This design comes from an exercise in tuning for small area on the open sky130 flow, not from production work.
Function was checked by simulation only, so behaviour that the tests miss may differ from the original.
Not every run is shown, and edits may drop behaviour that the tests do not exercise.

## design/flow/run.sh

```bash
#!/bin/bash
# synth_recipe.tcl (not shown) runs the flow's synth.tcl, then flattens the netlist and writes it again
# the make line also repeats each setting of config.mk as NAME=value (left out here)
make -C /OpenROAD-flow-scripts/flow DESIGN_CONFIG=/design/flow/config.mk WORK_HOME=/design/flow/orfs CLKGATE_MAP_FILE= SYNTH_SCRIPT=/design/flow/synth_recipe.tcl finish
```

## design/flow/constraint.sdc

```tcl
create_clock -name core_clock -period 7.0 [get_ports {clk}]
set_input_delay 1.4000 -clock core_clock [delete_from_list [all_inputs] [get_ports {clk}]]
set_output_delay 1.4000 -clock core_clock [all_outputs]
set_load 0.01 [all_outputs]
```

## design/flow/design.v

```verilog
`timescale 1ns / 1ps
module ff_dce(q, clk, d, reset, en);
	input clk, reset, en, d;
	output reg q;
	always @(posedge clk)
	if (reset) q <= 0; 
	else if (en) q <= d;
endmodule
`timescale 1ns / 1ps
module register(dout, clk, din, reset, load);
		input clk, reset, load;
		input [15:0] din;
		output reg [15:0] dout;
		always @(posedge clk)
			if (reset) dout <= 16'd0;
			else if (load) dout <= din;
endmodule
`timescale 1ns / 1ps
module mux21n(q, sel, a, b);
		parameter WID = 16;
		input sel;
		input[WID-1:0] a, b;
		output[WID-1:0] q;
		assign q = sel?b:a;
endmodule
`timescale 1ns / 1ps
module ADDR2MUX(result, sel, a,b,c,d);
		parameter WID = 16;
		input[1:0] sel;
		input[WID-1:0] a,b,c,d;
		output[WID-1:0] result;
assign result  = (sel == 2'b00) ? a:
                 (sel == 2'b01) ? b:
                 (sel == 2'b10) ? c:
                      d;
endmodule
`timescale 1ns / 1ps
module PCMUX(result, sel, a, b, c, d);
		output[15:0] result;
		input[1:0] sel;
		input[15:0] a,b,c,d;
		assign result  = (sel == 2'b00) ? a:
                             (sel == 2'b01) ? b:
                             (sel == 2'b10) ? c:
                                    d;
endmodule
`timescale 1ns / 1ps
module ALU(Ra, Rb, IR, aluControl, aluOut);
	input[5:0] IR;
	input[1:0] aluControl;
	input[15:0] Ra, Rb;
	output[15:0] aluOut;
	wire[15:0] sext, b;
	wire selMux;
	assign selMux = IR[5];
	assign sext = {{11{IR[4]}} , IR[4:0]};
	mux21n m21(b, selMux, Rb, sext);
	assign aluOut  = (aluControl == 2'b00) ? Ra:
                    (aluControl == 2'b01) ? Ra + b:
                    (aluControl == 2'b10) ? Ra & b:
                                    ~Ra;				
endmodule
`timescale 1ns / 1ps
module EAB(eabOut, IR, Ra, PC, selEAB1, selEAB2);
		output[15:0] eabOut;
		input[10:0] IR;
		input[15:0] Ra, PC;
		input selEAB1;
		input[1:0] selEAB2;
		wire[15:0] temp1, temp2, a,b,c,d;
		assign eabOut = temp1 + temp2;
		assign a =  16'd0;
		assign b =  {{10{IR[5]}},IR[5:0]};
		assign c =  {{7{IR[8]}},IR[8:0]};
		assign d =  {{5{IR[10]}},IR[10:0]};
		ADDR2MUX addmux2(temp1, selEAB2, a,b,c,d);
		mux21n addmux1(temp2, selEAB1, PC, Ra);
endmodule
`timescale 1ns / 1ps
module IR(IR, clk, ldIR, reset, Buss);
	input[15:0] Buss;
	input clk, ldIR, reset;
	output[15:0] IR;
	register r1(IR, clk, Buss, reset, ldIR);
endmodule
`timescale 1ns / 1ps
module MARMux(MARMuxOut, IR, eabOut, selMAR);
		output[15:0] MARMuxOut;
		input[15:0] eabOut;
		input[7:0] IR;
		input selMAR;
		wire[15:0] temp;
		assign temp = {{8'd0},IR};
		mux21n mux1(MARMuxOut, selMAR, eabOut, temp);
endmodule
`timescale 1ns / 1ps
module NZP(N, Z, P, clk, flagWE, reset, Buss);
	input[15:0] Buss;
	input clk, flagWE, reset;
	output N, Z, P;
	wire Nn, Nz, Np;
	assign Nn = Buss[15];
	assign Nz = ~|Buss;
	assign Np = ~Buss[15] && ~Nz;
	ff_dce ffn(N, clk, Nn, reset, flagWE);
	ff_dce ffz(Z, clk, Nz, reset, flagWE);
   ff_dce ffp(P, clk, Np, reset, flagWE);
endmodule
`timescale 1ns / 1ps
module PC(Buss, clk, reset, ldPC, eabOut, selPC, PC);
		input[15:0] Buss, eabOut;
		input clk, reset, ldPC;
		input[1:0] selPC;
		output[15:0] PC;
		wire[15:0] temp;
		register R1(PC, clk, temp, reset, ldPC);	
		PCMUX p1(temp, selPC, PC+16'd1, eabOut, Buss, 16'd0);  
endmodule
`timescale 1ns / 1ps
module RegFile(Ra, Rb, Buss, clk, regWE, reset, DR, SR1, SR2);
	input[15:0] Buss;
	input clk, regWE, reset;
	input[2:0] DR, SR1, SR2;
	output[15:0] Ra, Rb;
	wire[15:0] r0, r1, r2, r3, r4, r5, r6, r7;
	wire[7:0] ld;
	assign Ra = (SR1 == 3'b000)? r0:
					(SR1 == 3'b001)? r1:
					(SR1 == 3'b010)? r2:
					(SR1 == 3'b011)? r3:
					(SR1 == 3'b100)? r4:
					(SR1 == 3'b101)? r5:
					(SR1 == 3'b110)? r6:
					r7;
	assign Rb = (SR2 == 3'b000)? r0:
					(SR2 == 3'b001)? r1:
					(SR2 == 3'b010)? r2:
					(SR2 == 3'b011)? r3:
					(SR2 == 3'b100)? r4:
					(SR2 == 3'b101)? r5:
					(SR2 == 3'b110)? r6:
					r7;
	assign ld = (regWE == 1'b1 && DR == 3'b000)? 8'd1:
					(regWE == 1'b1 && DR == 3'b001)? 8'd2:
					(regWE == 1'b1 && DR == 3'b010)? 8'd4:
					(regWE == 1'b1 && DR == 3'b011)? 8'd8:
					(regWE == 1'b1 && DR == 3'b100)? 8'd16:
					(regWE == 1'b1 && DR == 3'b101)? 8'd32:
					(regWE == 1'b1 && DR == 3'b110)? 8'd64:
					(regWE == 1'b1 && DR == 3'b111)?8'd128:
					8'd0;
	register R0(r0, clk, Buss, reset, ld[0]);
	register R1(r1, clk, Buss, reset, ld[1]);
	register R2(r2, clk, Buss, reset, ld[2]);
	register R3(r3, clk, Buss, reset, ld[3]);
	register R4(r4, clk, Buss, reset, ld[4]);
	register R5(r5, clk, Buss, reset, ld[5]);
	register R6(r6, clk, Buss, reset, ld[6]);
	register R7(r7, clk, Buss, reset, ld[7]);
endmodule
`timescale 1ns / 1ps
module Memory(mdrOut, Buss, clk, reset, ldMAR, ldMDR, selMDR, memWE, mem_addr, mem_wdata, mem_we, mem_rdata);
input [15:0] Buss;
input clk, reset, ldMAR, selMDR, ldMDR, memWE;
output [15:0] mdrOut;
output [15:0] mem_addr, mem_wdata;
output mem_we;
input [15:0] mem_rdata;
wire [15:0] MARReg, memOut;
MAR MAR0(Buss, clk, reset, ldMAR, MARReg);
MDR MDR0(Buss, memOut, selMDR, clk, reset, ldMDR, mdrOut);
assign memOut = mem_rdata;
assign mem_addr = MARReg;
assign mem_wdata = mdrOut;
assign mem_we = memWE;
endmodule
module MAR(Buss, clk, reset, ldMAR, MAR);
input [15:0] Buss;
input clk, reset, ldMAR;
output reg [15:0] MAR;
  always @(posedge clk)
    if (reset == 1'b1)
			MAR <= 0;
	else if (ldMAR)
			MAR <= Buss;
endmodule
module MDR(Buss, memOut, selMDR, clk, reset, ldMDR, MDR);
input [15:0] Buss, memOut;
input clk, reset, ldMDR, selMDR;
output reg [15:0] MDR;
  always @(posedge clk)
    if (reset == 1'b1)
			MDR <= 0;
	else if (ldMDR)
			MDR <= selMDR?memOut:Buss;
endmodule
`timescale 1ns / 1ps
module Datapath(
	 input reset,
	 input clk,
    output [15:0] IR,
    output N,
    output Z,
    output P,
    input [1:0] aluControl,
    input [2:0] SR1,
    input [2:0] SR2,
    input [2:0] DR,
    input [1:0] selPC,
    input [1:0] selEAB2,
    input enaALU,
    input regWE,
    input enaMARM,
    input selMAR,
    input selEAB1,
    input enaPC,
    input ldPC,
    input ldIR,
    input ldMAR,
    input ldMDR,
    input selMDR,
    input memWE,
    input enaMDR,
    input flagWE,
    output [15:0] mem_addr,
    output [15:0] mem_wdata,
    output mem_we,
    input [15:0] mem_rdata
    );
	wire[15:0] Ra, Rb, aluOut, eabOut, PC, Buss, MARMuxOut, mdrOut;
	assign Buss = ({16{enaMARM}} & MARMuxOut) | ({16{enaPC}} & PC) |
	              ({16{enaMDR}} & mdrOut) | ({16{enaALU}} & aluOut);
 ALU alu0(Ra, Rb, IR[5:0], aluControl, aluOut);
 EAB eab(eabOut, IR[10:0], Ra, PC, selEAB1, selEAB2);
 IR ir(IR, clk, ldIR, reset, Buss);
 MARMux marmux(MARMuxOut, IR[7:0], eabOut, selMAR);
 Memory mem0(mdrOut, Buss, clk, reset, ldMAR, ldMDR, selMDR, memWE, mem_addr, mem_wdata, mem_we, mem_rdata);
 NZP znp(N, Z, P, clk, flagWE, reset, Buss);
 PC pc(Buss, clk, reset, ldPC, eabOut, selPC, PC);
 RegFile reg0(Ra, Rb, Buss, clk, regWE, reset, DR, SR1, SR2);
endmodule
`timescale 1ns / 1ps
module LC3_Control(IR,N,Z,P,aluControl,SR1,SR2,DR,selPC,selEAB1,selEAB2,
						enaALU,regWE,flagWE,enaMARM,selMAR,enaPC,ldPC,ldIR,ldMAR,ldMDR,selMDR,memWE,enaMDR,reset,clk);
		input reset,clk;
		input[15:0] IR;
		input N,Z,P;
		output reg[1:0] aluControl,selPC,selEAB2;
		output reg[2:0] SR1,SR2,DR;
		output reg selEAB1,enaALU,regWE,flagWE,enaMARM,selMAR,enaPC,ldPC,ldIR,ldMAR,ldMDR,selMDR,memWE,enaMDR;
		reg[14:0] CS;
		wire[3:0] OPcode = IR[15:12];
		parameter fetch0 = 15'h0001;
		parameter fetch1 = 15'h0002;
		parameter fetch2 = 15'h0004;
		parameter decode = 15'h0008;
		parameter AAN = 15'h0010;
		parameter JSR0 = 15'h0020;
		parameter JSR1 = 15'h0040;
		parameter BR = 15'h0080;
		parameter LD0 = 15'h0100;
		parameter LD1 = 15'h0200;
		parameter LD2 = 15'h0400;
		parameter ST0 = 15'h0800;
		parameter ST1 = 15'h1000;
		parameter ST2 = 15'h2000;
		parameter JMRE = 15'h4000;
		always @(posedge clk)
		begin	
			if(reset)
				CS <= fetch0;
			else
				case(CS)
					fetch0:
						CS <= fetch1;
					fetch1:
						CS <= fetch2;
					fetch2:
						CS <= decode;
					decode:
					begin
						if(OPcode == 4'b0001 || OPcode == 4'b0101 || OPcode == 4'b1001)
							CS <= AAN;
						else if(OPcode == 4'b0100)
							CS <= JSR0;
						else if(OPcode == 4'b0000)
							CS <= BR;
						else if(OPcode == 4'b0010)
							CS <= LD0;
						else if(OPcode == 4'b0011)
							CS <= ST0;
						else if(OPcode == 4'b1100)
							CS <= JMRE;
						else
							CS <= fetch0;
					end
					AAN:
						CS <= fetch0;
					JSR0:
						CS <= JSR1;
					JSR1:
						CS <= fetch0;
					BR:
						CS <= fetch0;
					LD0:
						CS <= LD1;
					LD1:
						CS <= LD2;
					LD2:
						CS <= fetch0;
					ST0:
						CS <= ST1;
					ST1:
						CS <= ST2;
					ST2:
						CS <= fetch0;
					JMRE:
						CS <= fetch0;
					default:
						CS <= fetch0;
				endcase
		end
		always @(*)
		begin
			enaALU = 1'b0;
			enaMARM = 1'b0;
			enaPC = 1'b0;
			enaMDR = 1'b0;
			ldIR  = 1'b0;
			ldPC = 1'b0;
			ldMAR = 1'b0;
			ldMDR = 1'b0;
			regWE = 1'b0;
			memWE = 1'b0;
			flagWE = 1'b0;
			aluControl = 2'b00;
			selPC = 2'b00;
			selEAB2 = 2'b00;
			SR1 = 3'b000;
			SR2 = 3'b000;
			DR = 3'b000;
			selEAB1 = 1'b0;
			enaMARM = 1'b0;
			selMAR = 1'b0;
			selMDR = 1'b0;
			case(CS)
				fetch0: 
				begin
					enaPC = 1'b1;
					ldMAR  = 1'b1;
				end
				fetch1: 
				begin
					ldPC = 1'b1;
					selPC = 2'b00;
					ldMDR = 1'b1;
					selMDR = 1'b1;
				end
				fetch2: 
				begin
					ldIR = 1'b1;
					enaMDR = 1'b1;
				end
				AAN: 
				begin
					enaALU = 1'b1;
					regWE = 1'b1;
					flagWE = 1'b1;
					aluControl = (IR[15:12] == 4'b0001)? 2'b01:
									(IR[15:12] == 4'b0101)? 2'b10:
									2'b11;
					SR1 = IR[8:6];
					SR2 = IR[2:0];
					DR = IR[11:9];
				end
				JSR0: 
				begin
					DR = 3'b111;
					regWE = 1'b1;
					enaPC = 1'b1;
				end
				JSR1: 
				begin
					selPC = 2'b01;
					selEAB1 = 1'b0;
					selEAB2 = 2'b11;
					ldPC = 1'b1;
				end
				BR: 
				begin
					selPC = 2'b01;
					selEAB1 = 1'b0;
					selEAB2 = 2'b10;
					ldPC = ((N & IR[11]) | (Z & IR[10]) | (P & IR[9]));
				end
				LD0: 
				begin
					selEAB1 = 1'b0;
					selEAB2 = 2'b10;
					enaMARM = 1'b1;
					selMAR = 1'b0;
					ldMAR = 1'b1;
				end
				LD1: 
				begin
					ldMDR = 1'b1;
					selMDR = 1'b1;
				end
				LD2: 
				begin
					DR = IR[11:9];
					regWE = 1'b1;
					flagWE = 1'b1;
					enaMDR = 1'b1;
				end
				ST0: 
				begin
					selEAB1 = 1'b0;
					selEAB2 = 2'b10;
					enaMARM = 1'b1;
					selMAR = 1'b0;
					ldMAR = 1'b1;
				end
				ST1: 
				begin
					aluControl = 2'b00;
					SR1 = IR[11:9];
					enaALU = 1'b1;
					ldMDR = 1'b1;    
					selMDR = 1'b0;
				end
				ST2: 
				begin
					memWE = 1'b1;
				end
				JMRE: 
				begin
					SR1 = IR[8:6];
					selPC = 2'b01;
					selEAB1 = 1'b1;
					selEAB2 = 2'b00;
					ldPC = 1'b1;
				end				
			endcase			
		end
endmodule
`timescale 1ns / 1ps
module LC3(reset, clk, mem_addr, mem_wdata, mem_we, mem_rdata);
	input reset, clk;
	output [15:0] mem_addr, mem_wdata;
	output mem_we;
	input [15:0] mem_rdata;
	wire[15:0] IR;
	wire N,Z,P;
	wire[1:0] aluControl,selPC,selEAB2;
	wire[2:0] SR1,SR2,DR;
	wire selEAB1,enaALU,regWE,flagWE,enaMARM,selMAR,enaPC,ldPC,ldIR,ldMAR,ldMDR,selMDR,memWE,enaMDR;
	LC3_Control LC3_C(IR,N,Z,P,aluControl,SR1,SR2,DR,selPC,selEAB1,selEAB2,
					enaALU,regWE,flagWE,enaMARM,selMAR,enaPC,ldPC,ldIR,ldMAR,ldMDR,selMDR,memWE,enaMDR,reset,clk);
	Datapath DP(reset, clk, IR, N, Z, P, aluControl, SR1, SR2, DR, selPC, selEAB2, enaALU, 
	regWE, enaMARM, selMAR, selEAB1, enaPC, ldPC, ldIR, ldMAR, ldMDR, selMDR, memWE, enaMDR, flagWE,
	mem_addr, mem_wdata, mem_we, mem_rdata);
endmodule
```

## design/flow/config.mk

```make
export PLATFORM = sky130hd
export DESIGN_NAME = LC3
export DESIGN_NICKNAME = LC3
export VERILOG_FILES = /design/flow/design.v
export SDC_FILE = /design/flow/constraint.sdc
export NUM_CORES = 4
export LEC_CHECK = 0
export CAP_MARGIN = 20
export CORE_MARGIN = 2
export CORE_UTILIZATION = 40
export SLEW_MARGIN = 20
```

Figure 1. M2 wires (run 1).
The bar under the picture is 50 microns long.
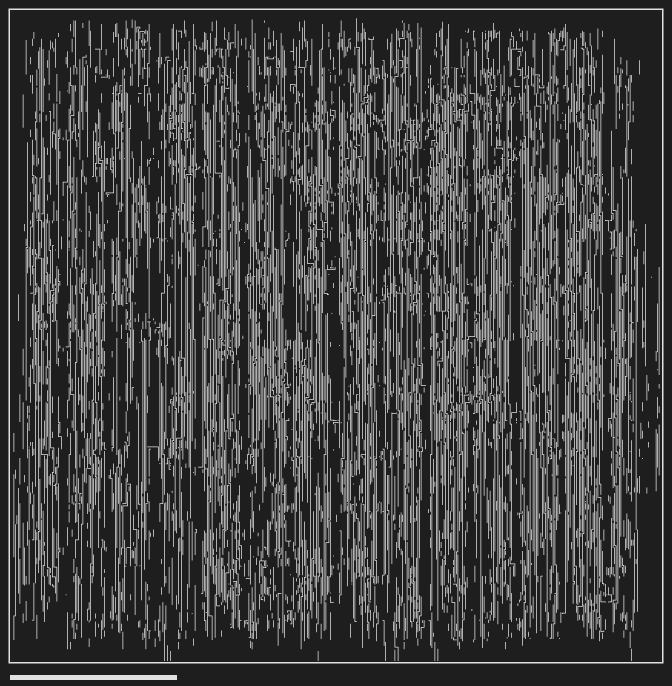
share of all routed wire	43%
wire length on this layer	32.4 mm
via count: 16.90k
met2 global-route usage: 0.6005

Figure 2. Clock distribution (run 1).
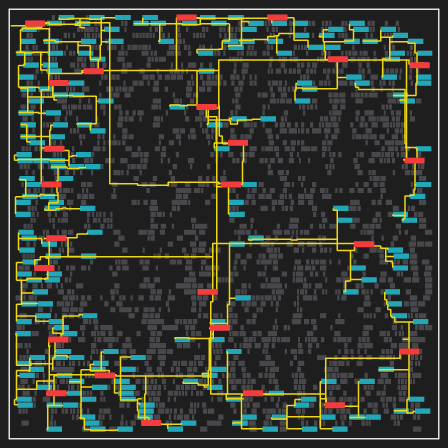
[flip-flops] cyan | count: 210
[clock drivers] red | count: 25
[clock wires] yellow | length: 3290 microns
routed clock nets	26
flops lie	all over the die
clk latency of the worst-skew pair: 0.56 ns

==> key figures, run 1 <==
Min path
  – Hold crit path type: reg -> reg
  – Hold_sp: DP.mem0.MAR0.MAR[13]$_SDFFE_PP0P_

Final layout
  – Fill cells: about 3.8k
  – # nets final: 2162
  – Share of cells above drive strength 1: 0.09873
  – Area growth syn-to-layout: 15.72%

Synthesis
  – Compound-Gate Fraction of Synth Area: 0.3097
  – Synth Instances: 2069
  – Area share of fa/ha/maj cells after synthesis: 0.03013
  – Yosys top cell area share: 0.2876
  – Main combinational cell family by area after synthesis: compound AO/OA/AOI/OAI gates
  – Count leader, synth: nand2_1
  – Distinct cells, synth: 83
  – Sequential fraction of the synthesis area: 0.2876
  – Synth warnings: 5
  – Synthesized area per cell: 7.066 sq um
  – Post-Synth Simple-Gate Area: 0.2824
  – Mapped Nets: 2121
  – Xor/xnor share of the synthesized area: 0.01857
  – Synthesized flop and latch total: 210
  – Post-synth EDFFs: 0
  – FFs w/ async S/R, synth: 0
  – Area leader, netlist: dfxtp_1
  – Ys flop type: dfxtp_1
  – Synth area leaders: dfxtp_1, nand2_1, a21oi_1
  – Most frequent cells after synthesis: nand2_1, a21oi_1, nor2_1
  – Mux contribution to synthesized area: 0.02234
  – Area of the mapped netlist: roughly 0.015 sq mm

Run status
  – Status: timing/DRC/antenna clean

Timing
  – Worst-Margin Slew: 1.147 ns
  – Hold WS: 0.4538 ns
  – Tcrit/Tclk final: 0.9556
  – RSZ-0062 raised after global routing: false
  – Clk_skew: 0.01473 ns
  – # setup viols final: 0
  – Pins Over Slew Limit: 0
  – Crit path time final: 6.689 ns
  – Setup TNS: 0 ns
  – Fin. Hold Viols: 0
  – Maximum operating frequency: 0.1495 GHz
  – Slew headroom: 0.2331

Global route
  – Global-route wire length before repair: 109400 microns
  – Grt total ovfl: 0
  – Total GRT Usage: 0.3880
  – Pin count of the biggest net entering global routing: 93
  – Vias in the first global route: 15.64k
  – Initial antenna violation count: 3

CTS
  – Root buf cell: clkbuf_16
  – Clock sinks: 210
  – Worst-path clk slew: approximately 0.07 ns
  – # hold bufs at CTS: 0
  – Max Buffers Root-to-Sink: 3
  – Inserted Clock Buffers: 25
  – H-tree depth: 1
  – CTS tree: yes

Floorplanning
  – Starting Density: 0.4032
  – Die extent in x: 195.2 microns
  – Die area: 0.03809 sq mm
  – Core Rows: 70
  – Core Region: 0.03626 sq mm
  – Chip height: 195.2 microns
  – Ports: 51

Place
  – Gp weighted congestion: 1.041
  – Port buffer count: 50
  – Hpwl dp: approximately 58000 microns

Drt
  – Router iterations before antenna repair: 6
  – Vias/cell: ~6.5
  – Routed WL: 75000 microns
  – Routed Antenna Nets: 0
  – Initial DRC count: around 2.1k
  – # DRC: 0
  – Wire length per cell: 28.87 microns

Flow run
  – Maxcap violations: 0

Worst setup path
  – Top Family by Delay on Critical Path: simple AND/OR/NAND/NOR gates
  – Worst path bufs/invs: 2
  – Critical Path RT: 7.41 ns
  – Worst path slowest cell: or4_1
  – Critical Path End Type: flip-flop
  – Worst Path Max Fanout: 7
  – Reg2Reg Launch Point: LC3_C.CS[1]$_SDFF_PP0_
  – Worst EP arrival: 7.09 ns
  – CP Cell Sequence: or4_1 > nor4_2 > a32o_1 > buf_4 > mux2i_1 > o2111ai_1 > a21oi_1 > nor3_1 > a21o_1 > inv_1 > fa_1 > nor2b_1 > o21ai_0 > a211o_1 > a31oi_1 > xor2_1 > and2_1 > a221oi_1 > o211ai_1 > or4_1 > nor4_2 > o41ai_1
  – Max incr delay on CP: 0.77 ns
  – Setup crit start: LC3_C.CS[1]$_SDFF_PP0_
  – CP Class: reg -> reg
  – Worst setup SP type: flip-flop
Figure 3. Zoomed window (run 1).
Region (134, 134) to (159, 159) microns. Cells in grey, sequential cells in the stronger grey; small squares are vias.
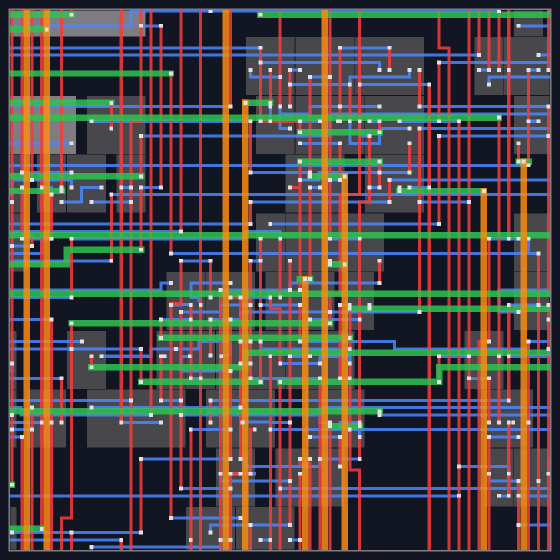
layer	colour
metal 1	blue
metal 3	green
metal 4	orange
metal 2	red
cells with their middle in the window	40
sequential cells in the window	0
most frequent	nand2_1 (6), a21oi_1 (5)

-- run 1: through the flow --
| step | worst slack [ns] | cell area, sq um | std cells | util |
|---|---|---|---|---|
| 3_5_place_dp | 0.1993 | 16050 | 2549 | 0.4427 |
| 4_1_cts | 0.1704 | 16870 | 2593 | 0.4653 |
| 5_1_grt | 0.05234 | 16910 | 2595 | 0.4664 |
| 6_report | 0.3107 | 16920 | 2598 | 0.4666 |
| 2_1_floorplan | 0.4930 | 14620 | 2069 | - |
| 3_3_place_gp | 0.1946 | 16050 | 2549 | 0.4427 |
-- run 1: final timing paths --
path,end,slack [ns],cells after the start
worst max-delay path,DP.znp.ffp.q$_SDFFE_PP0N_,0.31,22
worst min-delay path,DP.mem0.MAR0.MAR[13]$_SDFFE_PP0P_,0.45,2
worst max register to register,DP.znp.ffp.q$_SDFFE_PP0N_,0.31,22
worst min register to register,DP.mem0.MAR0.MAR[13]$_SDFFE_PP0P_,0.45,2
-- run 1: sequential cells by signal, indices dropped and copies added, names as in the netlist --
name	count
DP.ir.r1.dout	16
DP.mem0.MAR0.MAR	16
DP.mem0.MDR0.MDR	16
DP.pc.R1.dout	16
DP.reg0.R0.dout	16
DP.reg0.R1.dout	16
DP.reg0.R2.dout	16
DP.reg0.R3.dout	16
DP.reg0.R4.dout	16
DP.reg0.R5.dout	16
DP.reg0.R6.dout	16
DP.reg0.R7.dout	16
DP.znp.ffn.q	1
DP.znp.ffp.q	1
DP.znp.ffz.q	1
LC3_C.CS	15
-- run 1: layer usage --
layer | global-route usage | up-vias | part of all wire
li1 | - | 7663 | -
met1 | 0.5266 | 8085 | 0.42
met2 | 0.6005 | 974 | 0.43
met3 | 0.08187 | 174 | 0.10
met4 | 0.1547 | 4 | 0.043
met5 | 0 | - | 0.00035
-- run 1: layout by cell type (no fill, tap or decap), types with 10 or more instances in the layout --
cell type / netlist / layout
nand2_1: 381 / 381
a21oi_1: 230 / 229
nor2_1: 226 / 224
dfxtp_1: 210 / 210
buf_4: 0 / 112
o21ai_0: 102 / 101
a211oi_1: 62 / 61
nor3_1: 62 / 57
clkdlybuf4s50_1: 0 / 49
nand3_1: 38 / 38
inv_1: 32 / 32
ha_1: 32 / 32
o211ai_1: 28 / 28
mux2i_1: 27 / 27
a22oi_1: 27 / 27
nand4_1: 25 / 25
a31oi_1: 25 / 25
clkbuf_16: 0 / 25
and3_1: 25 / 24
a21o_1: 24 / 24
a211o_1: 24 / 24
and2_1: 21 / 21
xnor2_1: 20 / 20
nor2b_1: 19 / 19
nor3b_1: 19 / 18
a221oi_1: 15 / 15
nor4_1: 14 / 12
nand2b_1: 12 / 12
xor2_1: 11 / 11
a32oi_1: 11 / 11
o22ai_1: 12 / 11
or3_1: 10 / 10
o21a_1: 10 / 10
-- run 1: layout make-up --
cell class,count,area (sq um),share of cell area
clock inverter,10,110.1,0.006508
inverter,32,120.1,0.007100
sequential,210,4204,0.2485
antenna,3,7.507,0.0004438
clock buffer,34,709.4,0.04193
multi-input combinational,1676,9791,0.5787
timing repair buffer,165,1390,0.08217
tap,468,585.6,0.03461
-- run 1: logic make-up (layout without fill, tap and decap cells) --
kind of cell,Yosys count,after routing
xor gates and xnor gates,31,31
and+or+nand+nor,896,896
buffers and inverters,183,241
AOI/OAI and AO/OA,683,683
muxes,32,32
adders and majority gates,34,34
DFF,210,210
other,0,3
-- run 1: timing repair --
action                                  in CTS  in global routing
resized for setup                            0                  6
setup buffers                                0                  1
endpoints found under the setup margin       0                 29
-- run 1: worst reg2reg max path, cell delays in order, from the launching register on --
cell and delay, ns:
dfxtp_1 0.35, or4_1 0.77, nor4_2 0.54, a32o_1 0.45
buf_4 0.22, mux2i_1 0.09, o2111ai_1 0.48, a21oi_1 0.12
nor3_1 0.24, a21o_1 0.15, inv_1 0.06, fa_1 0.43
nor2b_1 0.11, o21ai_0 0.11, a211o_1 0.34, a31oi_1 0.26
xor2_1 0.15, and2_1 0.19, a221oi_1 0.35, o211ai_1 0.21
or4_1 0.55, nor4_2 0.27, o41ai_1 0.10
Figure 4. Placed cells, one colour a class (run 1).
The bar under the picture is 50 microns long.
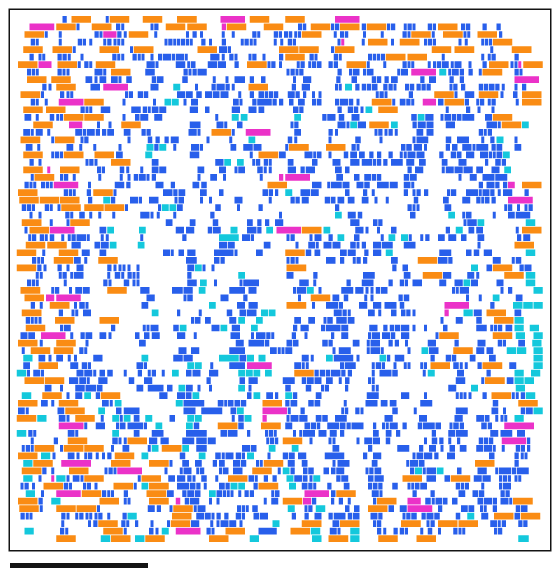

==> inputs of run 2 (changes only) <==
==> design/flow/design.v (replaced) <==
`timescale 1ns / 1ps
module LC3(reset, clk, mem_addr, mem_wdata, mem_we, mem_rdata);
	input reset, clk;
	output [15:0] mem_addr, mem_wdata;
	output mem_we;
	input [15:0] mem_rdata;
	reg [3:0] ph;
	reg clr, p2;
	reg [15:0] ir, pc, mdr;
	reg [15:0] r0, r1, r2, r3, r4, r5, r6, r7;
	reg n, z, p;
	reg ac, pcc;
	wire first = ~clr & ~p2 & (ph == 4'd0);
	wire [15:0] ire = first ? mem_rdata : ir;
	wire [3:0] op = ire[15:12];
	wire isADD = (op == 4'b0001);
	wire isAND = (op == 4'b0101);
	wire isNOT = (op == 4'b1001);
	wire isBR  = (op == 4'b0000);
	wire isLD  = (op == 4'b0010);
	wire isST  = (op == 4'b0011);
	wire isJSR = (op == 4'b0100);
	wire isJMP = (op == 4'b1100);
	wire isALU = isADD | isAND | isNOT;
	wire [7:0] tail = {r7[0], r6[0], r5[0], r4[0], r3[0], r2[0], r1[0], r0[0]};
	wire [2:0] sa = isST ? ire[11:9] : ire[8:6];
	wire a = tail[sa];
	wire rb = tail[ire[2:0]];
	reg [3:0] idx;
	always @(*) begin
		if (isALU) idx = (ph > 4'd4) ? 4'd4 : ph;
		else if (isJSR) idx = (ph > 4'd10) ? 4'd10 : ph;
		else idx = (ph > 4'd8) ? 4'd8 : ph;
	end
	wire obit = ire[idx];
	wire b = ire[5] ? obit : rb;
	wire acin = (ph == 4'd0) ? 1'b0 : ac;
	wire asum = a ^ b ^ acin;
	wire ar = isADD ? asum : isAND ? (a & b) : ~a;
	wire taken = (n & ire[11]) | (z & ire[10]) | (p & ire[9]);
	wire useoff = p2 | (isBR & taken) | isLD | isST;
	wire q = useoff & (obit ^ (p2 & ~isJSR));
	wire pcin = (ph == 4'd0) ? ~(p2 & isJSR) : pcc;
	wire psum = pc[0] ^ q ^ pcin;
	wire ldbit = (ph == 4'd0) ? mem_rdata[0] : mdr[0];
	wire wen = p2 ? isLD : (isALU | isJSR);
	wire [2:0] wsel = isJSR ? 3'd7 : ire[11:9];
	wire wbit = isJSR ? psum : p2 ? ldbit : ar;
	wire setcc = ~clr & (p2 ? isLD : isALU);
	wire clearing = reset | clr;
	wire [7:0] wk;
	genvar k;
	generate for (k = 0; k < 8; k = k + 1) begin : wd
		assign wk[k] = wen & (wsel == k);
	end endgenerate
	wire [7:0] rin = clearing ? 8'd0 : ((wk & {8{wbit}}) | (~wk & tail));
	wire pnew = clearing ? 1'b0 : (isJMP & ~p2) ? a : psum;
	always @(posedge clk) begin
		ir <= ire;
		r0 <= {rin[0], r0[15:1]};
		r1 <= {rin[1], r1[15:1]};
		r2 <= {rin[2], r2[15:1]};
		r3 <= {rin[3], r3[15:1]};
		r4 <= {rin[4], r4[15:1]};
		r5 <= {rin[5], r5[15:1]};
		r6 <= {rin[6], r6[15:1]};
		r7 <= {rin[7], r7[15:1]};
		pc <= {pnew, pc[15:1]};
		ac <= (a & b) | (a & acin) | (b & acin);
		pcc <= (pc[0] & q) | (pc[0] & pcin) | (q & pcin);
		if (p2 & (ph == 4'd0))
			mdr <= {1'b0, mem_rdata[15:1]};
		else
			mdr <= {a, mdr[15:1]};
	end
	always @(posedge clk) begin
		if (reset) begin
			n <= 1'b0; z <= 1'b0; p <= 1'b0;
		end else if (setcc) begin
			if (ph == 4'd15) begin
				n <= wbit;
				z <= z & ~wbit;
				p <= ~wbit & ~z;
			end else if (ph == 4'd0)
				z <= ~wbit;
			else
				z <= z & ~wbit;
		end
	end
	always @(posedge clk) begin
		if (reset) begin
			ph <= 4'd0; clr <= 1'b1; p2 <= 1'b0;
		end else begin
			ph <= ph + 4'd1;
			if (ph == 4'd15) begin
				clr <= 1'b0;
				p2 <= ~clr & ~p2 & (isLD | isST | isJSR);
			end
		end
	end
	assign mem_addr = pc;
	assign mem_wdata = mdr;
	assign mem_we = p2 & (ph == 4'd0) & isST;
endmodule
--- a/design/flow/config.mk
+++ b/design/flow/config.mk
@@ -5,6 +5,7 @@
 export SDC_FILE = /design/flow/constraint.sdc
 export NUM_CORES = 4
 export LEC_CHECK = 0
+export ABC_AREA = 1
 export CAP_MARGIN = 20
 export CORE_MARGIN = 2
 export CORE_UTILIZATION = 40
Figure 5. Placed cells, one colour a class (run 2).
The bar under the picture is 20 microns long.
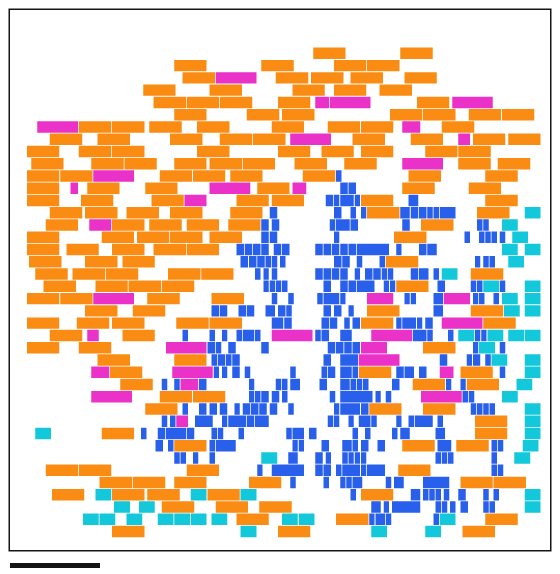
class	colour	cells	share of their area
remaining buffers and delay cells	cyan	50	7.8%
sequential cells	orange	187	59%
clock drivers and dummy loads	magenta	32	9.2%
combinational and other logic	blue	313	24%
fin area: 0.006615 sq mm
Core Rows: 42
Core Region: 0.01319 sq mm
fin util: 0.5015
sequential cell area share: 0.5659

Figure 6. Clock distribution (run 2).
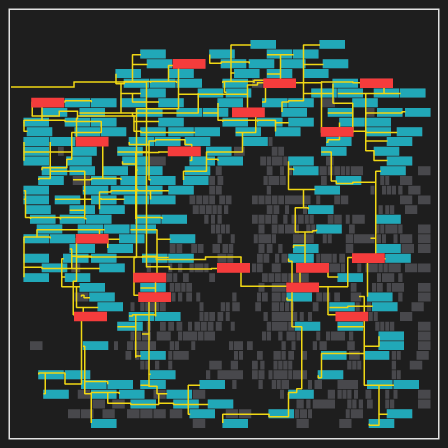
[flip-flops] cyan | count: 187
[clock wires] yellow | length: 1880 microns
[clock drivers] red | count: 17
flops lie	all over the die
clk_skew: 0.009144 ns
clk latency of the worst-skew pair: 0.42 ns

==> key figures, run 2 <==
Run status
  – Status: timing/DRC/antenna clean (unchanged)

Timing
  – Fin. Hold Viols: 0 (unchanged)
  – Slew headroom: 0.4161 (was 0.2331)
  – Hold WS: 0.3222 ns (was 0.4538 ns)
  – Setup TNS: 0 ns (unchanged)
  – Maximum operating frequency: 0.2069 GHz (was 0.1495 GHz)
  – Worst-Margin Slew: 0.8726 ns (was 1.147 ns)
  – RSZ-0062 raised after global routing: false (unchanged)
  – Tcrit/Tclk final: 0.6906 (was 0.9556)
  – # setup viols final: 0 (unchanged)
  – Pins Over Slew Limit: 0 (unchanged)
  – Crit path time final: 4.834 ns (was 6.689 ns)

Synthesis
  – Synth Instances: 507 (was 2069)
  – Area leader, netlist: dfxtp_1 (unchanged)
  – Area of the mapped netlist: 0.005361 sq mm (was 0.01462 sq mm)
  – Yosys top cell area share: 0.6982 (was 0.2876)
  – Synth warnings: 1 (was 5)
  – Mapped Nets: 530 (was 2121)
  – Synth area leaders: dfxtp_1, nand2_1, o21ai_0 (was dfxtp_1, nand2_1, a21oi_1)
  – Post-synth EDFFs: 0 (unchanged)
  – Synthesized area per cell: 10.57 sq um (was 7.066 sq um)
  – Ys flop type: dfxtp_1 (unchanged)
  – Distinct cells, synth: 32 (was 83)
  – Most frequent cells after synthesis: dfxtp_1, nand2_1, inv_1 (was nand2_1, a21oi_1, nor2_1)
  – Sequential fraction of the synthesis area: 0.6982 (was 0.2876)
  – FFs w/ async S/R, synth: 0 (unchanged)
  – Synthesized flop and latch total: 187 (was 210)
  – Count leader, synth: dfxtp_1 (was nand2_1)

Floorplanning
  – Die extent in x: 119.8 microns (was 195.2 microns)
  – Chip height: 119.8 microns (was 195.2 microns)
  – Die area: 0.01435 sq mm (was 0.03809 sq mm)
  – Starting Density: 0.4065 (was 0.4032)
  – Ports: 51 (unchanged)

Final layout
  – Fill cells: 1198 (was 3787)
  – Commonest non-fill, non-tap cell in the layout: dfxtp_1 (was nand2_1)
  – Share of cells above drive strength 1: 0.1031 (was 0.09873)
  – Ant. Diodes: 0 (was 3)
  – # nets final: 592 (was 2162)
  – Cell Count, Final, Fillers Out: 758 (was 2598)
  – Most frequent cells in the layout: dfxtp_1, nand2_1, clkdlybuf4s50_1 (was nand2_1, a21oi_1, nor2_1)
  – Area growth syn-to-layout: 23.38% (was 15.72%)

Global route
  – Total GRT Usage: 0.1459 (was 0.3880)
  – Global-route wire length before repair: 15900 microns (was 109400 microns)
  – Vias in the first global route: 3296 (was 15.64k)
  – Grt total ovfl: 0 (unchanged)
  – Initial antenna violation count: 0 (was 3)
  – Pin count of the biggest net entering global routing: 25 (was 93)

Drt
  – Vias/cell: 4.522 (was 6.505)
  – # DRC: 0 (unchanged)
  – Routed Antenna Nets: 0 (unchanged)
  – Router iterations before antenna repair: 4 (was 6)
  – Wire length per cell: 12.85 microns (was 28.87 microns)
  – Initial DRC count: 168 (was 2127)

Worst setup path
  – Critical Path End Type: output pin (was flip-flop)
  – Max incr delay on CP: 0.68 ns (was 0.77 ns)
  – Critical Path RT: 5.60 ns (was 7.41 ns)
  – CP Cell Sequence: inv_1 > ha_1 > nand2_2 > nor2_1 > inv_1 > nor2_1 > clkdlybuf4s50_1 (was or4_1 > nor4_2 > a32o_1 > buf_4 > mux2i_1 > o2111ai_1 > a21oi_1 > nor3_1 > a21o_1 > inv_1 > fa_1 > nor2b_1 > o21ai_0 > a211o_1 > a31oi_1 > xor2_1 > and2_1 > a221oi_1 > o211ai_1 > or4_1 > nor4_2 > o41ai_1)
  – Worst EP arrival: 3.43 ns (was 7.09 ns)
  – Setup crit start: ph[0]$_SDFF_PP0_ (was LC3_C.CS[1]$_SDFF_PP0_)
  – Worst path slowest cell: nor2_1 (was or4_1)
  – Reg2Reg Launch Point: ph[0]$_SDFF_PP0_ (was LC3_C.CS[1]$_SDFF_PP0_)
  – CP Class: reg -> out (was reg -> reg)
  – Worst Path Max Fanout: 20 (was 7)
  – Worst setup SP type: flip-flop (unchanged)

CTS
  – CTS tree: yes (unchanged)
  – # hold bufs at CTS: 0 (unchanged)
  – Root buf cell: clkbuf_16 (unchanged)
  – Post-cts resize count: 0 (unchanged)
  – Post-CTS Setup Bufs: 0 (unchanged)
  – Inserted Clock Buffers: 17 (was 25)
  – Worst-path clk slew: 0.07 ns (about the same)
  – Clock sinks: 187 (was 210)
  – H-tree depth: 4 (was 1)
  – Max Buffers Root-to-Sink: 2 (was 3)

Place
  – Hpwl dp: 6873 microns (was 57580 microns)
  – Inst Count DP: 726 (was 2549)
  – Port buffer count: 50 (unchanged)
  – Gp weighted congestion: 0.8903 (was 1.041)

Min path
  – Hold_sp: r2[9]$_DFF_P_ (was DP.mem0.MAR0.MAR[13]$_SDFFE_PP0P_)
  – Hold crit path type: reg -> reg (unchanged)

Flow run
  – Maxcap violations: 0 (unchanged)
Figure 7. M2 wires (run 2).
The bar under the picture is 20 microns long.
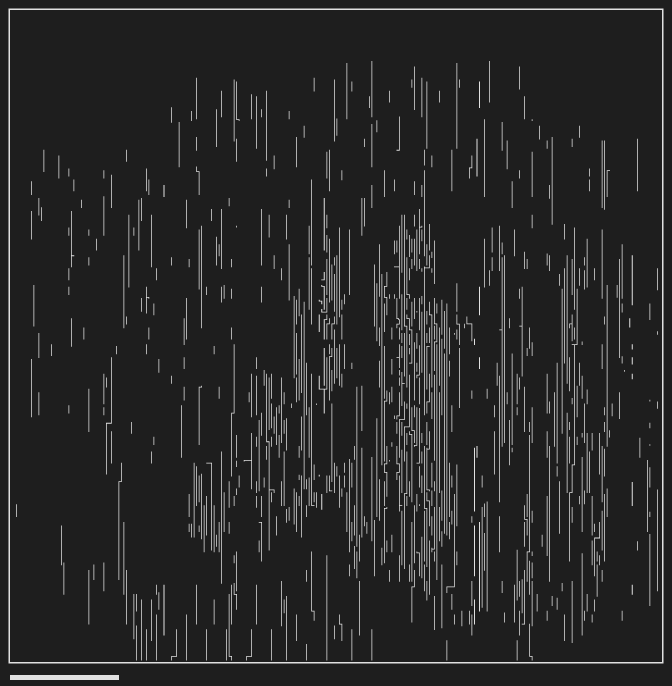
main direction	vertical
wire length on this layer	4350 microns
share of all routed wire	45%
via count: 3428
Routed WL: 9738 microns
met2 global-route usage: 0.2121

-- run 2: final timing paths --
kind / to / slack (ns) / cells past startpoint
setup / recovery: mem_we / 2.17 / 7
hold reg to reg: r2[8]$_DFF_P_ / 0.32 / 0
setup reg to reg: p$_SDFFE_PP0P_ / 2.61 / 25
hold / removal: r2[8]$_DFF_P_ / 0.32 / 0
-- run 2: cell type report --
cell class | count | area, sq um | share of cell area
Clock buffer | 19 | 452.9 | 0.06847
Clock inverter | 13 | 136.4 | 0.02062
Inverter | 49 | 183.9 | 0.02780
Multi-Input combinational cell | 264 | 1378 | 0.2082
Sequential cell | 187 | 3744 | 0.5659
Tap cell | 176 | 220.2 | 0.03329
Timing Repair Buffer | 50 | 500.5 | 0.07566
-- run 2: logic make-up (layout without fill, tap and decap cells) --
| kind of cell | after synthesis | after routing | share of synthesized area |
|---|---|---|---|
| adders and majority gates | 5 | 5 | 0.01447 |
| AOI/OAI and AO/OA | 83 | 83 | 0.08658 |
| muxes | 1 | 1 | 0.001867 |
| and+or+nand+nor | 175 | 175 | 0.1540 |
| DFF | 187 | 187 | 0.6982 |
| buffers and inverters | 56 | 131 | 0.04481 |
-- run 2: worst max-delay path: cells and delay by family, from the launching register on --
kind,cells,cell delay (ns)
adder cells (fa/ha/maj),1,0.40
buffers and inverters,3,1.24
flip-flops,1,0.35
AND/OR/NAND/NOR,3,1.02
-- run 2: through the flow --
step	utilization	setup WS, ns	area, sq um
after floorplan	-	2.905	5361
after global placement	0.4568	2.056	6026
after detailed placement	0.4568	1.900	6026
after CTS	0.5015	2.099	6615
after global routing	0.5015	1.781	6615
final	0.5015	2.166	6615
-- run 2: routing by layer --
layer / share of wire / up-vias / global-route usage
met4: 0.018 / 0 / 0.06838
met1: 0.49 / 1595 / 0.1901
met3: 0.048 / 12 / 0.05798
li1: - / 1747 / -
met5: 0 / - / 0
met2: 0.45 / 74 / 0.2121
Figure 8. Zoomed window (run 2).
Region (77, 77) to (102, 102) microns. Cells in grey, sequential cells in the stronger grey; small squares are vias.
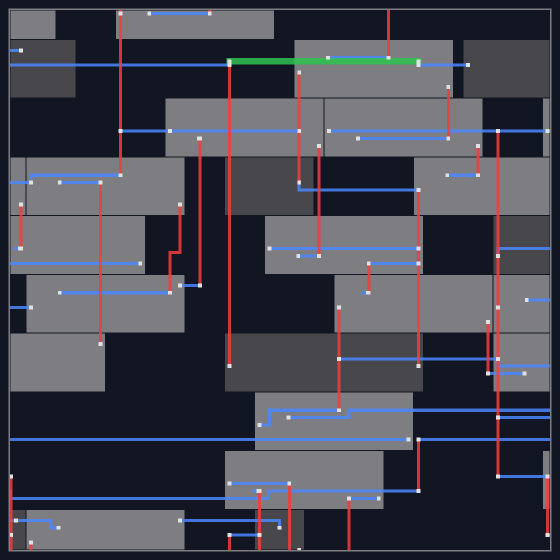

==> inputs of run 3 (changes only) <==
--- a/design/flow/design.v
+++ b/design/flow/design.v
@@ -8,7 +8,7 @@
 	reg clr, p2;
 	reg [15:0] ir, pc, mdr;
 	reg [15:0] r0, r1, r2, r3, r4, r5, r6, r7;
-	reg n, z, p;
+	reg f1, f0;	 
 	reg ac, pcc;
 	wire first = ~clr & ~p2 & (ph == 4'd0);
 	wire [15:0] ire = first ? mem_rdata : ir;
@@ -37,7 +37,7 @@
 	wire acin = (ph == 4'd0) ? 1'b0 : ac;
 	wire asum = a ^ b ^ acin;
 	wire ar = isADD ? asum : isAND ? (a & b) : ~a;
-	wire taken = (n & ire[11]) | (z & ire[10]) | (p & ire[9]);
+	wire taken = (~f1 & f0 & ire[11]) | (f1 & ~f0 & ire[10]) | (f1 & f0 & ire[9]);
 	wire useoff = p2 | (isBR & taken) | isLD | isST;
 	wire q = useoff & (obit ^ (p2 & ~isJSR));
 	wire pcin = (ph == 4'd0) ? ~(p2 & isJSR) : pcc;
@@ -53,7 +53,9 @@
 	generate for (k = 0; k < 8; k = k + 1) begin : wd
 		assign wk[k] = wen & (wsel == k);
 	end endgenerate
-	wire [7:0] rin = clearing ? 8'd0 : ((wk & {8{wbit}}) | (~wk & tail));
+	wire [7:0] wkc = wk | {8{clearing}};
+	wire wbc = wbit & ~clearing;
+	wire [7:0] rin = (wkc & {8{wbc}}) | (~wkc & tail);
 	wire pnew = clearing ? 1'b0 : (isJMP & ~p2) ? a : psum;
 	always @(posedge clk) begin
 		ir <= ire;
@@ -75,16 +77,15 @@
 	end
 	always @(posedge clk) begin
 		if (reset) begin
-			n <= 1'b0; z <= 1'b0; p <= 1'b0;
+			f1 <= 1'b0; f0 <= 1'b0;
 		end else if (setcc) begin
 			if (ph == 4'd15) begin
-				n <= wbit;
-				z <= z & ~wbit;
-				p <= ~wbit & ~z;
+				f1 <= ~wbit;
+				f0 <= wbit | ~f1;
 			end else if (ph == 4'd0)
-				z <= ~wbit;
+				f1 <= ~wbit;
 			else
-				z <= z & ~wbit;
+				f1 <= f1 & ~wbit;
 		end
 	end
 	always @(posedge clk) begin
--- a/design/flow/config.mk
+++ b/design/flow/config.mk
@@ -8,5 +8,6 @@
 export ABC_AREA = 1
 export CAP_MARGIN = 20
 export CORE_MARGIN = 2
-export CORE_UTILIZATION = 40
+export CORE_UTILIZATION = 70
+export CTS_BUF_LIST = sky130_fd_sc_hd__clkbuf_2 sky130_fd_sc_hd__clkbuf_4 sky130_fd_sc_hd__clkbuf_8
 export SLEW_MARGIN = 20
Figure 9. Zoomed window (run 3).
Region (57, 57) to (82, 82) microns. Cells in grey, sequential cells in the stronger grey; small squares are vias.
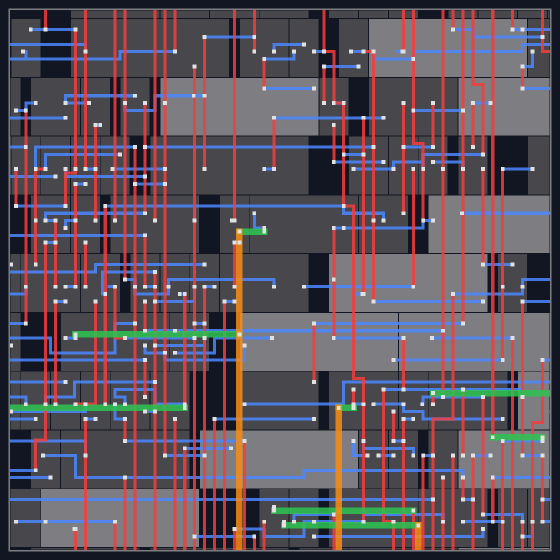
layer	colour
metal 1	blue
metal 3	green
metal 2	red
metal 4	orange
netlist names of flops here include	mdr (6), ir (4)
cells with their middle in the window	65
most frequent	nand2_1 (20), dfxtp_1 (10), inv_1 (8)
sequential cells in the window	10

Figure 10. M2 wires (run 3).
The bar under the picture is 20 microns long.
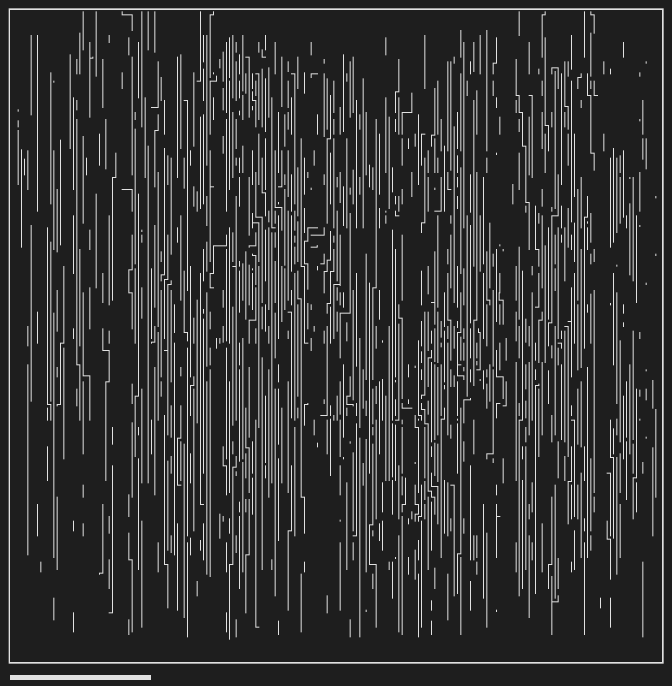
wire length on this layer	6390 microns
main direction	vertical
longest straight run	47.6 microns
nets with wire on the layer	539
Routed WL: 12630 microns
met2 global-route usage: 0.5502

Figure 11. Placed cells, one colour a class (run 3).
The bar under the picture is 20 microns long.
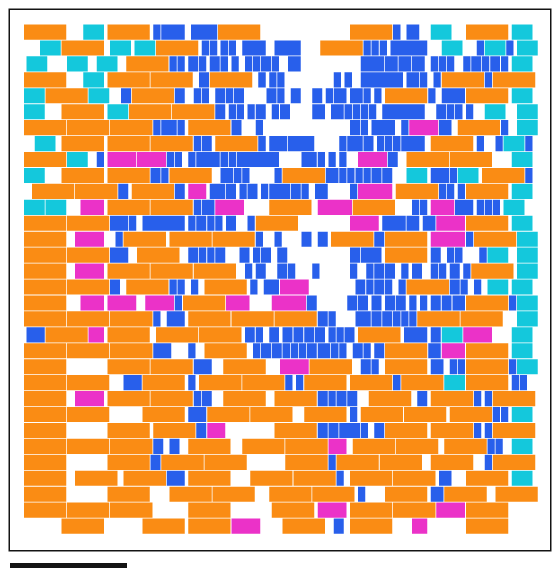
class	colour	cells	share of their area
clock drivers and dummy loads	magenta	32	6.5%
remaining buffers and delay cells	cyan	50	7.9%
sequential cells	orange	186	59%
combinational and other logic	blue	329	27%
Core Region: 0.007647 sq mm
fin area: 0.006441 sq mm
Core Rows: 32

==> key figures, run 3 <==
Worst setup path
  – Worst Setup EP: mem_we (unchanged)
  – CP Cell Sequence: inv_1 > ha_1 > nand2_1 > nor2_1 > inv_1 > nor2_1 > clkdlybuf4s50_1 (was inv_1 > ha_1 > nand2_2 > nor2_1 > inv_1 > nor2_1 > clkdlybuf4s50_1)
  – Top Family by Delay on Critical Path: buffers and inverters (unchanged)
  – Worst setup SP type: flip-flop (unchanged)
  – Setup crit start: ph[0]$_SDFF_PP0_ (unchanged)
  – CP Class: reg -> out (unchanged)
  – Reg2Reg Launch Point: ph[0]$_SDFF_PP0_ (unchanged)
  – Max incr delay on CP: 0.73 ns (was 0.68 ns)
  – Worst path slowest cell: nor2_1 (unchanged)
  – Worst EP arrival: 3.59 ns (was 3.43 ns)
  – Worst R2R End: r4[15]$_DFF_P_ (was p$_SDFFE_PP0P_)
  – Worst Path Max Fanout: 20 (unchanged)
  – Crit. path cell count: 7 (unchanged)
  – Critical Path RT: 5.60 ns (about the same)
  – R2R Setup Slk: 2.61 ns (about the same)

Synthesis
  – Ys flop type: dfxtp_1 (unchanged)
  – Area leader, netlist: dfxtp_1 (unchanged)
  – Synth Instances: 521 (was 507)
  – Most frequent cells after synthesis: dfxtp_1, nand2_1, inv_1 (unchanged)
  – FFs w/ async S/R, synth: 0 (unchanged)
  – Count leader, synth: dfxtp_1 (unchanged)
  – Area of the mapped netlist: 0.005441 sq mm (was 0.005361 sq mm)
  – Synthesized flop and latch total: 186 (was 187)

Timing
  – Pins Over Slew Limit: 0 (unchanged)
  – Crit path time final: 4.994 ns (was 4.834 ns)
  – Fin. Hold Viols: 0 (unchanged)
  – Slew headroom: 0.3851 (was 0.4161)
  – Hold WS: 0.3250 ns (was 0.3222 ns)
  – # setup viols final: 0 (unchanged)
  – Final setup margin: 2.006 ns (was 2.166 ns)

Global route
  – Pin count of the biggest net entering global routing: 24 (was 25)
  – Total GRT Usage: 0.3204 (was 0.1459)
  – Initial antenna violation count: 0 (unchanged)
  – Vias in the first global route: 3835 (was 3296)
  – Global-route wire length before repair: 19980 microns (was 15900 microns)

Place
  – Dpl ws: 1.985 ns (was 1.900 ns)
  – Port buffer count: 50 (unchanged)
  – Hpwl dp: 8294 microns (was 6873 microns)
  – Gp weighted congestion: 0.9193 (was 0.8903)

CTS
  – Clk latency of the worst-skew pair: 0.47 ns (was 0.42 ns)
  – Post-CTS Setup Bufs: 0 (unchanged)
  – H-tree depth: 4 (unchanged)
  – Root buf cell: clkbuf_8 (was clkbuf_16)
  – Inserted Clock Buffers: 17 (unchanged)
  – Post-cts resize count: 0 (unchanged)
  – # hold bufs at CTS: 0 (unchanged)
  – Max Buffers Root-to-Sink: 2 (unchanged)

Final layout
  – Ant. Diodes: 0 (unchanged)
  – Share of cells above drive strength 1: 0.1290 (was 0.1031)
  – Commonest non-fill, non-tap cell in the layout: dfxtp_1 (unchanged)
  – Most frequent cells in the layout: dfxtp_1, nand2_1, inv_1 (was dfxtp_1, nand2_1, clkdlybuf4s50_1)

Run status
  – Status: timing/DRC/antenna clean (unchanged)

Drt
  – Vias/cell: 5.416 (was 4.522)
  – Initial DRC count: 259 (was 168)
  – Routed Antenna Nets: 0 (unchanged)
  – # DRC: 0 (unchanged)
  – Wire length per cell: 18.07 microns (was 12.85 microns)
  – Router iterations before antenna repair: 5 (was 4)
  – Via count: 3786 (was 3428)

Floorplanning
  – Die extent in x: 92.17 microns (was 119.8 microns)

Flow run
  – Maxcap violations: 0 (unchanged)
-- run 3: worst min-delay path by stage --
stage,from,endpoint,slack (ns),cells after the start
3_3_place_gp,r5[8]$_DFF_P_,r5[7]$_DFF_P_,0.31,0
2_1_floorplan,r0[1]$_DFF_P_,r0[0]$_DFF_P_,0.31,0
4_1_cts,r5[15]$_DFF_P_,r5[14]$_DFF_P_,0.33,0
6_report,r0[13]$_DFF_P_,r0[12]$_DFF_P_,0.32,0
5_1_grt,r5[15]$_DFF_P_,r5[14]$_DFF_P_,0.33,0
3_5_place_dp,r5[3]$_DFF_P_,r5[2]$_DFF_P_,0.31,0
-- run 3: area by class of cell --
type | instances | area [sq um]
sequential | 186 | 3724
timing repair buffer | 50 | 500.5
fill | 381 | 1206
clock buffer | 18 | 247.7
inverter | 55 | 206.4
tap | 102 | 127.6
multi-input combinational | 274 | 1473
clock inverter | 14 | 162.7
-- run 3: per-stage QoR --
step / instances / util
2_1_floorplan: 521 / -
3_3_place_gp: 667 / 0.7886
3_5_place_dp: 667 / 0.7886
4_1_cts: 699 / 0.8423
5_1_grt: 699 / 0.8423
6_report: 699 / 0.8423
-- run 3: routing by layer --
| metal | share of wire | vias to the layer above | global-route usage |
|---|---|---|---|
| met2 | 0.51 | 171 | 0.5502 |
| li1 | - | 1795 | - |
| met5 | 0 | - | 0 |
| met4 | 0.030 | 0 | 0.1405 |
| met1 | 0.40 | 1781 | 0.3803 |
| met3 | 0.060 | 39 | 0.08217 |
-- run 3: kinds of logic (layout without fill, tap and decap cells) --
logic type | count (synthesis) | count (layout) | share of synthesized area
AND/OR/NAND/NOR | 199 | 199 | 0.1800
AO/OA/AOI/OAI | 70 | 70 | 0.07634
buffers and inverters | 61 | 137 | 0.04507
flip-flops | 186 | 186 | 0.6843
adder cells (fa/ha/maj) | 5 | 5 | 0.01426
Figure 12. Cell placement (run 3).
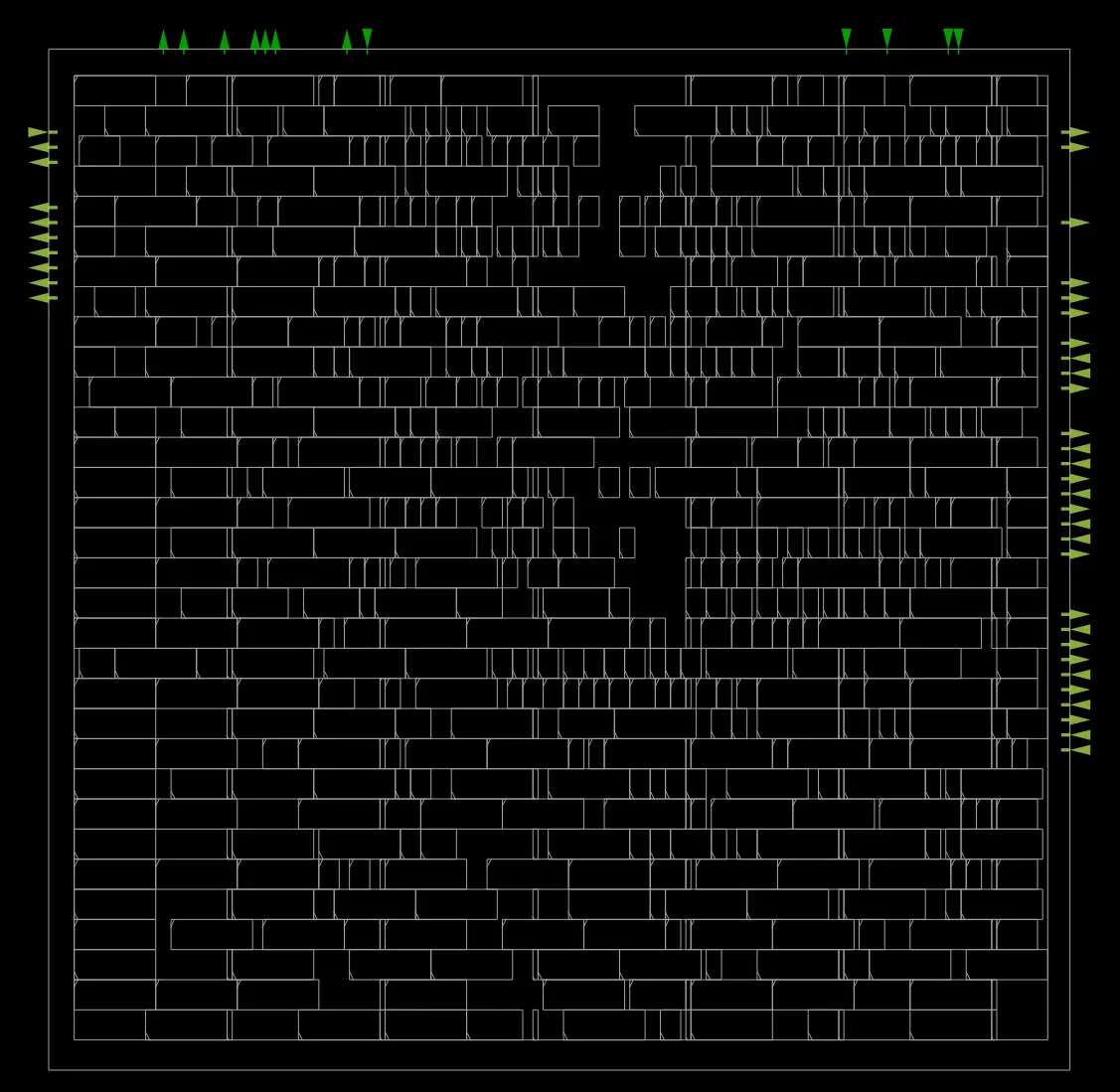

==> inputs of run 4 (changes only) <==
==> design/flow/flow/run.sh (new file) <==
#!/bin/bash
set -euo pipefail
bash standard.sh "BUFFER_PORTS_ARGS=-buffer_cell sky130_fd_sc_hd__buf_1" finish > standard_flow.log 2>&1
==> design/flow/standard.sh (new file) <==
#!/bin/bash
# synth_recipe.tcl (not shown) runs the flow's synth.tcl, then flattens the netlist and writes it again
# the make line also repeats each setting of config.mk as NAME=value (left out here)
make -C /OpenROAD-flow-scripts/flow DESIGN_CONFIG=/design/flow/config.mk WORK_HOME=/design/flow/orfs CLKGATE_MAP_FILE= SYNTH_SCRIPT=/design/flow/synth_recipe.tcl "${@:-finish}"
removed: design/flow/run.sh
Figure 13. Cell placement (run 4).
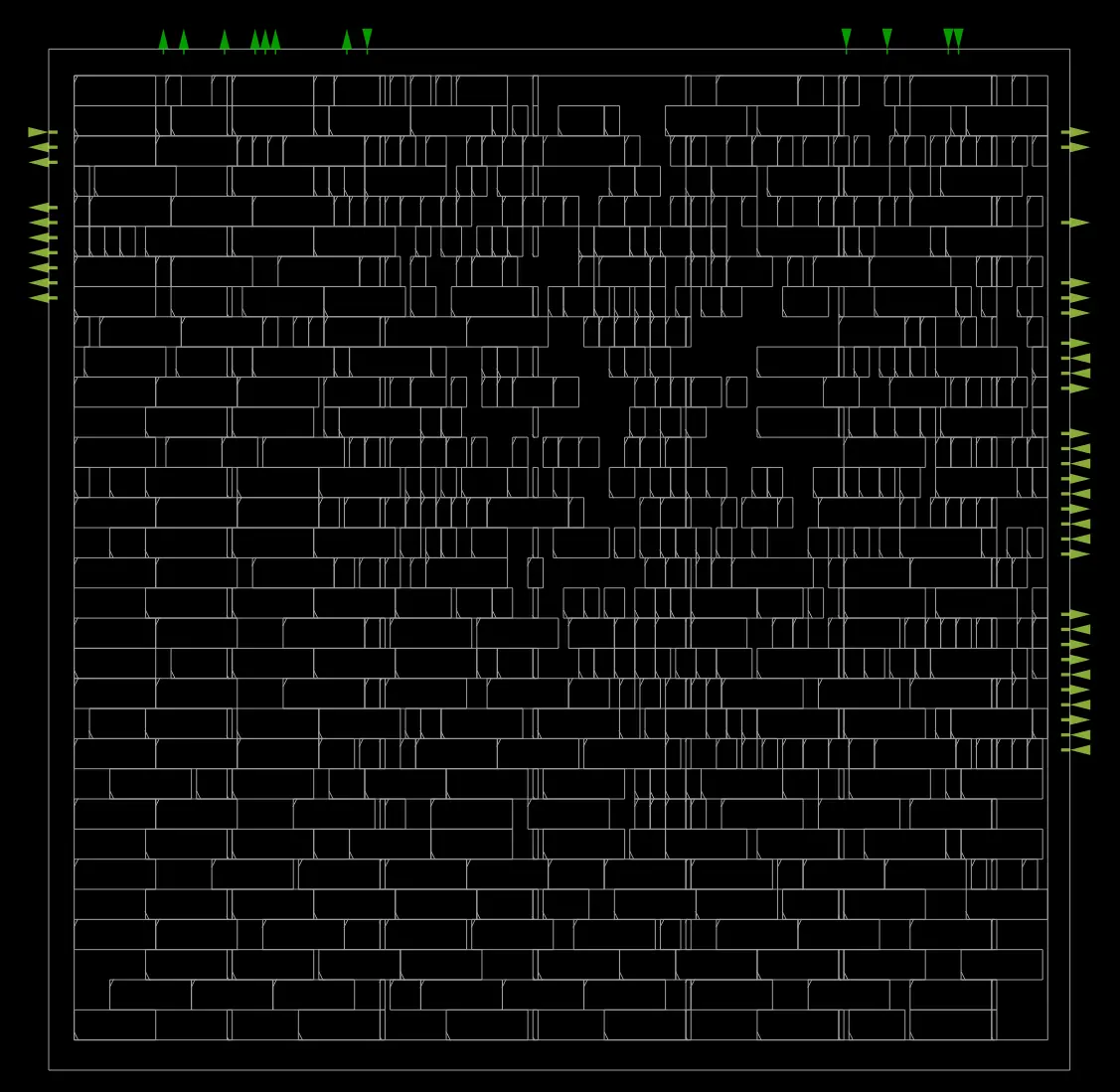
Cell Count, Final, Fillers Out: 699
Fill cells: 459
Seq cells: 186
fin util: 0.7981

Figure 14. M2 wires (run 4).
The bar under the picture is 20 microns long.
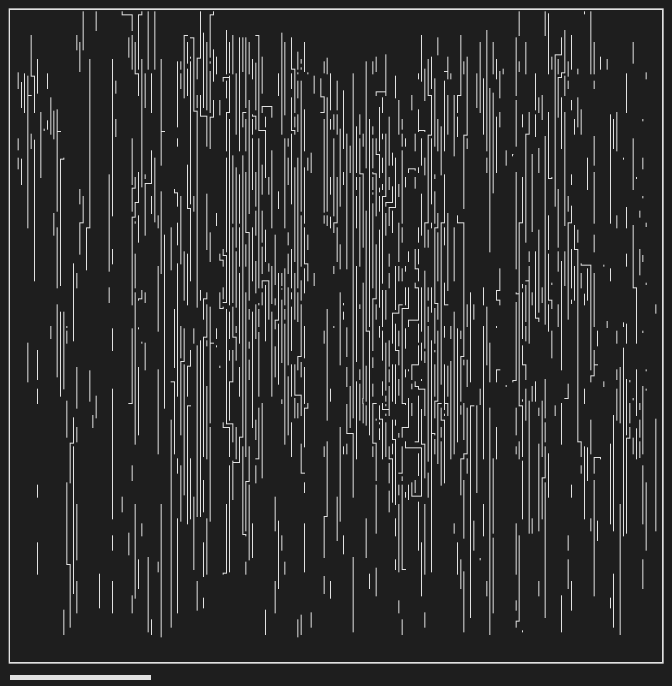
main direction	vertical
nets with wire on the layer	534
longest straight run	48.6 microns
share of all routed wire	48%
met2 global-route usage: 0.4442
Routed WL: 10710 microns

Figure 15. Clock distribution (run 4).
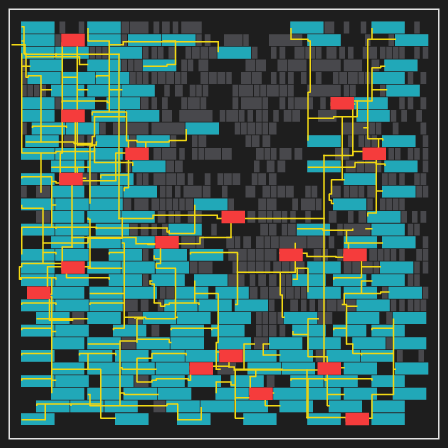
[clock wires] yellow | length: 1780 microns
[flip-flops] cyan | count: 186
[clock drivers] red | count: 17
flops lie	all over the die
clk latency of the worst-skew pair: 0.45 ns
clk_skew: 0.02114 ns

==> key figures, run 4 <==
Synthesis
  – FFs w/ async S/R, synth: 0 (unchanged)
  – Main combinational cell family by area after synthesis: simple AND/OR/NAND/NOR gates (unchanged)
  – Synth warnings: 1 (unchanged)
  – Count leader, synth: dfxtp_1 (unchanged)
  – Mapped Nets: 544 (unchanged)
  – Area share of fa/ha/maj cells after synthesis: 0.01426 (unchanged)
  – Post-synth EDFFs: 0 (unchanged)
  – Area of the mapped netlist: 0.005441 sq mm (unchanged)
  – Synthesized flop and latch total: 186 (unchanged)
  – Distinct cells, synth: 33 (unchanged)
  – Synthesized area per cell: 10.44 sq um (unchanged)
  – Synth area leaders: dfxtp_1, nand2_1, nand3_1 (unchanged)
  – Ys flop type: dfxtp_1 (unchanged)
  – Most frequent cells after synthesis: dfxtp_1, nand2_1, inv_1 (unchanged)
  – Xor/xnor share of the synthesized area: 0 (unchanged)
  – Synth Instances: 521 (unchanged)
  – Yosys top cell area share: 0.6843 (unchanged)
  – Post-Synth Simple-Gate Area: 0.1800 (unchanged)
  – Compound-Gate Fraction of Synth Area: 0.07634 (unchanged)
  – Mux contribution to synthesized area: 0 (unchanged)
  – Sequential fraction of the synthesis area: 0.6843 (unchanged)
  – Area leader, netlist: dfxtp_1 (unchanged)

Place
  – Hpwl dp: 7512 microns (was 8294 microns)
  – Placed cell area: 0.005718 sq mm (was 0.006031 sq mm)
  – Port buffer count: 50 (unchanged)
  – Dpl ws: 2.415 ns (was 1.985 ns)
  – Gp weighted congestion: 0.9722 (was 0.9193)

Worst setup path
  – Worst Path Max Fanout: 20 (unchanged)
  – Worst setup SP type: flip-flop (unchanged)
  – CP Class: reg -> out (unchanged)
  – R2r worst-path depth: 24 (unchanged)
  – Setup crit start: ph[0]$_SDFF_PP0_ (unchanged)
  – Critical Path End Type: output pin (unchanged)
  – Reg2Reg Launch Point: ph[0]$_SDFF_PP0_ (unchanged)
  – Worst EP arrival: 3.23 ns (was 3.59 ns)
  – Critical Path RT: 5.60 ns (about the same)

Timing
  – Hold WS: 0.3326 ns (was 0.3250 ns)
  – Maximum operating frequency: 0.2162 GHz (was 0.2002 GHz)
  – RSZ-0062 raised after global routing: false (unchanged)
  – Fin. Hold Viols: 0 (unchanged)
  – Tcrit/Tclk final: 0.6608 (was 0.7135)
  – Worst-Margin Slew: 0.8794 ns (was 0.9189 ns)
  – Pins Over Slew Limit: 0 (unchanged)
  – Setup TNS: 0 ns (unchanged)
  – Crit path time final: 4.626 ns (was 4.994 ns)
  – Slew headroom: 0.4116 (was 0.3851)
  – Final setup margin: 2.374 ns (was 2.006 ns)
  – # setup viols final: 0 (unchanged)

Floorplanning
  – Die area: 0.008494 sq mm (unchanged)
  – Ports: 51 (unchanged)
  – Core Region: 0.007647 sq mm (unchanged)
  – Core Rows: 32 (unchanged)
  – Starting Density: 0.7116 (unchanged)
  – Chip height: 92.17 microns (unchanged)
  – Die extent in x: 92.17 microns (unchanged)

Final layout
  – Fin area: 0.006103 sq mm (was 0.006441 sq mm)
  – # nets final: 607 (unchanged)
  – Most frequent cells in the layout: dfxtp_1, nand2_1, inv_1 (unchanged)
  – Commonest non-fill, non-tap cell in the layout: dfxtp_1 (unchanged)
  – Ant. Diodes: 0 (unchanged)
  – Share of cells above drive strength 1: 0.1290 (unchanged)
  – Area growth syn-to-layout: 12.16% (was 18.37%)

CTS
  – H-tree depth: 4 (unchanged)
  – # hold bufs at CTS: 0 (unchanged)
  – Worst-path clk slew: 0.11 ns (was 0.12 ns)
  – CTS tree: yes (unchanged)
  – Root buf cell: clkbuf_8 (unchanged)
  – Post-cts resize count: 0 (unchanged)
  – Post-CTS Setup Bufs: 0 (unchanged)
  – Max Buffers Root-to-Sink: 2 (unchanged)
  – Clock sinks: 186 (unchanged)
  – Inserted Clock Buffers: 17 (unchanged)

Global route
  – Grt total ovfl: 0 (unchanged)
  – Pin count of the biggest net entering global routing: 24 (unchanged)
  – Total GRT Usage: 0.2756 (was 0.3204)
  – Global-route wire length before repair: 17640 microns (was 19980 microns)
  – Initial antenna violation count: 0 (unchanged)
  – Vias in the first global route: 3632 (was 3835)

Drt
  – Wire length per cell: 15.32 microns (was 18.07 microns)
  – Initial DRC count: 235 (was 259)
  – Vias/cell: 5.280 (was 5.416)
  – # DRC: 0 (unchanged)
  – DR WL met2: 5116 microns (was 6388 microns)
  – Routed Antenna Nets: 0 (unchanged)
  – Post-Route M1 WL: 4746 microns (was 5105 microns)
  – Router iterations before antenna repair: 5 (unchanged)
  – Top sig layer: met4 (unchanged)
  – Via count: 3691 (was 3786)
  – Met3 routed WL: 634 microns (was 755 microns)

Min path
  – Hold crit path type: reg -> reg (unchanged)
  – Hold_sp: r1[13]$_DFF_P_ (was r0[13]$_DFF_P_)
  – Hold depth: 0 (unchanged)

Run status
  – Status: timing/DRC/antenna clean (unchanged)

Flow run
  – Maxcap violations: 0 (unchanged)
run 4: cell types whose count changed in the layout (fill, tap and decap cells not counted), sizes merged:
cell | before | now
buf | 0 | 50
clkbuf | 18 | 19
clkdlybuf4s50 | 50 | 0
clkinv | 3 | 6
clkinvlp | 2 | 1
inv | 64 | 61
run 4: layout make-up:
type	count	area, sq um
inverters	55	206.4
well taps	102	127.6
flip-flops and latches	186	3724
clock buffers	19	255.2
repair buffers	50	187.7
fillers	459	1544
multi-input cells	274	1473
clock inverters	13	130.1
run 4: metal layers:
layer | GRT usage | up-vias
met4 | 0.1132 | 0
li1 | - | 1788
met5 | 0 | -
met2 | 0.4442 | 143
met1 | 0.3552 | 1732
met3 | 0.07231 | 28
run 4: path summary, 6_finish.rpt:
| check | end | slack [ns] |
|---|---|---|
| max | mem_we | 2.37 |
| min | r1[12]$_DFF_P_ | 0.33 |
| max reg2reg | r1[15]$_DFF_P_ | 2.68 |
| min reg2reg | r1[12]$_DFF_P_ | 0.33 |
run 4: worst max-delay path, cell delays in order (launching register included):
cell     delay, ns
dfxtp_1       0.39
inv_1         0.14
ha_1          0.34
nand2_1       0.20
nor2_1        0.71
inv_1         0.58
nor2_1        0.22
buf_1         0.18
run 4: logic make-up (layout without fill, tap and decap cells):
logic type	Yosys count	count (layout)
buffers and inverters	61	137
AOI/OAI and AO/OA	70	70
adders and majority gates	5	5
DFF	186	186
and+or+nand+nor	199	199
run 4: through the flow:
| stage | std cells |
|---|---|
| 2_1_floorplan | 521 |
| 3_3_place_gp | 667 |
| 3_5_place_dp | 667 |
| 4_1_cts | 699 |
| 5_1_grt | 699 |
| 6_report | 699 |
Figure 16. Placed cells, one colour a class (run 4).
The bar under the picture is 20 microns long.
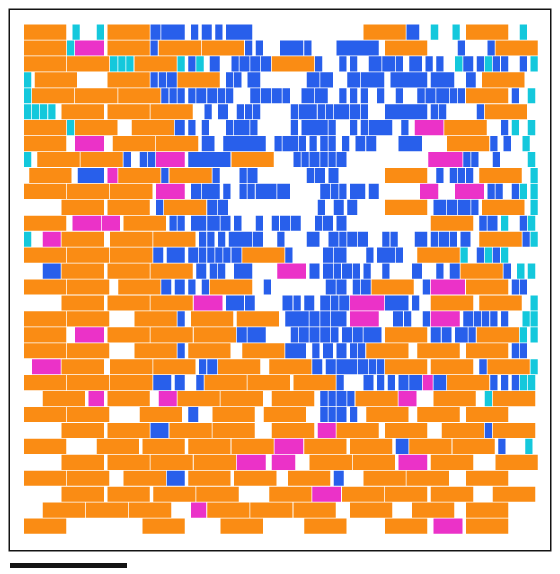

==> inputs of run 5 (changes only) <==
==> design/flow/flow/run.sh (replaced) <==
#!/bin/bash
# The standard layout, with two changes:
#  - synthesis maps the logic with ABC's area-oriented amap (flow/abc_area.script) instead of
#    ORFS's area script; otherwise it is synth_recipe.tcl unchanged (same registers and names)
#  - the port buffers use the smallest buffer cell
set -euo pipefail
here=$(pwd)
{
  echo "proc abc {args} { set i [lsearch \$args -script]; if {\$i >= 0} { lset args [expr {\$i+1}] $here/flow/abc_area.script }; yosys abc {*}\$args }"
  cat synth_recipe.tcl
} > own_synth.tcl
bash standard.sh "SYNTH_SCRIPT=$here/own_synth.tcl" "BUFFER_PORTS_ARGS=-buffer_cell sky130_fd_sc_hd__buf_1" finish > standard_flow.log 2>&1
==> design/flow/flow/abc_area.script (new file) <==
strash
dch
amap
topo
Figure 17. Placed cells, one colour a class (run 5).
The bar under the picture is 20 microns long.
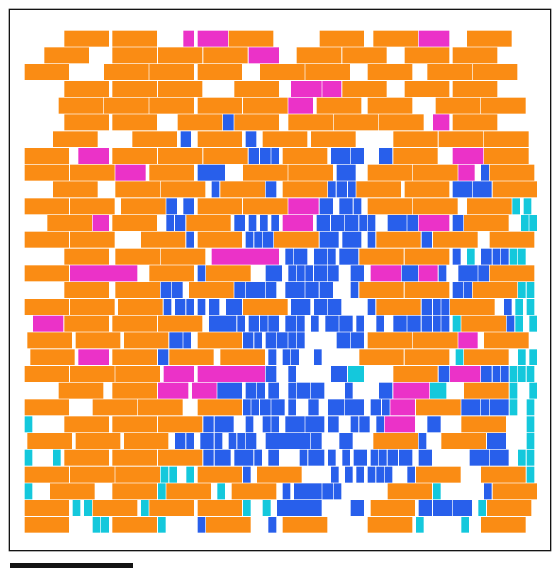
class	colour	cells	share of their area
combinational and other logic	blue	215	21%
sequential cells	orange	186	67%
clock drivers and dummy loads	magenta	31	7.7%
remaining buffers and delay cells	cyan	52	3.7%
fin area: 0.005644 sq mm
Core Region: 0.006794 sq mm
Core Rows: 30
sequential cell area share: 0.6597

Figure 18. Zoomed window (run 5).
Region (53, 53) to (78, 78) microns. Cells in grey, sequential cells in the stronger grey; small squares are vias.
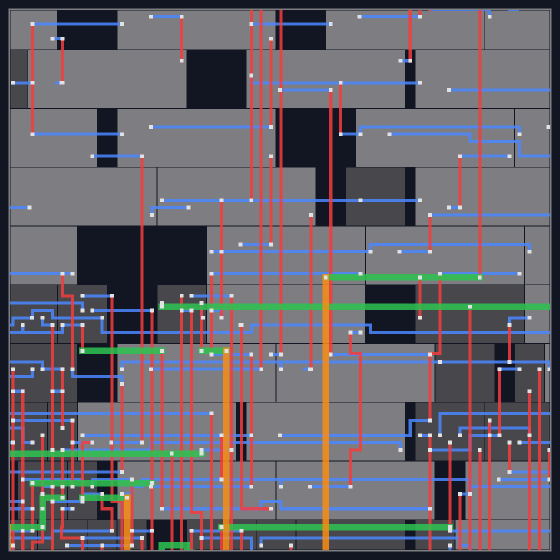
layer	colour
metal 1	blue
metal 3	green
metal 2	red
metal 4	orange
most frequent	dfxtp_1 (22), o22ai_1 (4)
cells with their middle in the window	44
netlist names of flops here include	r5 (7), r6 (6), r4 (5)
sequential cells in the window	22

Figure 19. Clock distribution (run 5).
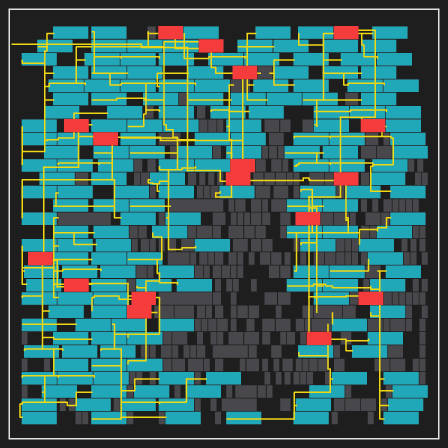
[clock drivers] red | count: 17
[flip-flops] cyan | count: 186
[clock wires] yellow | length: 1610 microns
routed clock nets	18
flops lie	all over the die
clk_skew: 0.02293 ns

==> key figures, run 5 <==
CTS
  – Clk latency of the worst-skew pair: 0.45 ns (about the same)
  – Worst-path clk slew: 0.09 ns (was 0.11 ns)
  – Max Buffers Root-to-Sink: 2 (unchanged)
  – H-tree depth: 4 (unchanged)
  – Clock sinks: 186 (unchanged)
  – Post-CTS Setup Bufs: 0 (unchanged)

Worst setup path
  – CP Class: reg -> reg (was reg -> out)
  – Critical Path End Type: flip-flop (was output pin)
  – Cell with the most instances on the worst path: clkinv_1
  – Worst path slowest cell: fa_1 (was nor2_1)
  – Worst setup SP type: flip-flop (unchanged)
  – Worst Path Max Fanout: 18 (was 20)

Global route
  – Pin count of the biggest net entering global routing: 23 (was 24)
  – Total GRT Usage: 0.2754 (was 0.2756)
  – Grt total ovfl: 0 (unchanged)
  – Initial antenna violation count: 0 (unchanged)

Final layout
  – Area growth syn-to-layout: 15.40% (was 12.16%)
  – Most frequent cells in the layout: dfxtp_1, buf_1, clkinv_1 (was dfxtp_1, nand2_1, inv_1)
  – Multi-input logic area: 0.001035 sq mm (was 0.001473 sq mm)
  – Share of cells above drive strength 1: 0.07025 (was 0.1290)
  – Commonest non-fill, non-tap cell in the layout: dfxtp_1 (unchanged)
  – # nets final: 495 (was 607)

Place
  – Placed cell area: 0.005214 sq mm (was 0.005718 sq mm)
  – Port buffer count: 50 (unchanged)
  – Gp weighted congestion: 0.9378 (was 0.9722)

Synthesis
  – Post-synth EDFFs: 0 (unchanged)
  – Compound-Gate Fraction of Synth Area: 0.1333 (was 0.07634)
  – Distinct cells, synth: 29 (was 33)
  – Synth warnings: 1 (unchanged)
  – Main combinational cell family by area after synthesis: compound AO/OA/AOI/OAI gates (was simple AND/OR/NAND/NOR gates)
  – Mux contribution to synthesized area: 0 (unchanged)
  – Xor/xnor share of the synthesized area: 0 (unchanged)
  – FFs w/ async S/R, synth: 0 (unchanged)
  – Sequential fraction of the synthesis area: 0.7613 (was 0.6843)
  – Synthesized area per cell: 12.20 sq um (was 10.44 sq um)
  – Count leader, synth: dfxtp_1 (unchanged)
  – Yosys top cell area share: 0.7613 (was 0.6843)
  – Synthesized flop and latch total: 186 (unchanged)

Timing
  – # setup viols final: 0 (unchanged)
  – Maximum operating frequency: 0.1564 GHz (was 0.2162 GHz)
  – Slew headroom: 0.4501 (was 0.4116)
  – Crit path time final: 6.395 ns (was 4.626 ns)
  – Setup TNS: 0 ns (unchanged)
  – RSZ-0062 raised after global routing: false (unchanged)
  – Worst-Margin Slew: 0.8218 ns (was 0.8794 ns)
  – Fin. Hold Viols: 0 (unchanged)

Flow run
  – Maxcap violations: 0 (unchanged)

Run status
  – Status: timing/DRC/antenna clean (unchanged)

Drt
  – Initial DRC count: 248 (was 235)
  – Router iterations before antenna repair: 13 (was 5)
  – Via count: 3277 (was 3691)
  – Vias/cell: 5.650 (was 5.280)

Floorplanning
  – Ports: 51 (unchanged)
  – Die extent in x: 87.59 microns (was 92.17 microns)
  – Die area: 0.007672 sq mm (was 0.008494 sq mm)
  – Chip height: 87.59 microns (was 92.17 microns)

Min path
  – Hold crit path type: reg -> reg (unchanged)
run 5: cell types whose count changed after synthesis, sizes merged, moves of 11 or more:
cell    delta
a22o      +11
clkinv    +36
inv       -55
nand2     -87
nand3     -36
o21ai     -17
o22ai     +25
run 5: worst max-delay path: cells and delay by family (launching register included):
kind / cells / cell delay (ns)
compound gates: 11 / 2.07
simple gates: 7 / 1.67
buf+inv: 8 / 1.53
flops: 1 / 0.36
fa+ha+maj: 2 / 0.67
run 5: cell families (layout without fill, tap and decap cells):
logic type	after synthesis	count (layout)
flops	186	186
compound gates	101	101
simple gates	73	73
buf+inv	36	119
fa+ha+maj	5	5
run 5: timing repair:
item | 4_1_cts | 5_1_grt
endpoints found under the hold margin | 0 | 0
endpoints found under the setup margin | 0 | 9
resized for setup | 0 | 1
hold buffers | 0 | 0
run 5: path summary, 6_finish.rpt:
kind | from | end | slack (ns) | cells after the start
min reg2reg | r4[12]$_DFF_P_ | r4[11]$_DFF_P_ | 0.32 | 0
max reg2reg | ph[0]$_SDFF_PP0_ | f1$_SDFFE_PP0P_ | 0.61 | 28
max | ph[0]$_SDFF_PP0_ | f1$_SDFFE_PP0P_ | 0.61 | 28
min | r4[12]$_DFF_P_ | r4[11]$_DFF_P_ | 0.32 | 0
run 5: layout make-up:
class,instances,area share
multi-input combinational,179,0.1833
clock buffer,18,0.04278
sequential,186,0.6597
clock inverter,13,0.03303
inverter,36,0.02394
timing repair buffer,52,0.03591
tap,96,0.02128
run 5: per-layer routing:
metal / wire length (microns) / GRT usage
met1: 3995 / 0.3241
met2: 4735 / 0.4394
met3: 746 / 0.08483
met4: 416 / 0.1762
met5: 0 / 0
run 5: stage by stage:
| stage | util | setup slack [ns] | std cells | hold slack [ns] |
|---|---|---|---|---|
| after floorplan | - | 1.191 | 401 | 0.3096 |
| final | 0.8308 | 0.6054 | 580 | 0.3232 |
| after CTS | 0.8304 | 0.6047 | 580 | 0.3253 |
| after global routing | 0.8308 | 0.02573 | 580 | 0.3299 |
| after global placement | 0.7674 | 1.050 | 549 | 0.3100 |
| after detailed placement | 0.7674 | 0.7138 | 549 | 0.3121 |
Figure 20. Cell placement (run 5).
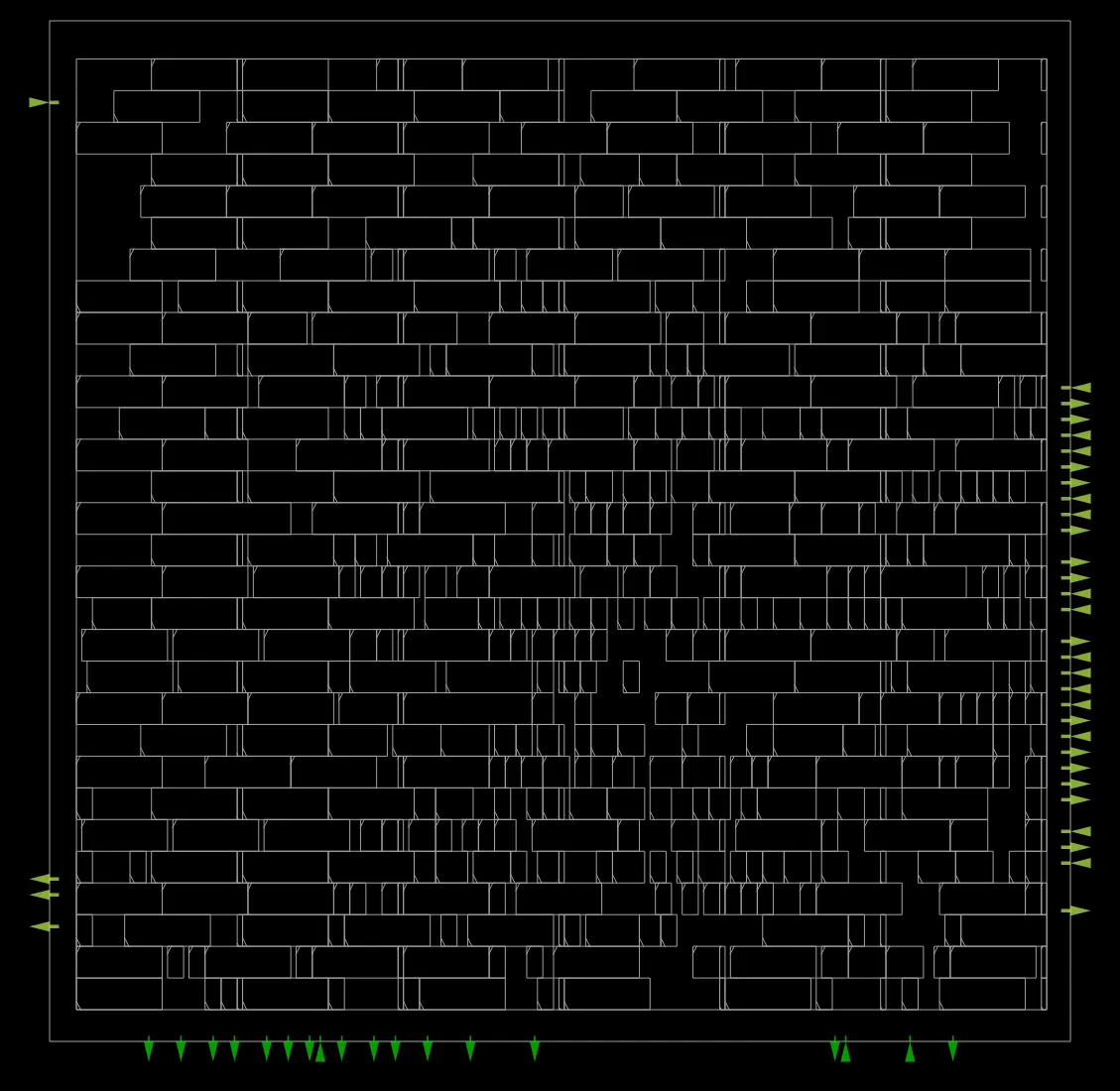

==> inputs of run 6 (changes only) <==
--- a/design/flow/flow/run.sh
+++ b/design/flow/flow/run.sh
@@ -9,4 +9,4 @@
   echo "proc abc {args} { set i [lsearch \$args -script]; if {\$i >= 0} { lset args [expr {\$i+1}] $here/flow/abc_area.script }; yosys abc {*}\$args }"
   cat synth_recipe.tcl
 } > own_synth.tcl
-bash standard.sh "SYNTH_SCRIPT=$here/own_synth.tcl" "BUFFER_PORTS_ARGS=-buffer_cell sky130_fd_sc_hd__buf_1" finish > standard_flow.log 2>&1
+bash standard.sh "SYNTH_SCRIPT=$here/own_synth.tcl" "BUFFER_PORTS_ARGS=-buffer_cell sky130_fd_sc_hd__buf_1" "CTS_ARGS=-sink_clustering_enable -repair_clock_nets -dont_use_dummy_load -buf_list {sky130_fd_sc_hd__clkbuf_2 sky130_fd_sc_hd__clkbuf_4 sky130_fd_sc_hd__clkbuf_8}" finish > standard_flow.log 2>&1
Figure 21. Cell placement (run 6).
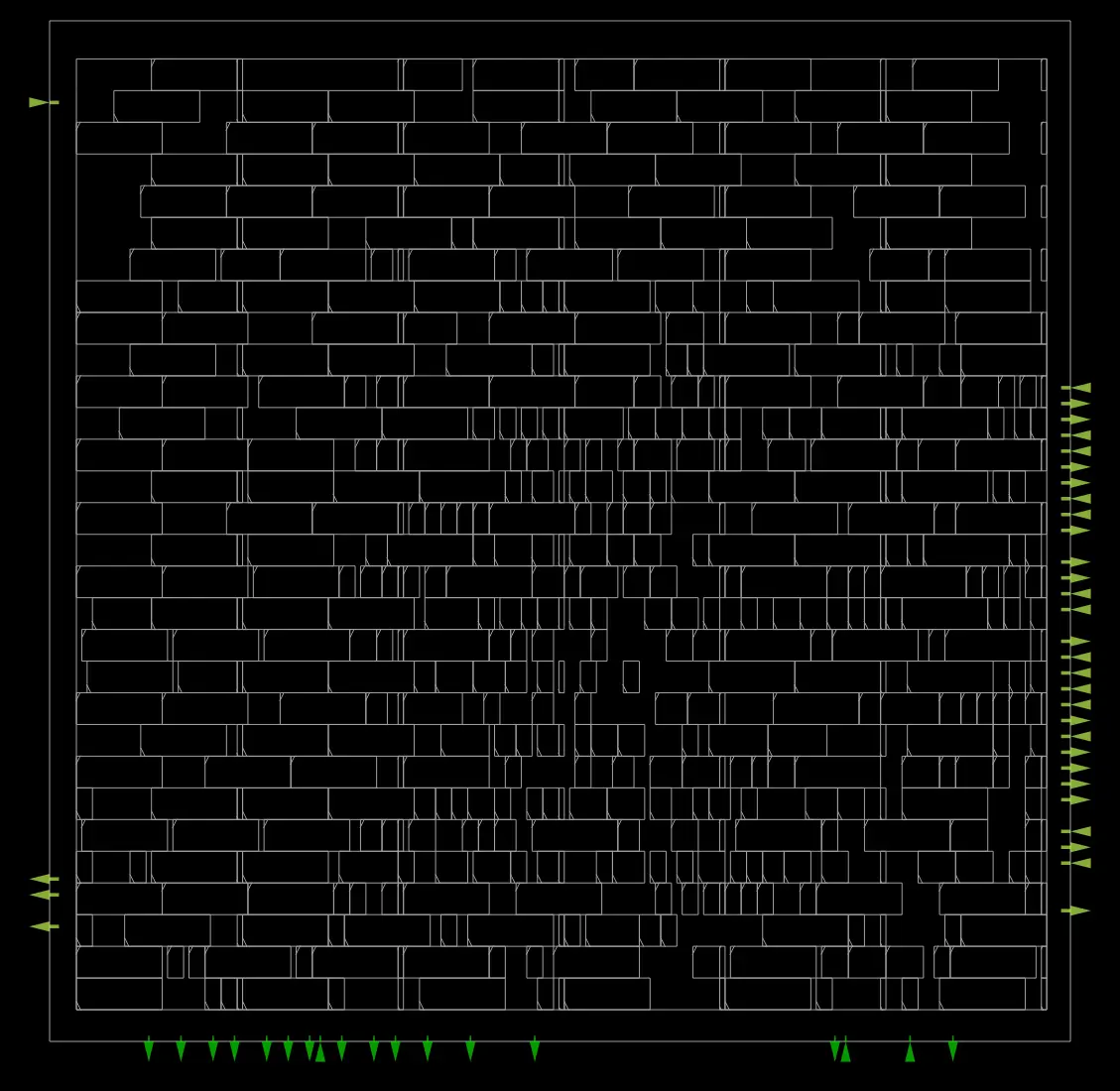
sequential cell area share: 0.6832
TAP cells: 96
Cell Count, Final, Fillers Out: 566
Fill cells: 384
fin util: 0.8022

Figure 22. M2 wires (run 6).
The bar under the picture is 20 microns long.
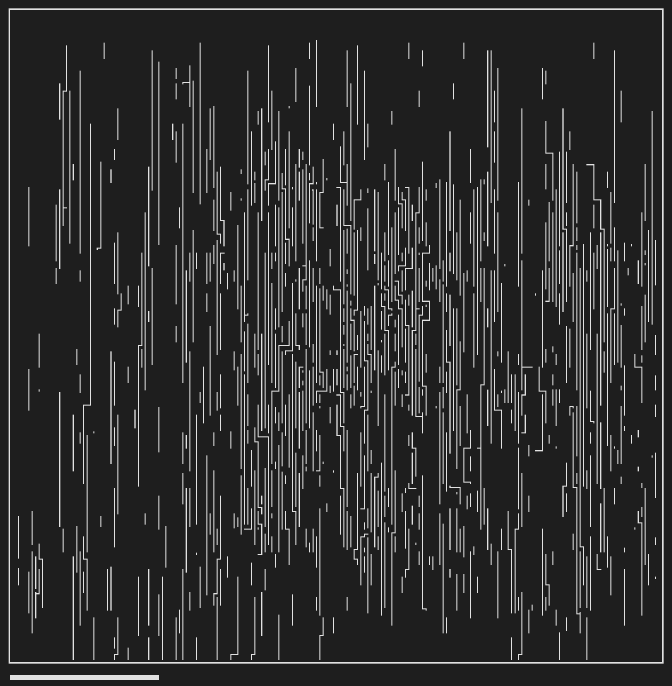
nets with wire on the layer	450
share of all routed wire	49%
main direction	vertical
Routed WL: 9338 microns
met2 global-route usage: 0.4380

Figure 23. Clock distribution (run 6).
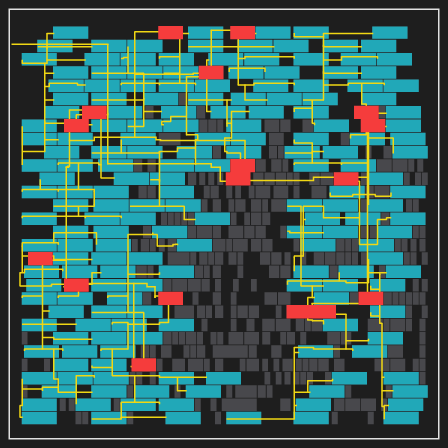
[clock wires] yellow | length: 1580 microns
[flip-flops] cyan | count: 186
[clock drivers] red | count: 17
routed clock nets	18
flops lie	all over the die
clk_skew: 0.03255 ns
clk latency of the worst-skew pair: 0.43 ns

==> key figures, run 6 <==
Run status
  – Status: timing/DRC/antenna clean (unchanged)

Global route
  – Initial antenna violation count: 0 (unchanged)
  – Total GRT Usage: 0.2622 (was 0.2754)
  – Grt total ovfl: 0 (unchanged)
  – Pin count of the biggest net entering global routing: 23 (unchanged)
  – Vias in the first global route: 3027 (was 3185)
  – Global-route wire length before repair: 14730 microns (was 15500 microns)

Synthesis
  – Synth area leaders: dfxtp_1, o22ai_1, clkinv_1 (unchanged)
  – Count leader, synth: dfxtp_1 (unchanged)
  – Synth warnings: 1 (unchanged)
  – Synth Instances: 401 (unchanged)
  – Mapped Nets: 424 (unchanged)
  – Ys flop type: dfxtp_1 (unchanged)
  – Area leader, netlist: dfxtp_1 (unchanged)
  – Post-synth EDFFs: 0 (unchanged)
  – Yosys top cell area share: 0.7613 (unchanged)
  – Sequential fraction of the synthesis area: 0.7613 (unchanged)
  – FFs w/ async S/R, synth: 0 (unchanged)
  – Synthesized area per cell: 12.20 sq um (unchanged)
  – Distinct cells, synth: 29 (unchanged)
  – Most frequent cells after synthesis: dfxtp_1, clkinv_1, nor2_1 (unchanged)
  – Synthesized flop and latch total: 186 (unchanged)
  – Area of the mapped netlist: 0.004891 sq mm (unchanged)

Drt
  – Routed Antenna Nets: 0 (unchanged)
  – Initial DRC count: 245 (was 248)
  – Via count: 3183 (was 3277)
  – Router iterations before antenna repair: 5 (was 13)
  – Wire length per cell: 16.50 microns (was 17.06 microns)
  – Vias/cell: 5.624 (was 5.650)
  – # DRC: 0 (unchanged)

Timing
  – Tcrit/Tclk final: 0.9001 (was 0.9135)
  – Final setup margin: 0.6993 ns (was 0.6054 ns)
  – Setup TNS: 0 ns (unchanged)
  – Maximum operating frequency: 0.1587 GHz (was 0.1564 GHz)
  – RSZ-0062 raised after global routing: false (unchanged)
  – Crit path time final: 6.301 ns (was 6.395 ns)
  – Worst-Margin Slew: 0.8236 ns (was 0.8218 ns)
  – Fin. Hold Viols: 0 (unchanged)
  – Hold WS: 0.3042 ns (was 0.3232 ns)
  – # setup viols final: 0 (unchanged)
  – Pins Over Slew Limit: 0 (unchanged)
  – Slew headroom: 0.4489 (was 0.4501)

Floorplanning
  – Die area: 0.007672 sq mm (unchanged)
  – Ports: 51 (unchanged)
  – Starting Density: 0.7199 (unchanged)
  – Core Rows: 30 (unchanged)
  – Die extent in x: 87.59 microns (unchanged)
  – Core Region: 0.006794 sq mm (unchanged)
  – Chip height: 87.59 microns (unchanged)

Min path
  – Hold EP: r6[14]$_DFF_P_ (was r4[11]$_DFF_P_)
  – Hold depth: 0 (unchanged)
  – Hold crit path type: reg -> reg (unchanged)
  – Hold_sp: r6[15]$_DFF_P_ (was r4[12]$_DFF_P_)

CTS
  – Max Buffers Root-to-Sink: 2 (unchanged)
  – H-tree depth: 4 (unchanged)
  – CTS tree: yes (unchanged)
  – Root buf cell: clkbuf_8 (unchanged)
  – Worst-path clk slew: 0.08 ns (was 0.09 ns)
  – Inserted Clock Buffers: 17 (unchanged)
  – Clock sinks: 186 (unchanged)

Final layout
  – Ant. Diodes: 0 (unchanged)
  – # nets final: 495 (unchanged)
  – Commonest non-fill, non-tap cell in the layout: dfxtp_1 (unchanged)
  – Most frequent cells in the layout: dfxtp_1, buf_1, clkinv_1 (unchanged)
  – Area growth syn-to-layout: 11.44% (was 15.40%)
  – Share of cells above drive strength 1: 0.04255 (was 0.07025)

Worst setup path
  – R2r worst-path depth: 28 (unchanged)
  – Worst path slowest cell: fa_1 (unchanged)
  – Cell with the most instances on the worst path: clkinv_1 (unchanged)
  – CP Class: reg -> reg (unchanged)
  – R2R Setup Slk: 0.70 ns (was 0.61 ns)
  – Worst R2R End: f1$_SDFFE_PP0P_ (unchanged)
  – Worst EP arrival: 6.60 ns (was 6.72 ns)
  – Worst Path Max Fanout: 18 (unchanged)
  – Reg2Reg Launch Point: ph[1]$_SDFF_PP0_ (was ph[0]$_SDFF_PP0_)
  – Critical Path RT: 7.30 ns (was 7.33 ns)
  – Max incr delay on CP: 0.52 ns (about the same)
  – Critical Path End Type: flip-flop (unchanged)
  – Worst setup SP type: flip-flop (unchanged)

Place
  – Inst Count DP: 549 (unchanged)
  – Gp weighted congestion: 0.9378 (unchanged)
  – Dpl ws: 0.7138 ns (unchanged)
  – Port buffer count: 50 (unchanged)
  – Hpwl dp: 6510 microns (unchanged)

Flow run
  – Maxcap violations: 0 (unchanged)
run 6: cell counts after synthesis:
Identical to the previous run, type by type.
run 6: critical path: cells and delay by family (launching register included):
| kind | cells | cell delay [ns] |
|---|---|---|
| adder cells (fa/ha/maj) | 2 | 0.66 |
| buffers and inverters | 8 | 1.43 |
| AND/OR/NAND/NOR | 7 | 1.65 |
| AO/OA/AOI/OAI | 11 | 2.07 |
| flip-flops | 1 | 0.34 |
run 6: per-stage QoR:
step / util / cell area, sq um
6_report: 0.8022 / 5450
5_1_grt: 0.8022 / 5450
4_1_cts: 0.8018 / 5448
3_5_place_dp: 0.7674 / 5214
3_3_place_gp: 0.7674 / 5214
2_1_floorplan: - / 4891
run 6: how the worst max path moves through the flow:
stage / startpoint / to / depth (start not counted)
after global placement: ph[0]$_SDFF_PP0_ / pc[15]$_SDFF_PN0_ / 26
after floorplan: ph[0]$_SDFF_PP0_ / f1$_SDFFE_PP0P_ / 26
after global routing: ph[0]$_SDFF_PP0_ / f1$_SDFFE_PP0P_ / 28
after detailed placement: ph[0]$_SDFF_PP0_ / f1$_SDFFE_PP0P_ / 28
after CTS: ph[1]$_SDFF_PP0_ / f1$_SDFFE_PP0P_ / 28
final: ph[1]$_SDFF_PP0_ / f1$_SDFFE_PP0P_ / 28
run 6: routing by layer:
layer	vias up	routed length, microns	global-route usage	part of all wire
met1	1468	3960	0.3209	0.42
met2	170	4545	0.4380	0.49
met5	-	0	0	0
met3	32	611	0.06880	0.065
li1	1513	-	-	-
met4	0	221	0.1189	0.024
run 6: what timing repair did:
item,in CTS,in global routing
hold buffers,0,0
endpoints found under the setup margin,0,1
gates resized for setup,0,1
hold endpoints to repair,0,0
setup buffers,0,0
run 6: cell type report:
class	count	area [sq um]	share of cell area
Clock buffer	17	234.0	0.04293
Sequential cell	186	3724	0.6832
Multi-Input combinational cell	179	1035	0.1899
Timing Repair Buffer	52	202.7	0.03719
Inverter	36	135.1	0.02479
Tap cell	96	120.1	0.02204
run 6: cell families after synthesis:
| family | share of synthesized area |
|---|---|
| AOI/OAI and AO/OA | 0.1333 |
| adders and majority gates | 0.01586 |
| buffers and inverters | 0.02763 |
| DFF | 0.7613 |
| and+or+nand+nor | 0.06191 |
Figure 24. Zoomed window (run 6).
Region (53, 53) to (78, 78) microns. Cells in grey, sequential cells in the stronger grey; small squares are vias.
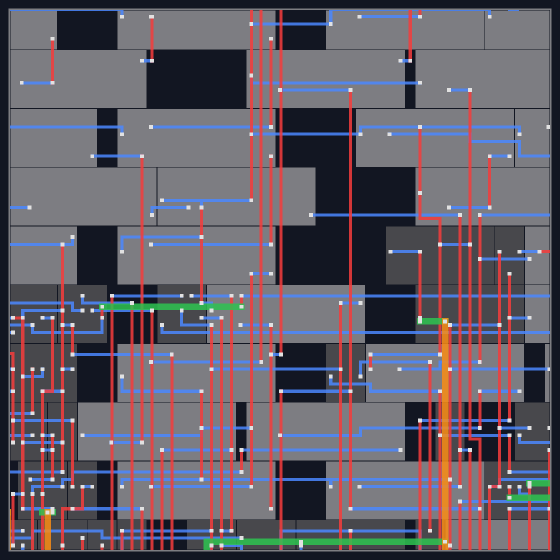

==> inputs of run 7 (changes only) <==
==> design/flow/design.v (replaced) <==
`timescale 1ns / 1ps
module LC3(reset, clk, mem_addr, mem_wdata, mem_we, mem_rdata);
	input reset, clk;
	output [15:0] mem_addr, mem_wdata;
	output mem_we;
	input [15:0] mem_rdata;
	reg [3:0] ph;
	reg clr, p2;
	reg [15:0] irr;
	reg [15:0] pc, mdr;
	reg [15:0] r0, r1, r2, r3, r4, r5, r6, r7;
	reg f1, f0;	 
	reg ac, pcc;
	wire first = ~clr & ~p2 & (ph == 4'd0);
	wire [15:0] ir = {irr[15:4], 1'b0, irr[2:0]};
	wire [15:0] ire = first ? mem_rdata : ir;
	wire [3:0] op = ire[15:12];
	wire isADD = (op == 4'b0001);
	wire isAND = (op == 4'b0101);
	wire isNOT = (op == 4'b1001);
	wire isBR  = (op == 4'b0000);
	wire isLD  = (op == 4'b0010);
	wire isST  = (op == 4'b0011);
	wire isJSR = (op == 4'b0100);
	wire isJMP = (op == 4'b1100);
	wire isALU = isADD | isAND | isNOT;
	wire isMEM = isLD | isST;
	wire [7:0] tail = {r7[0], r6[0], r5[0], r4[0], r3[0], r2[0], r1[0], r0[0]};
	wire [2:0] sa = isMEM ? ire[11:9] : ire[8:6];
	wire a = tail[sa];
	wire rb = tail[ire[2:0]];
	wire ext = isALU ? (ph > 4'd4) : isJSR ? (ph > 4'd10) : (ph > 4'd8);
	wire sgn = isALU ? ir[4] : isJSR ? ir[10] : ir[8];
	wire obit = first ? mem_rdata[0] : ext ? sgn : mdr[0];
	wire b = ire[5] ? obit : rb;
	wire acin = (ph == 4'd0) ? 1'b0 : ac;
	wire asum = a ^ b ^ acin;
	wire ar = isADD ? asum : isAND ? (a & b) : ~a;
	wire taken = (~f1 & f0 & ire[11]) | (f1 & ~f0 & ire[10]) | (f1 & f0 & ire[9]);
	wire pin = (isJMP | (p2 & isMEM)) ? a : pc[0];
	wire q = (p2 ? isJSR : ((isBR & taken) | isMEM)) & obit;
	wire pcin = (ph == 4'd0) ? ~(isJMP | (p2 & isJSR)) : pcc;
	wire psum = pin ^ q ^ pcin;
	wire ldbit = (isLD & (ph == 4'd0)) ? mem_rdata[0] : mdr[0];
	wire wen = p2 ? isMEM : (isALU | isJSR | isMEM);
	wire [2:0] wsel = isJSR ? 3'd7 : ire[11:9];
	wire wbit = p2 ? ldbit : isJSR ? psum : isMEM ? pc[0] : ar;
	wire setcc = ~clr & (p2 ? isLD : isALU);
	wire clearing = reset | clr;
	wire [7:0] wk;
	genvar k;
	generate for (k = 0; k < 8; k = k + 1) begin : wd
		assign wk[k] = wen & (wsel == k);
	end endgenerate
	wire [7:0] wkc = wk | {8{clearing}};
	wire wbc = wbit & ~clearing;
	wire [7:0] rin = (wkc & {8{wbc}}) | (~wkc & tail);
	wire pnew = ~clearing & psum;
	wire cap = first | (p2 & isLD & (ph == 4'd0));
	wire sin = (isJSR & ~p2) ? obit : a;
	always @(posedge clk) begin
		irr <= ire;
		r0 <= {rin[0], r0[15:1]};
		r1 <= {rin[1], r1[15:1]};
		r2 <= {rin[2], r2[15:1]};
		r3 <= {rin[3], r3[15:1]};
		r4 <= {rin[4], r4[15:1]};
		r5 <= {rin[5], r5[15:1]};
		r6 <= {rin[6], r6[15:1]};
		r7 <= {rin[7], r7[15:1]};
		pc <= {pnew, pc[15:1]};
		ac <= (a & b) | (a & acin) | (b & acin);
		pcc <= (pin & q) | (pin & pcin) | (q & pcin);
		mdr <= {sin, cap ? mem_rdata[15:1] : mdr[15:1]};
	end
	always @(posedge clk) begin
		if (reset) begin
			f1 <= 1'b0; f0 <= 1'b0;
		end else if (setcc) begin
			if (ph == 4'd15) begin
				f1 <= ~wbit;
				f0 <= wbit | ~f1;
			end else if (ph == 4'd0)
				f1 <= ~wbit;
			else
				f1 <= f1 & ~wbit;
		end
	end
	always @(posedge clk) begin
		if (reset) begin
			ph <= 4'd0; clr <= 1'b1; p2 <= 1'b0;
		end else begin
			ph <= ph + 4'd1;
			if (ph == 4'd15) begin
				clr <= 1'b0;
				p2 <= ~clr & ~p2 & (isMEM | isJSR);
			end
		end
	end
	assign mem_addr = pc;
	assign mem_wdata = mdr;
	assign mem_we = p2 & (ph == 4'd0) & isST;
endmodule
Figure 25. Zoomed window (run 7).
Region (53, 53) to (78, 78) microns. Cells in grey, sequential cells in the stronger grey; small squares are vias.
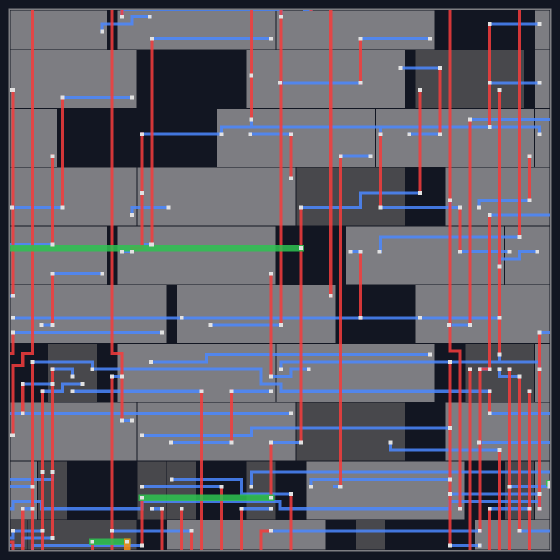
layer	colour
metal 4	orange
metal 2	red
metal 3	green
metal 1	blue
netlist names of flops here include	r5 (7), r6 (7), r4 (6)
cells with their middle in the window	35
most frequent	dfxtp_1 (23), clkinv_1 (4), clkbuf_8 (4)
sequential cells in the window	23

Figure 26. Cell placement (run 7).
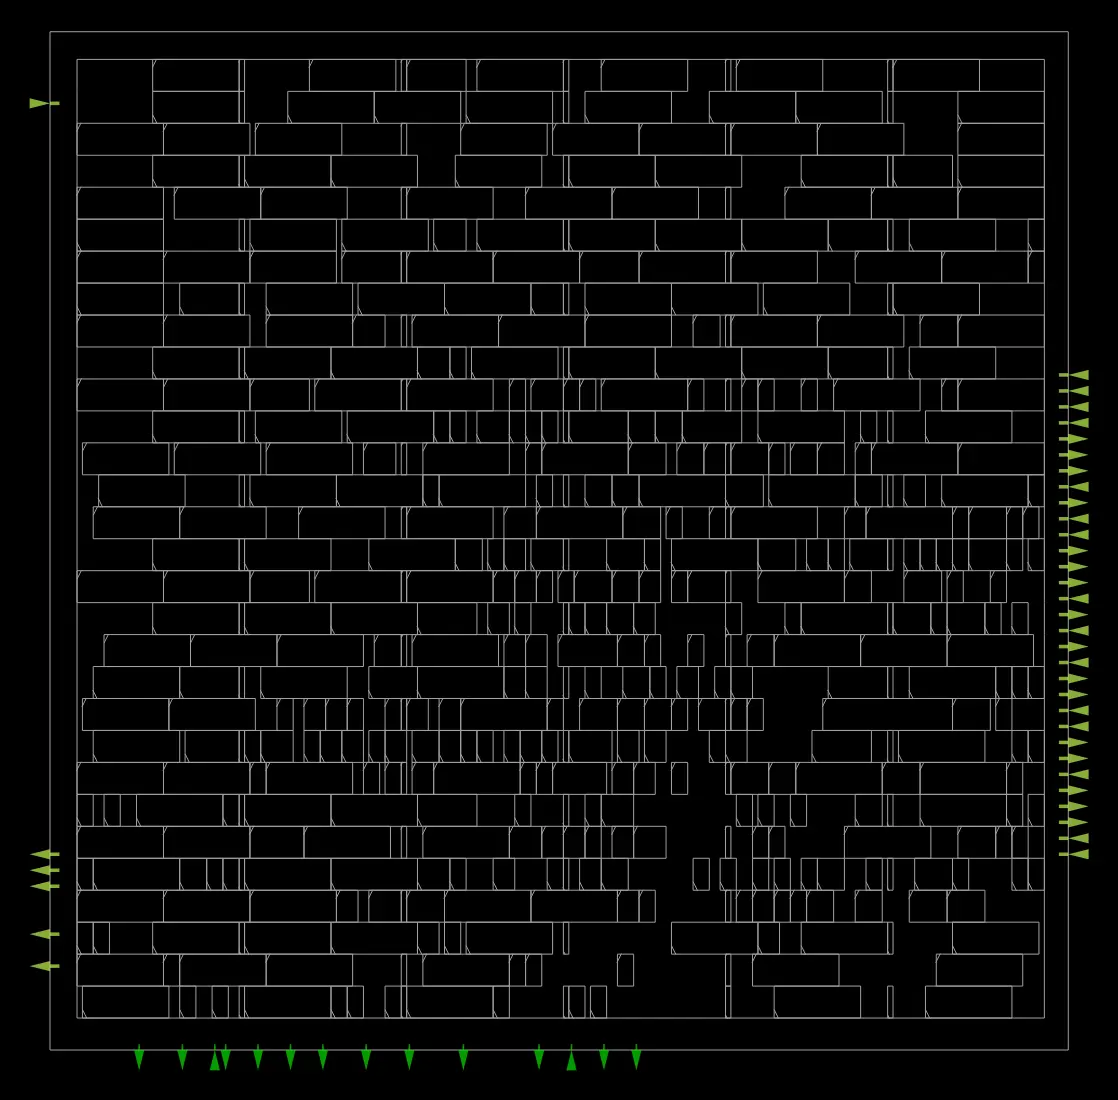
Seq cells: 185
Fill cells: 399

Figure 27. Clock distribution (run 7).
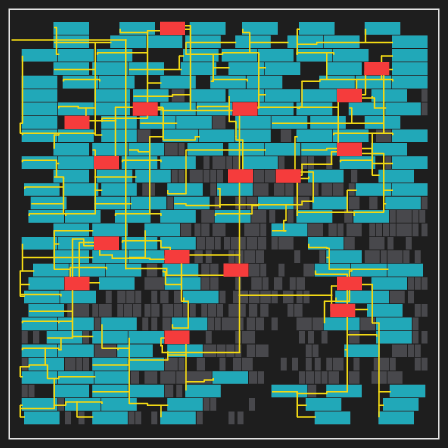
[clock wires] yellow | length: 1620 microns
[clock drivers] red | count: 17
[flip-flops] cyan | count: 185
routed clock nets	18
clk latency of the worst-skew pair: 0.44 ns
clk_skew: 0.03683 ns

==> key figures, run 7 <==
Run status
  – Status: timing/DRC/antenna clean (unchanged)

Drt
  – Wire length per cell: 17.30 microns (was 16.50 microns)
  – Vias/cell: 5.748 (was 5.624)
  – Via count: 3029 (was 3183)
  – Routed Antenna Nets: 0 (unchanged)
  – # DRC: 0 (unchanged)
  – Routed WL: 9118 microns (was 9338 microns)
  – Router iterations before antenna repair: 5 (unchanged)
  – Initial DRC count: 291 (was 245)

Synthesis
  – Synth area leaders: dfxtp_1, nor2_1, a22o_1 (was dfxtp_1, o22ai_1, clkinv_1)
  – FFs w/ async S/R, synth: 0 (unchanged)
  – Count leader, synth: dfxtp_1 (unchanged)
  – Most frequent cells after synthesis: dfxtp_1, nor2_1, clkinv_1 (was dfxtp_1, clkinv_1, nor2_1)
  – Area of the mapped netlist: 0.004785 sq mm (was 0.004891 sq mm)
  – Area leader, netlist: dfxtp_1 (unchanged)
  – Synth warnings: 1 (unchanged)
  – Synthesized flop and latch total: 185 (was 186)
  – Post-synth EDFFs: 1 (was 0)
  – Ys flop type: dfxtp_1 (unchanged)
  – Distinct cells, synth: 28 (was 29)
  – Mapped Nets: 400 (was 424)
  – Yosys top cell area share: 0.7699 (was 0.7613)
  – Synthesized area per cell: 12.62 sq um (was 12.20 sq um)
  – Synth Instances: 379 (was 401)
  – Sequential fraction of the synthesis area: 0.7762 (was 0.7613)

Timing
  – Worst-Margin Slew: 0.6738 ns (was 0.8236 ns)
  – Tcrit/Tclk final: 0.9376 (was 0.9001)
  – Setup TNS: 0 ns (unchanged)
  – # setup viols final: 0 (unchanged)
  – Slew headroom: 0.5503 (was 0.4489)
  – Maximum operating frequency: 0.1524 GHz (was 0.1587 GHz)
  – Crit path time final: 6.563 ns (was 6.301 ns)
  – Final setup margin: 0.4368 ns (was 0.6993 ns)
  – Fin. Hold Viols: 0 (unchanged)
  – RSZ-0062 raised after global routing: false (unchanged)
  – Pins Over Slew Limit: 0 (unchanged)

Worst setup path
  – CP Cell Sequence: clkinv_1 > ha_1 > nand3_1 > nor3_1 > clkinv_1 > o22ai_1 > nand2_1 > nor2_1 > clkinv_1 > o22ai_1 > clkinv_1 > a221oi_1 > a21oi_1 > o21ai_0 > clkinv_1 > nor2b_1 > nor2_1 > a21oi_1 > o32ai_1 > a221o_1 > a31oi_2 > a211oi_1
  – Cell with the most instances on the worst path: clkinv_1 (unchanged)
  – CP Class: reg -> reg (unchanged)
  – Max incr delay on CP: 0.53 ns (was 0.52 ns)
  – Worst EP arrival: 6.81 ns (was 6.60 ns)
  – Critical Path RT: 7.25 ns (was 7.30 ns)
  – Worst Path Max Fanout: 18 (unchanged)
  – Critical Path End Type: flip-flop (unchanged)
  – Worst setup SP type: flip-flop (unchanged)
  – R2r worst-path depth: 22 (was 28)
  – Worst path slowest cell: a31oi_2 (was fa_1)

Min path
  – Hold depth: 0 (unchanged)
  – Hold crit path type: reg -> reg (unchanged)

Global route
  – Grt total ovfl: 0 (unchanged)
  – Initial antenna violation count: 0 (unchanged)
  – Vias in the first global route: 2988 (was 3027)
  – Total GRT Usage: 0.2636 (was 0.2622)
  – Pin count of the biggest net entering global routing: 21 (was 23)
  – Global-route wire length before repair: 14590 microns (was 14730 microns)

Final layout
  – Area growth syn-to-layout: 11.24% (was 11.44%)
  – Ant. Diodes: 0 (unchanged)
  – # nets final: 470 (was 495)
  – Most frequent cells in the layout: dfxtp_1, buf_1, nor2_1 (was dfxtp_1, buf_1, clkinv_1)
  – Share of cells above drive strength 1: 0.04474 (was 0.04255)
  – Fin util: 0.7922 (was 0.8022)
  – Commonest non-fill, non-tap cell in the layout: dfxtp_1 (unchanged)

Floorplanning
  – Ports: 51 (unchanged)
  – Starting Density: 0.7121 (was 0.7199)
  – Die extent in x: 86.68 microns (was 87.59 microns)
  – Core Rows: 30 (unchanged)
  – Die area: 0.007513 sq mm (was 0.007672 sq mm)
  – Chip height: 86.68 microns (was 87.59 microns)
  – Core Region: 0.006719 sq mm (was 0.006794 sq mm)

CTS
  – Post-cts resize count: 0 (unchanged)
  – Clock sinks: 185 (was 186)
  – H-tree depth: 4 (unchanged)
  – Post-CTS Setup Bufs: 0 (unchanged)
  – Worst-path clk slew: 0.10 ns (was 0.08 ns)
  – # hold bufs at CTS: 0 (unchanged)
  – Root buf cell: clkbuf_8 (unchanged)
  – Max Buffers Root-to-Sink: 2 (unchanged)
  – CTS tree: yes (unchanged)
  – Inserted Clock Buffers: 17 (unchanged)

Place
  – Gp weighted congestion: 0.9646 (was 0.9378)
  – Dpl ws: 0.4406 ns (was 0.7138 ns)
  – Hpwl dp: 6270 microns (was 6510 microns)
  – Port buffer count: 50 (unchanged)

Flow run
  – Maxcap violations: 0 (unchanged)
-- run 7: cell count changes after synthesis, moves of 7 or more --
cell      change
nor3_1        +8
nand2_1       -7
o22ai_1       -7
o21ai_0      -13
a211oi_1     +10
clkinv_1      -8
-- run 7: kinds of logic after synthesis --
group | share of synthesized area
flip-flops | 0.7762
buffers and inverters | 0.02197
AND/OR/NAND/NOR | 0.06721
AO/OA/AOI/OAI | 0.1253
adder cells (fa/ha/maj) | 0.009414
-- run 7: cell type report --
type	instances	area (sq um)	share of cell area
Clock buffer	17	234.0	0.04396
Inverter	28	105.1	0.01975
Multi-Input combinational cell	166	974.7	0.1831
Sequential cell	185	3714	0.6977
Tap cell	80	100.1	0.01881
Timing Repair Buffer	51	195.2	0.03667
-- run 7: worst paths after layout --
path	startpoint	to	slack, ns
max	ph[0]$_SDFF_PP0_	r4[15]$_DFF_P_	0.44
min	r7[9]$_DFF_P_	r7[8]$_DFF_P_	0.31
max reg2reg	ph[0]$_SDFF_PP0_	r4[15]$_DFF_P_	0.44
min reg2reg	r7[9]$_DFF_P_	r7[8]$_DFF_P_	0.31
-- run 7: critical path: cells and delay by family, from the launching register on --
| kind | cells | cell delay (ns) |
|---|---|---|
| AOI/OAI and AO/OA | 10 | 3.03 |
| adders and majority gates | 1 | 0.22 |
| buffers and inverters | 5 | 1.29 |
| DFF | 1 | 0.35 |
| and+or+nand+nor | 6 | 1.47 |
-- run 7: per-layer routing --
layer | share of wire | GRT usage | vias to the layer above
met3 | 0.071 | 0.08381 | 26
met1 | 0.43 | 0.3299 | 1404
met5 | 0 | 0 | -
li1 | - | - | 1448
met4 | 0.024 | 0.1236 | 0
met2 | 0.48 | 0.4182 | 151
-- run 7: stage by stage --
step	hold WS (ns)	instances	instance area, sq um
2_1_floorplan	0.3096	379	4785
3_3_place_gp	0.3101	510	5080
3_5_place_dp	0.3121	510	5080
4_1_cts	0.3115	527	5314
5_1_grt	0.3103	527	5323
6_report	0.3091	527	5323

==> re-timing with driven ports <==
Ports are ideal in the flow. The routed layouts listed here were re-timed in OpenROAD. Step 1 (the two cells are an assumption about what drives the block):
set clk [get_ports {clk}]
set_driving_cell -lib_cell sky130_fd_sc_hd__clkbuf_16 $clk
set_driving_cell -lib_cell sky130_fd_sc_hd__buf_2 [delete_from_list [all_inputs] $clk]
Step 2 moves the port delays by t, midway between the first and last clock arrival at a register: inputs arrive t later, outputs are due t later. That takes back most of the time a late clock gives input paths. Three values: ideal, step 1, step 2; two values: the first two.
| run | shift t [ns] | setup slack, ns | worst register clock-pin slew, ns | worst slew at a driven data input, ns | pins driven straight from the clock port |
|---|---|---|---|---|---|
| run 1 | 0.606 | 0.311 / 0.311 / 0.311 | 0.07 / 0.07 | 0.04 | 1 |
| run 2 | 0.455 | 2.166 / 2.127 / 1.829 | 0.07 / 0.07 | 0.04 | 1 |
| run 3 | 0.490 | 2.006 / 1.970 / 1.941 | 0.12 / 0.12 | 0.05 | 1 |
| run 4 | 0.477 | 2.374 / 2.341 / 2.368 | 0.11 / 0.11 | 0.04 | 1 |
| run 5 | 0.467 | 0.605 / 0.605 / 0.605 | 0.10 / 0.10 | 0.04 | 1 |
| run 6 | 0.448 | 0.699 / 0.699 / 0.699 | 0.09 / 0.09 | 0.04 | 1 |
| run 7 | 0.459 | 0.437 / 0.437 / 0.437 | 0.10 / 0.10 | 0.04 | 1 |
After both steps every run listed still meets setup and hold. The setup slack of run 2, which loses most, moves by -0.039 ns with the drivers and by -0.337 ns with both steps.
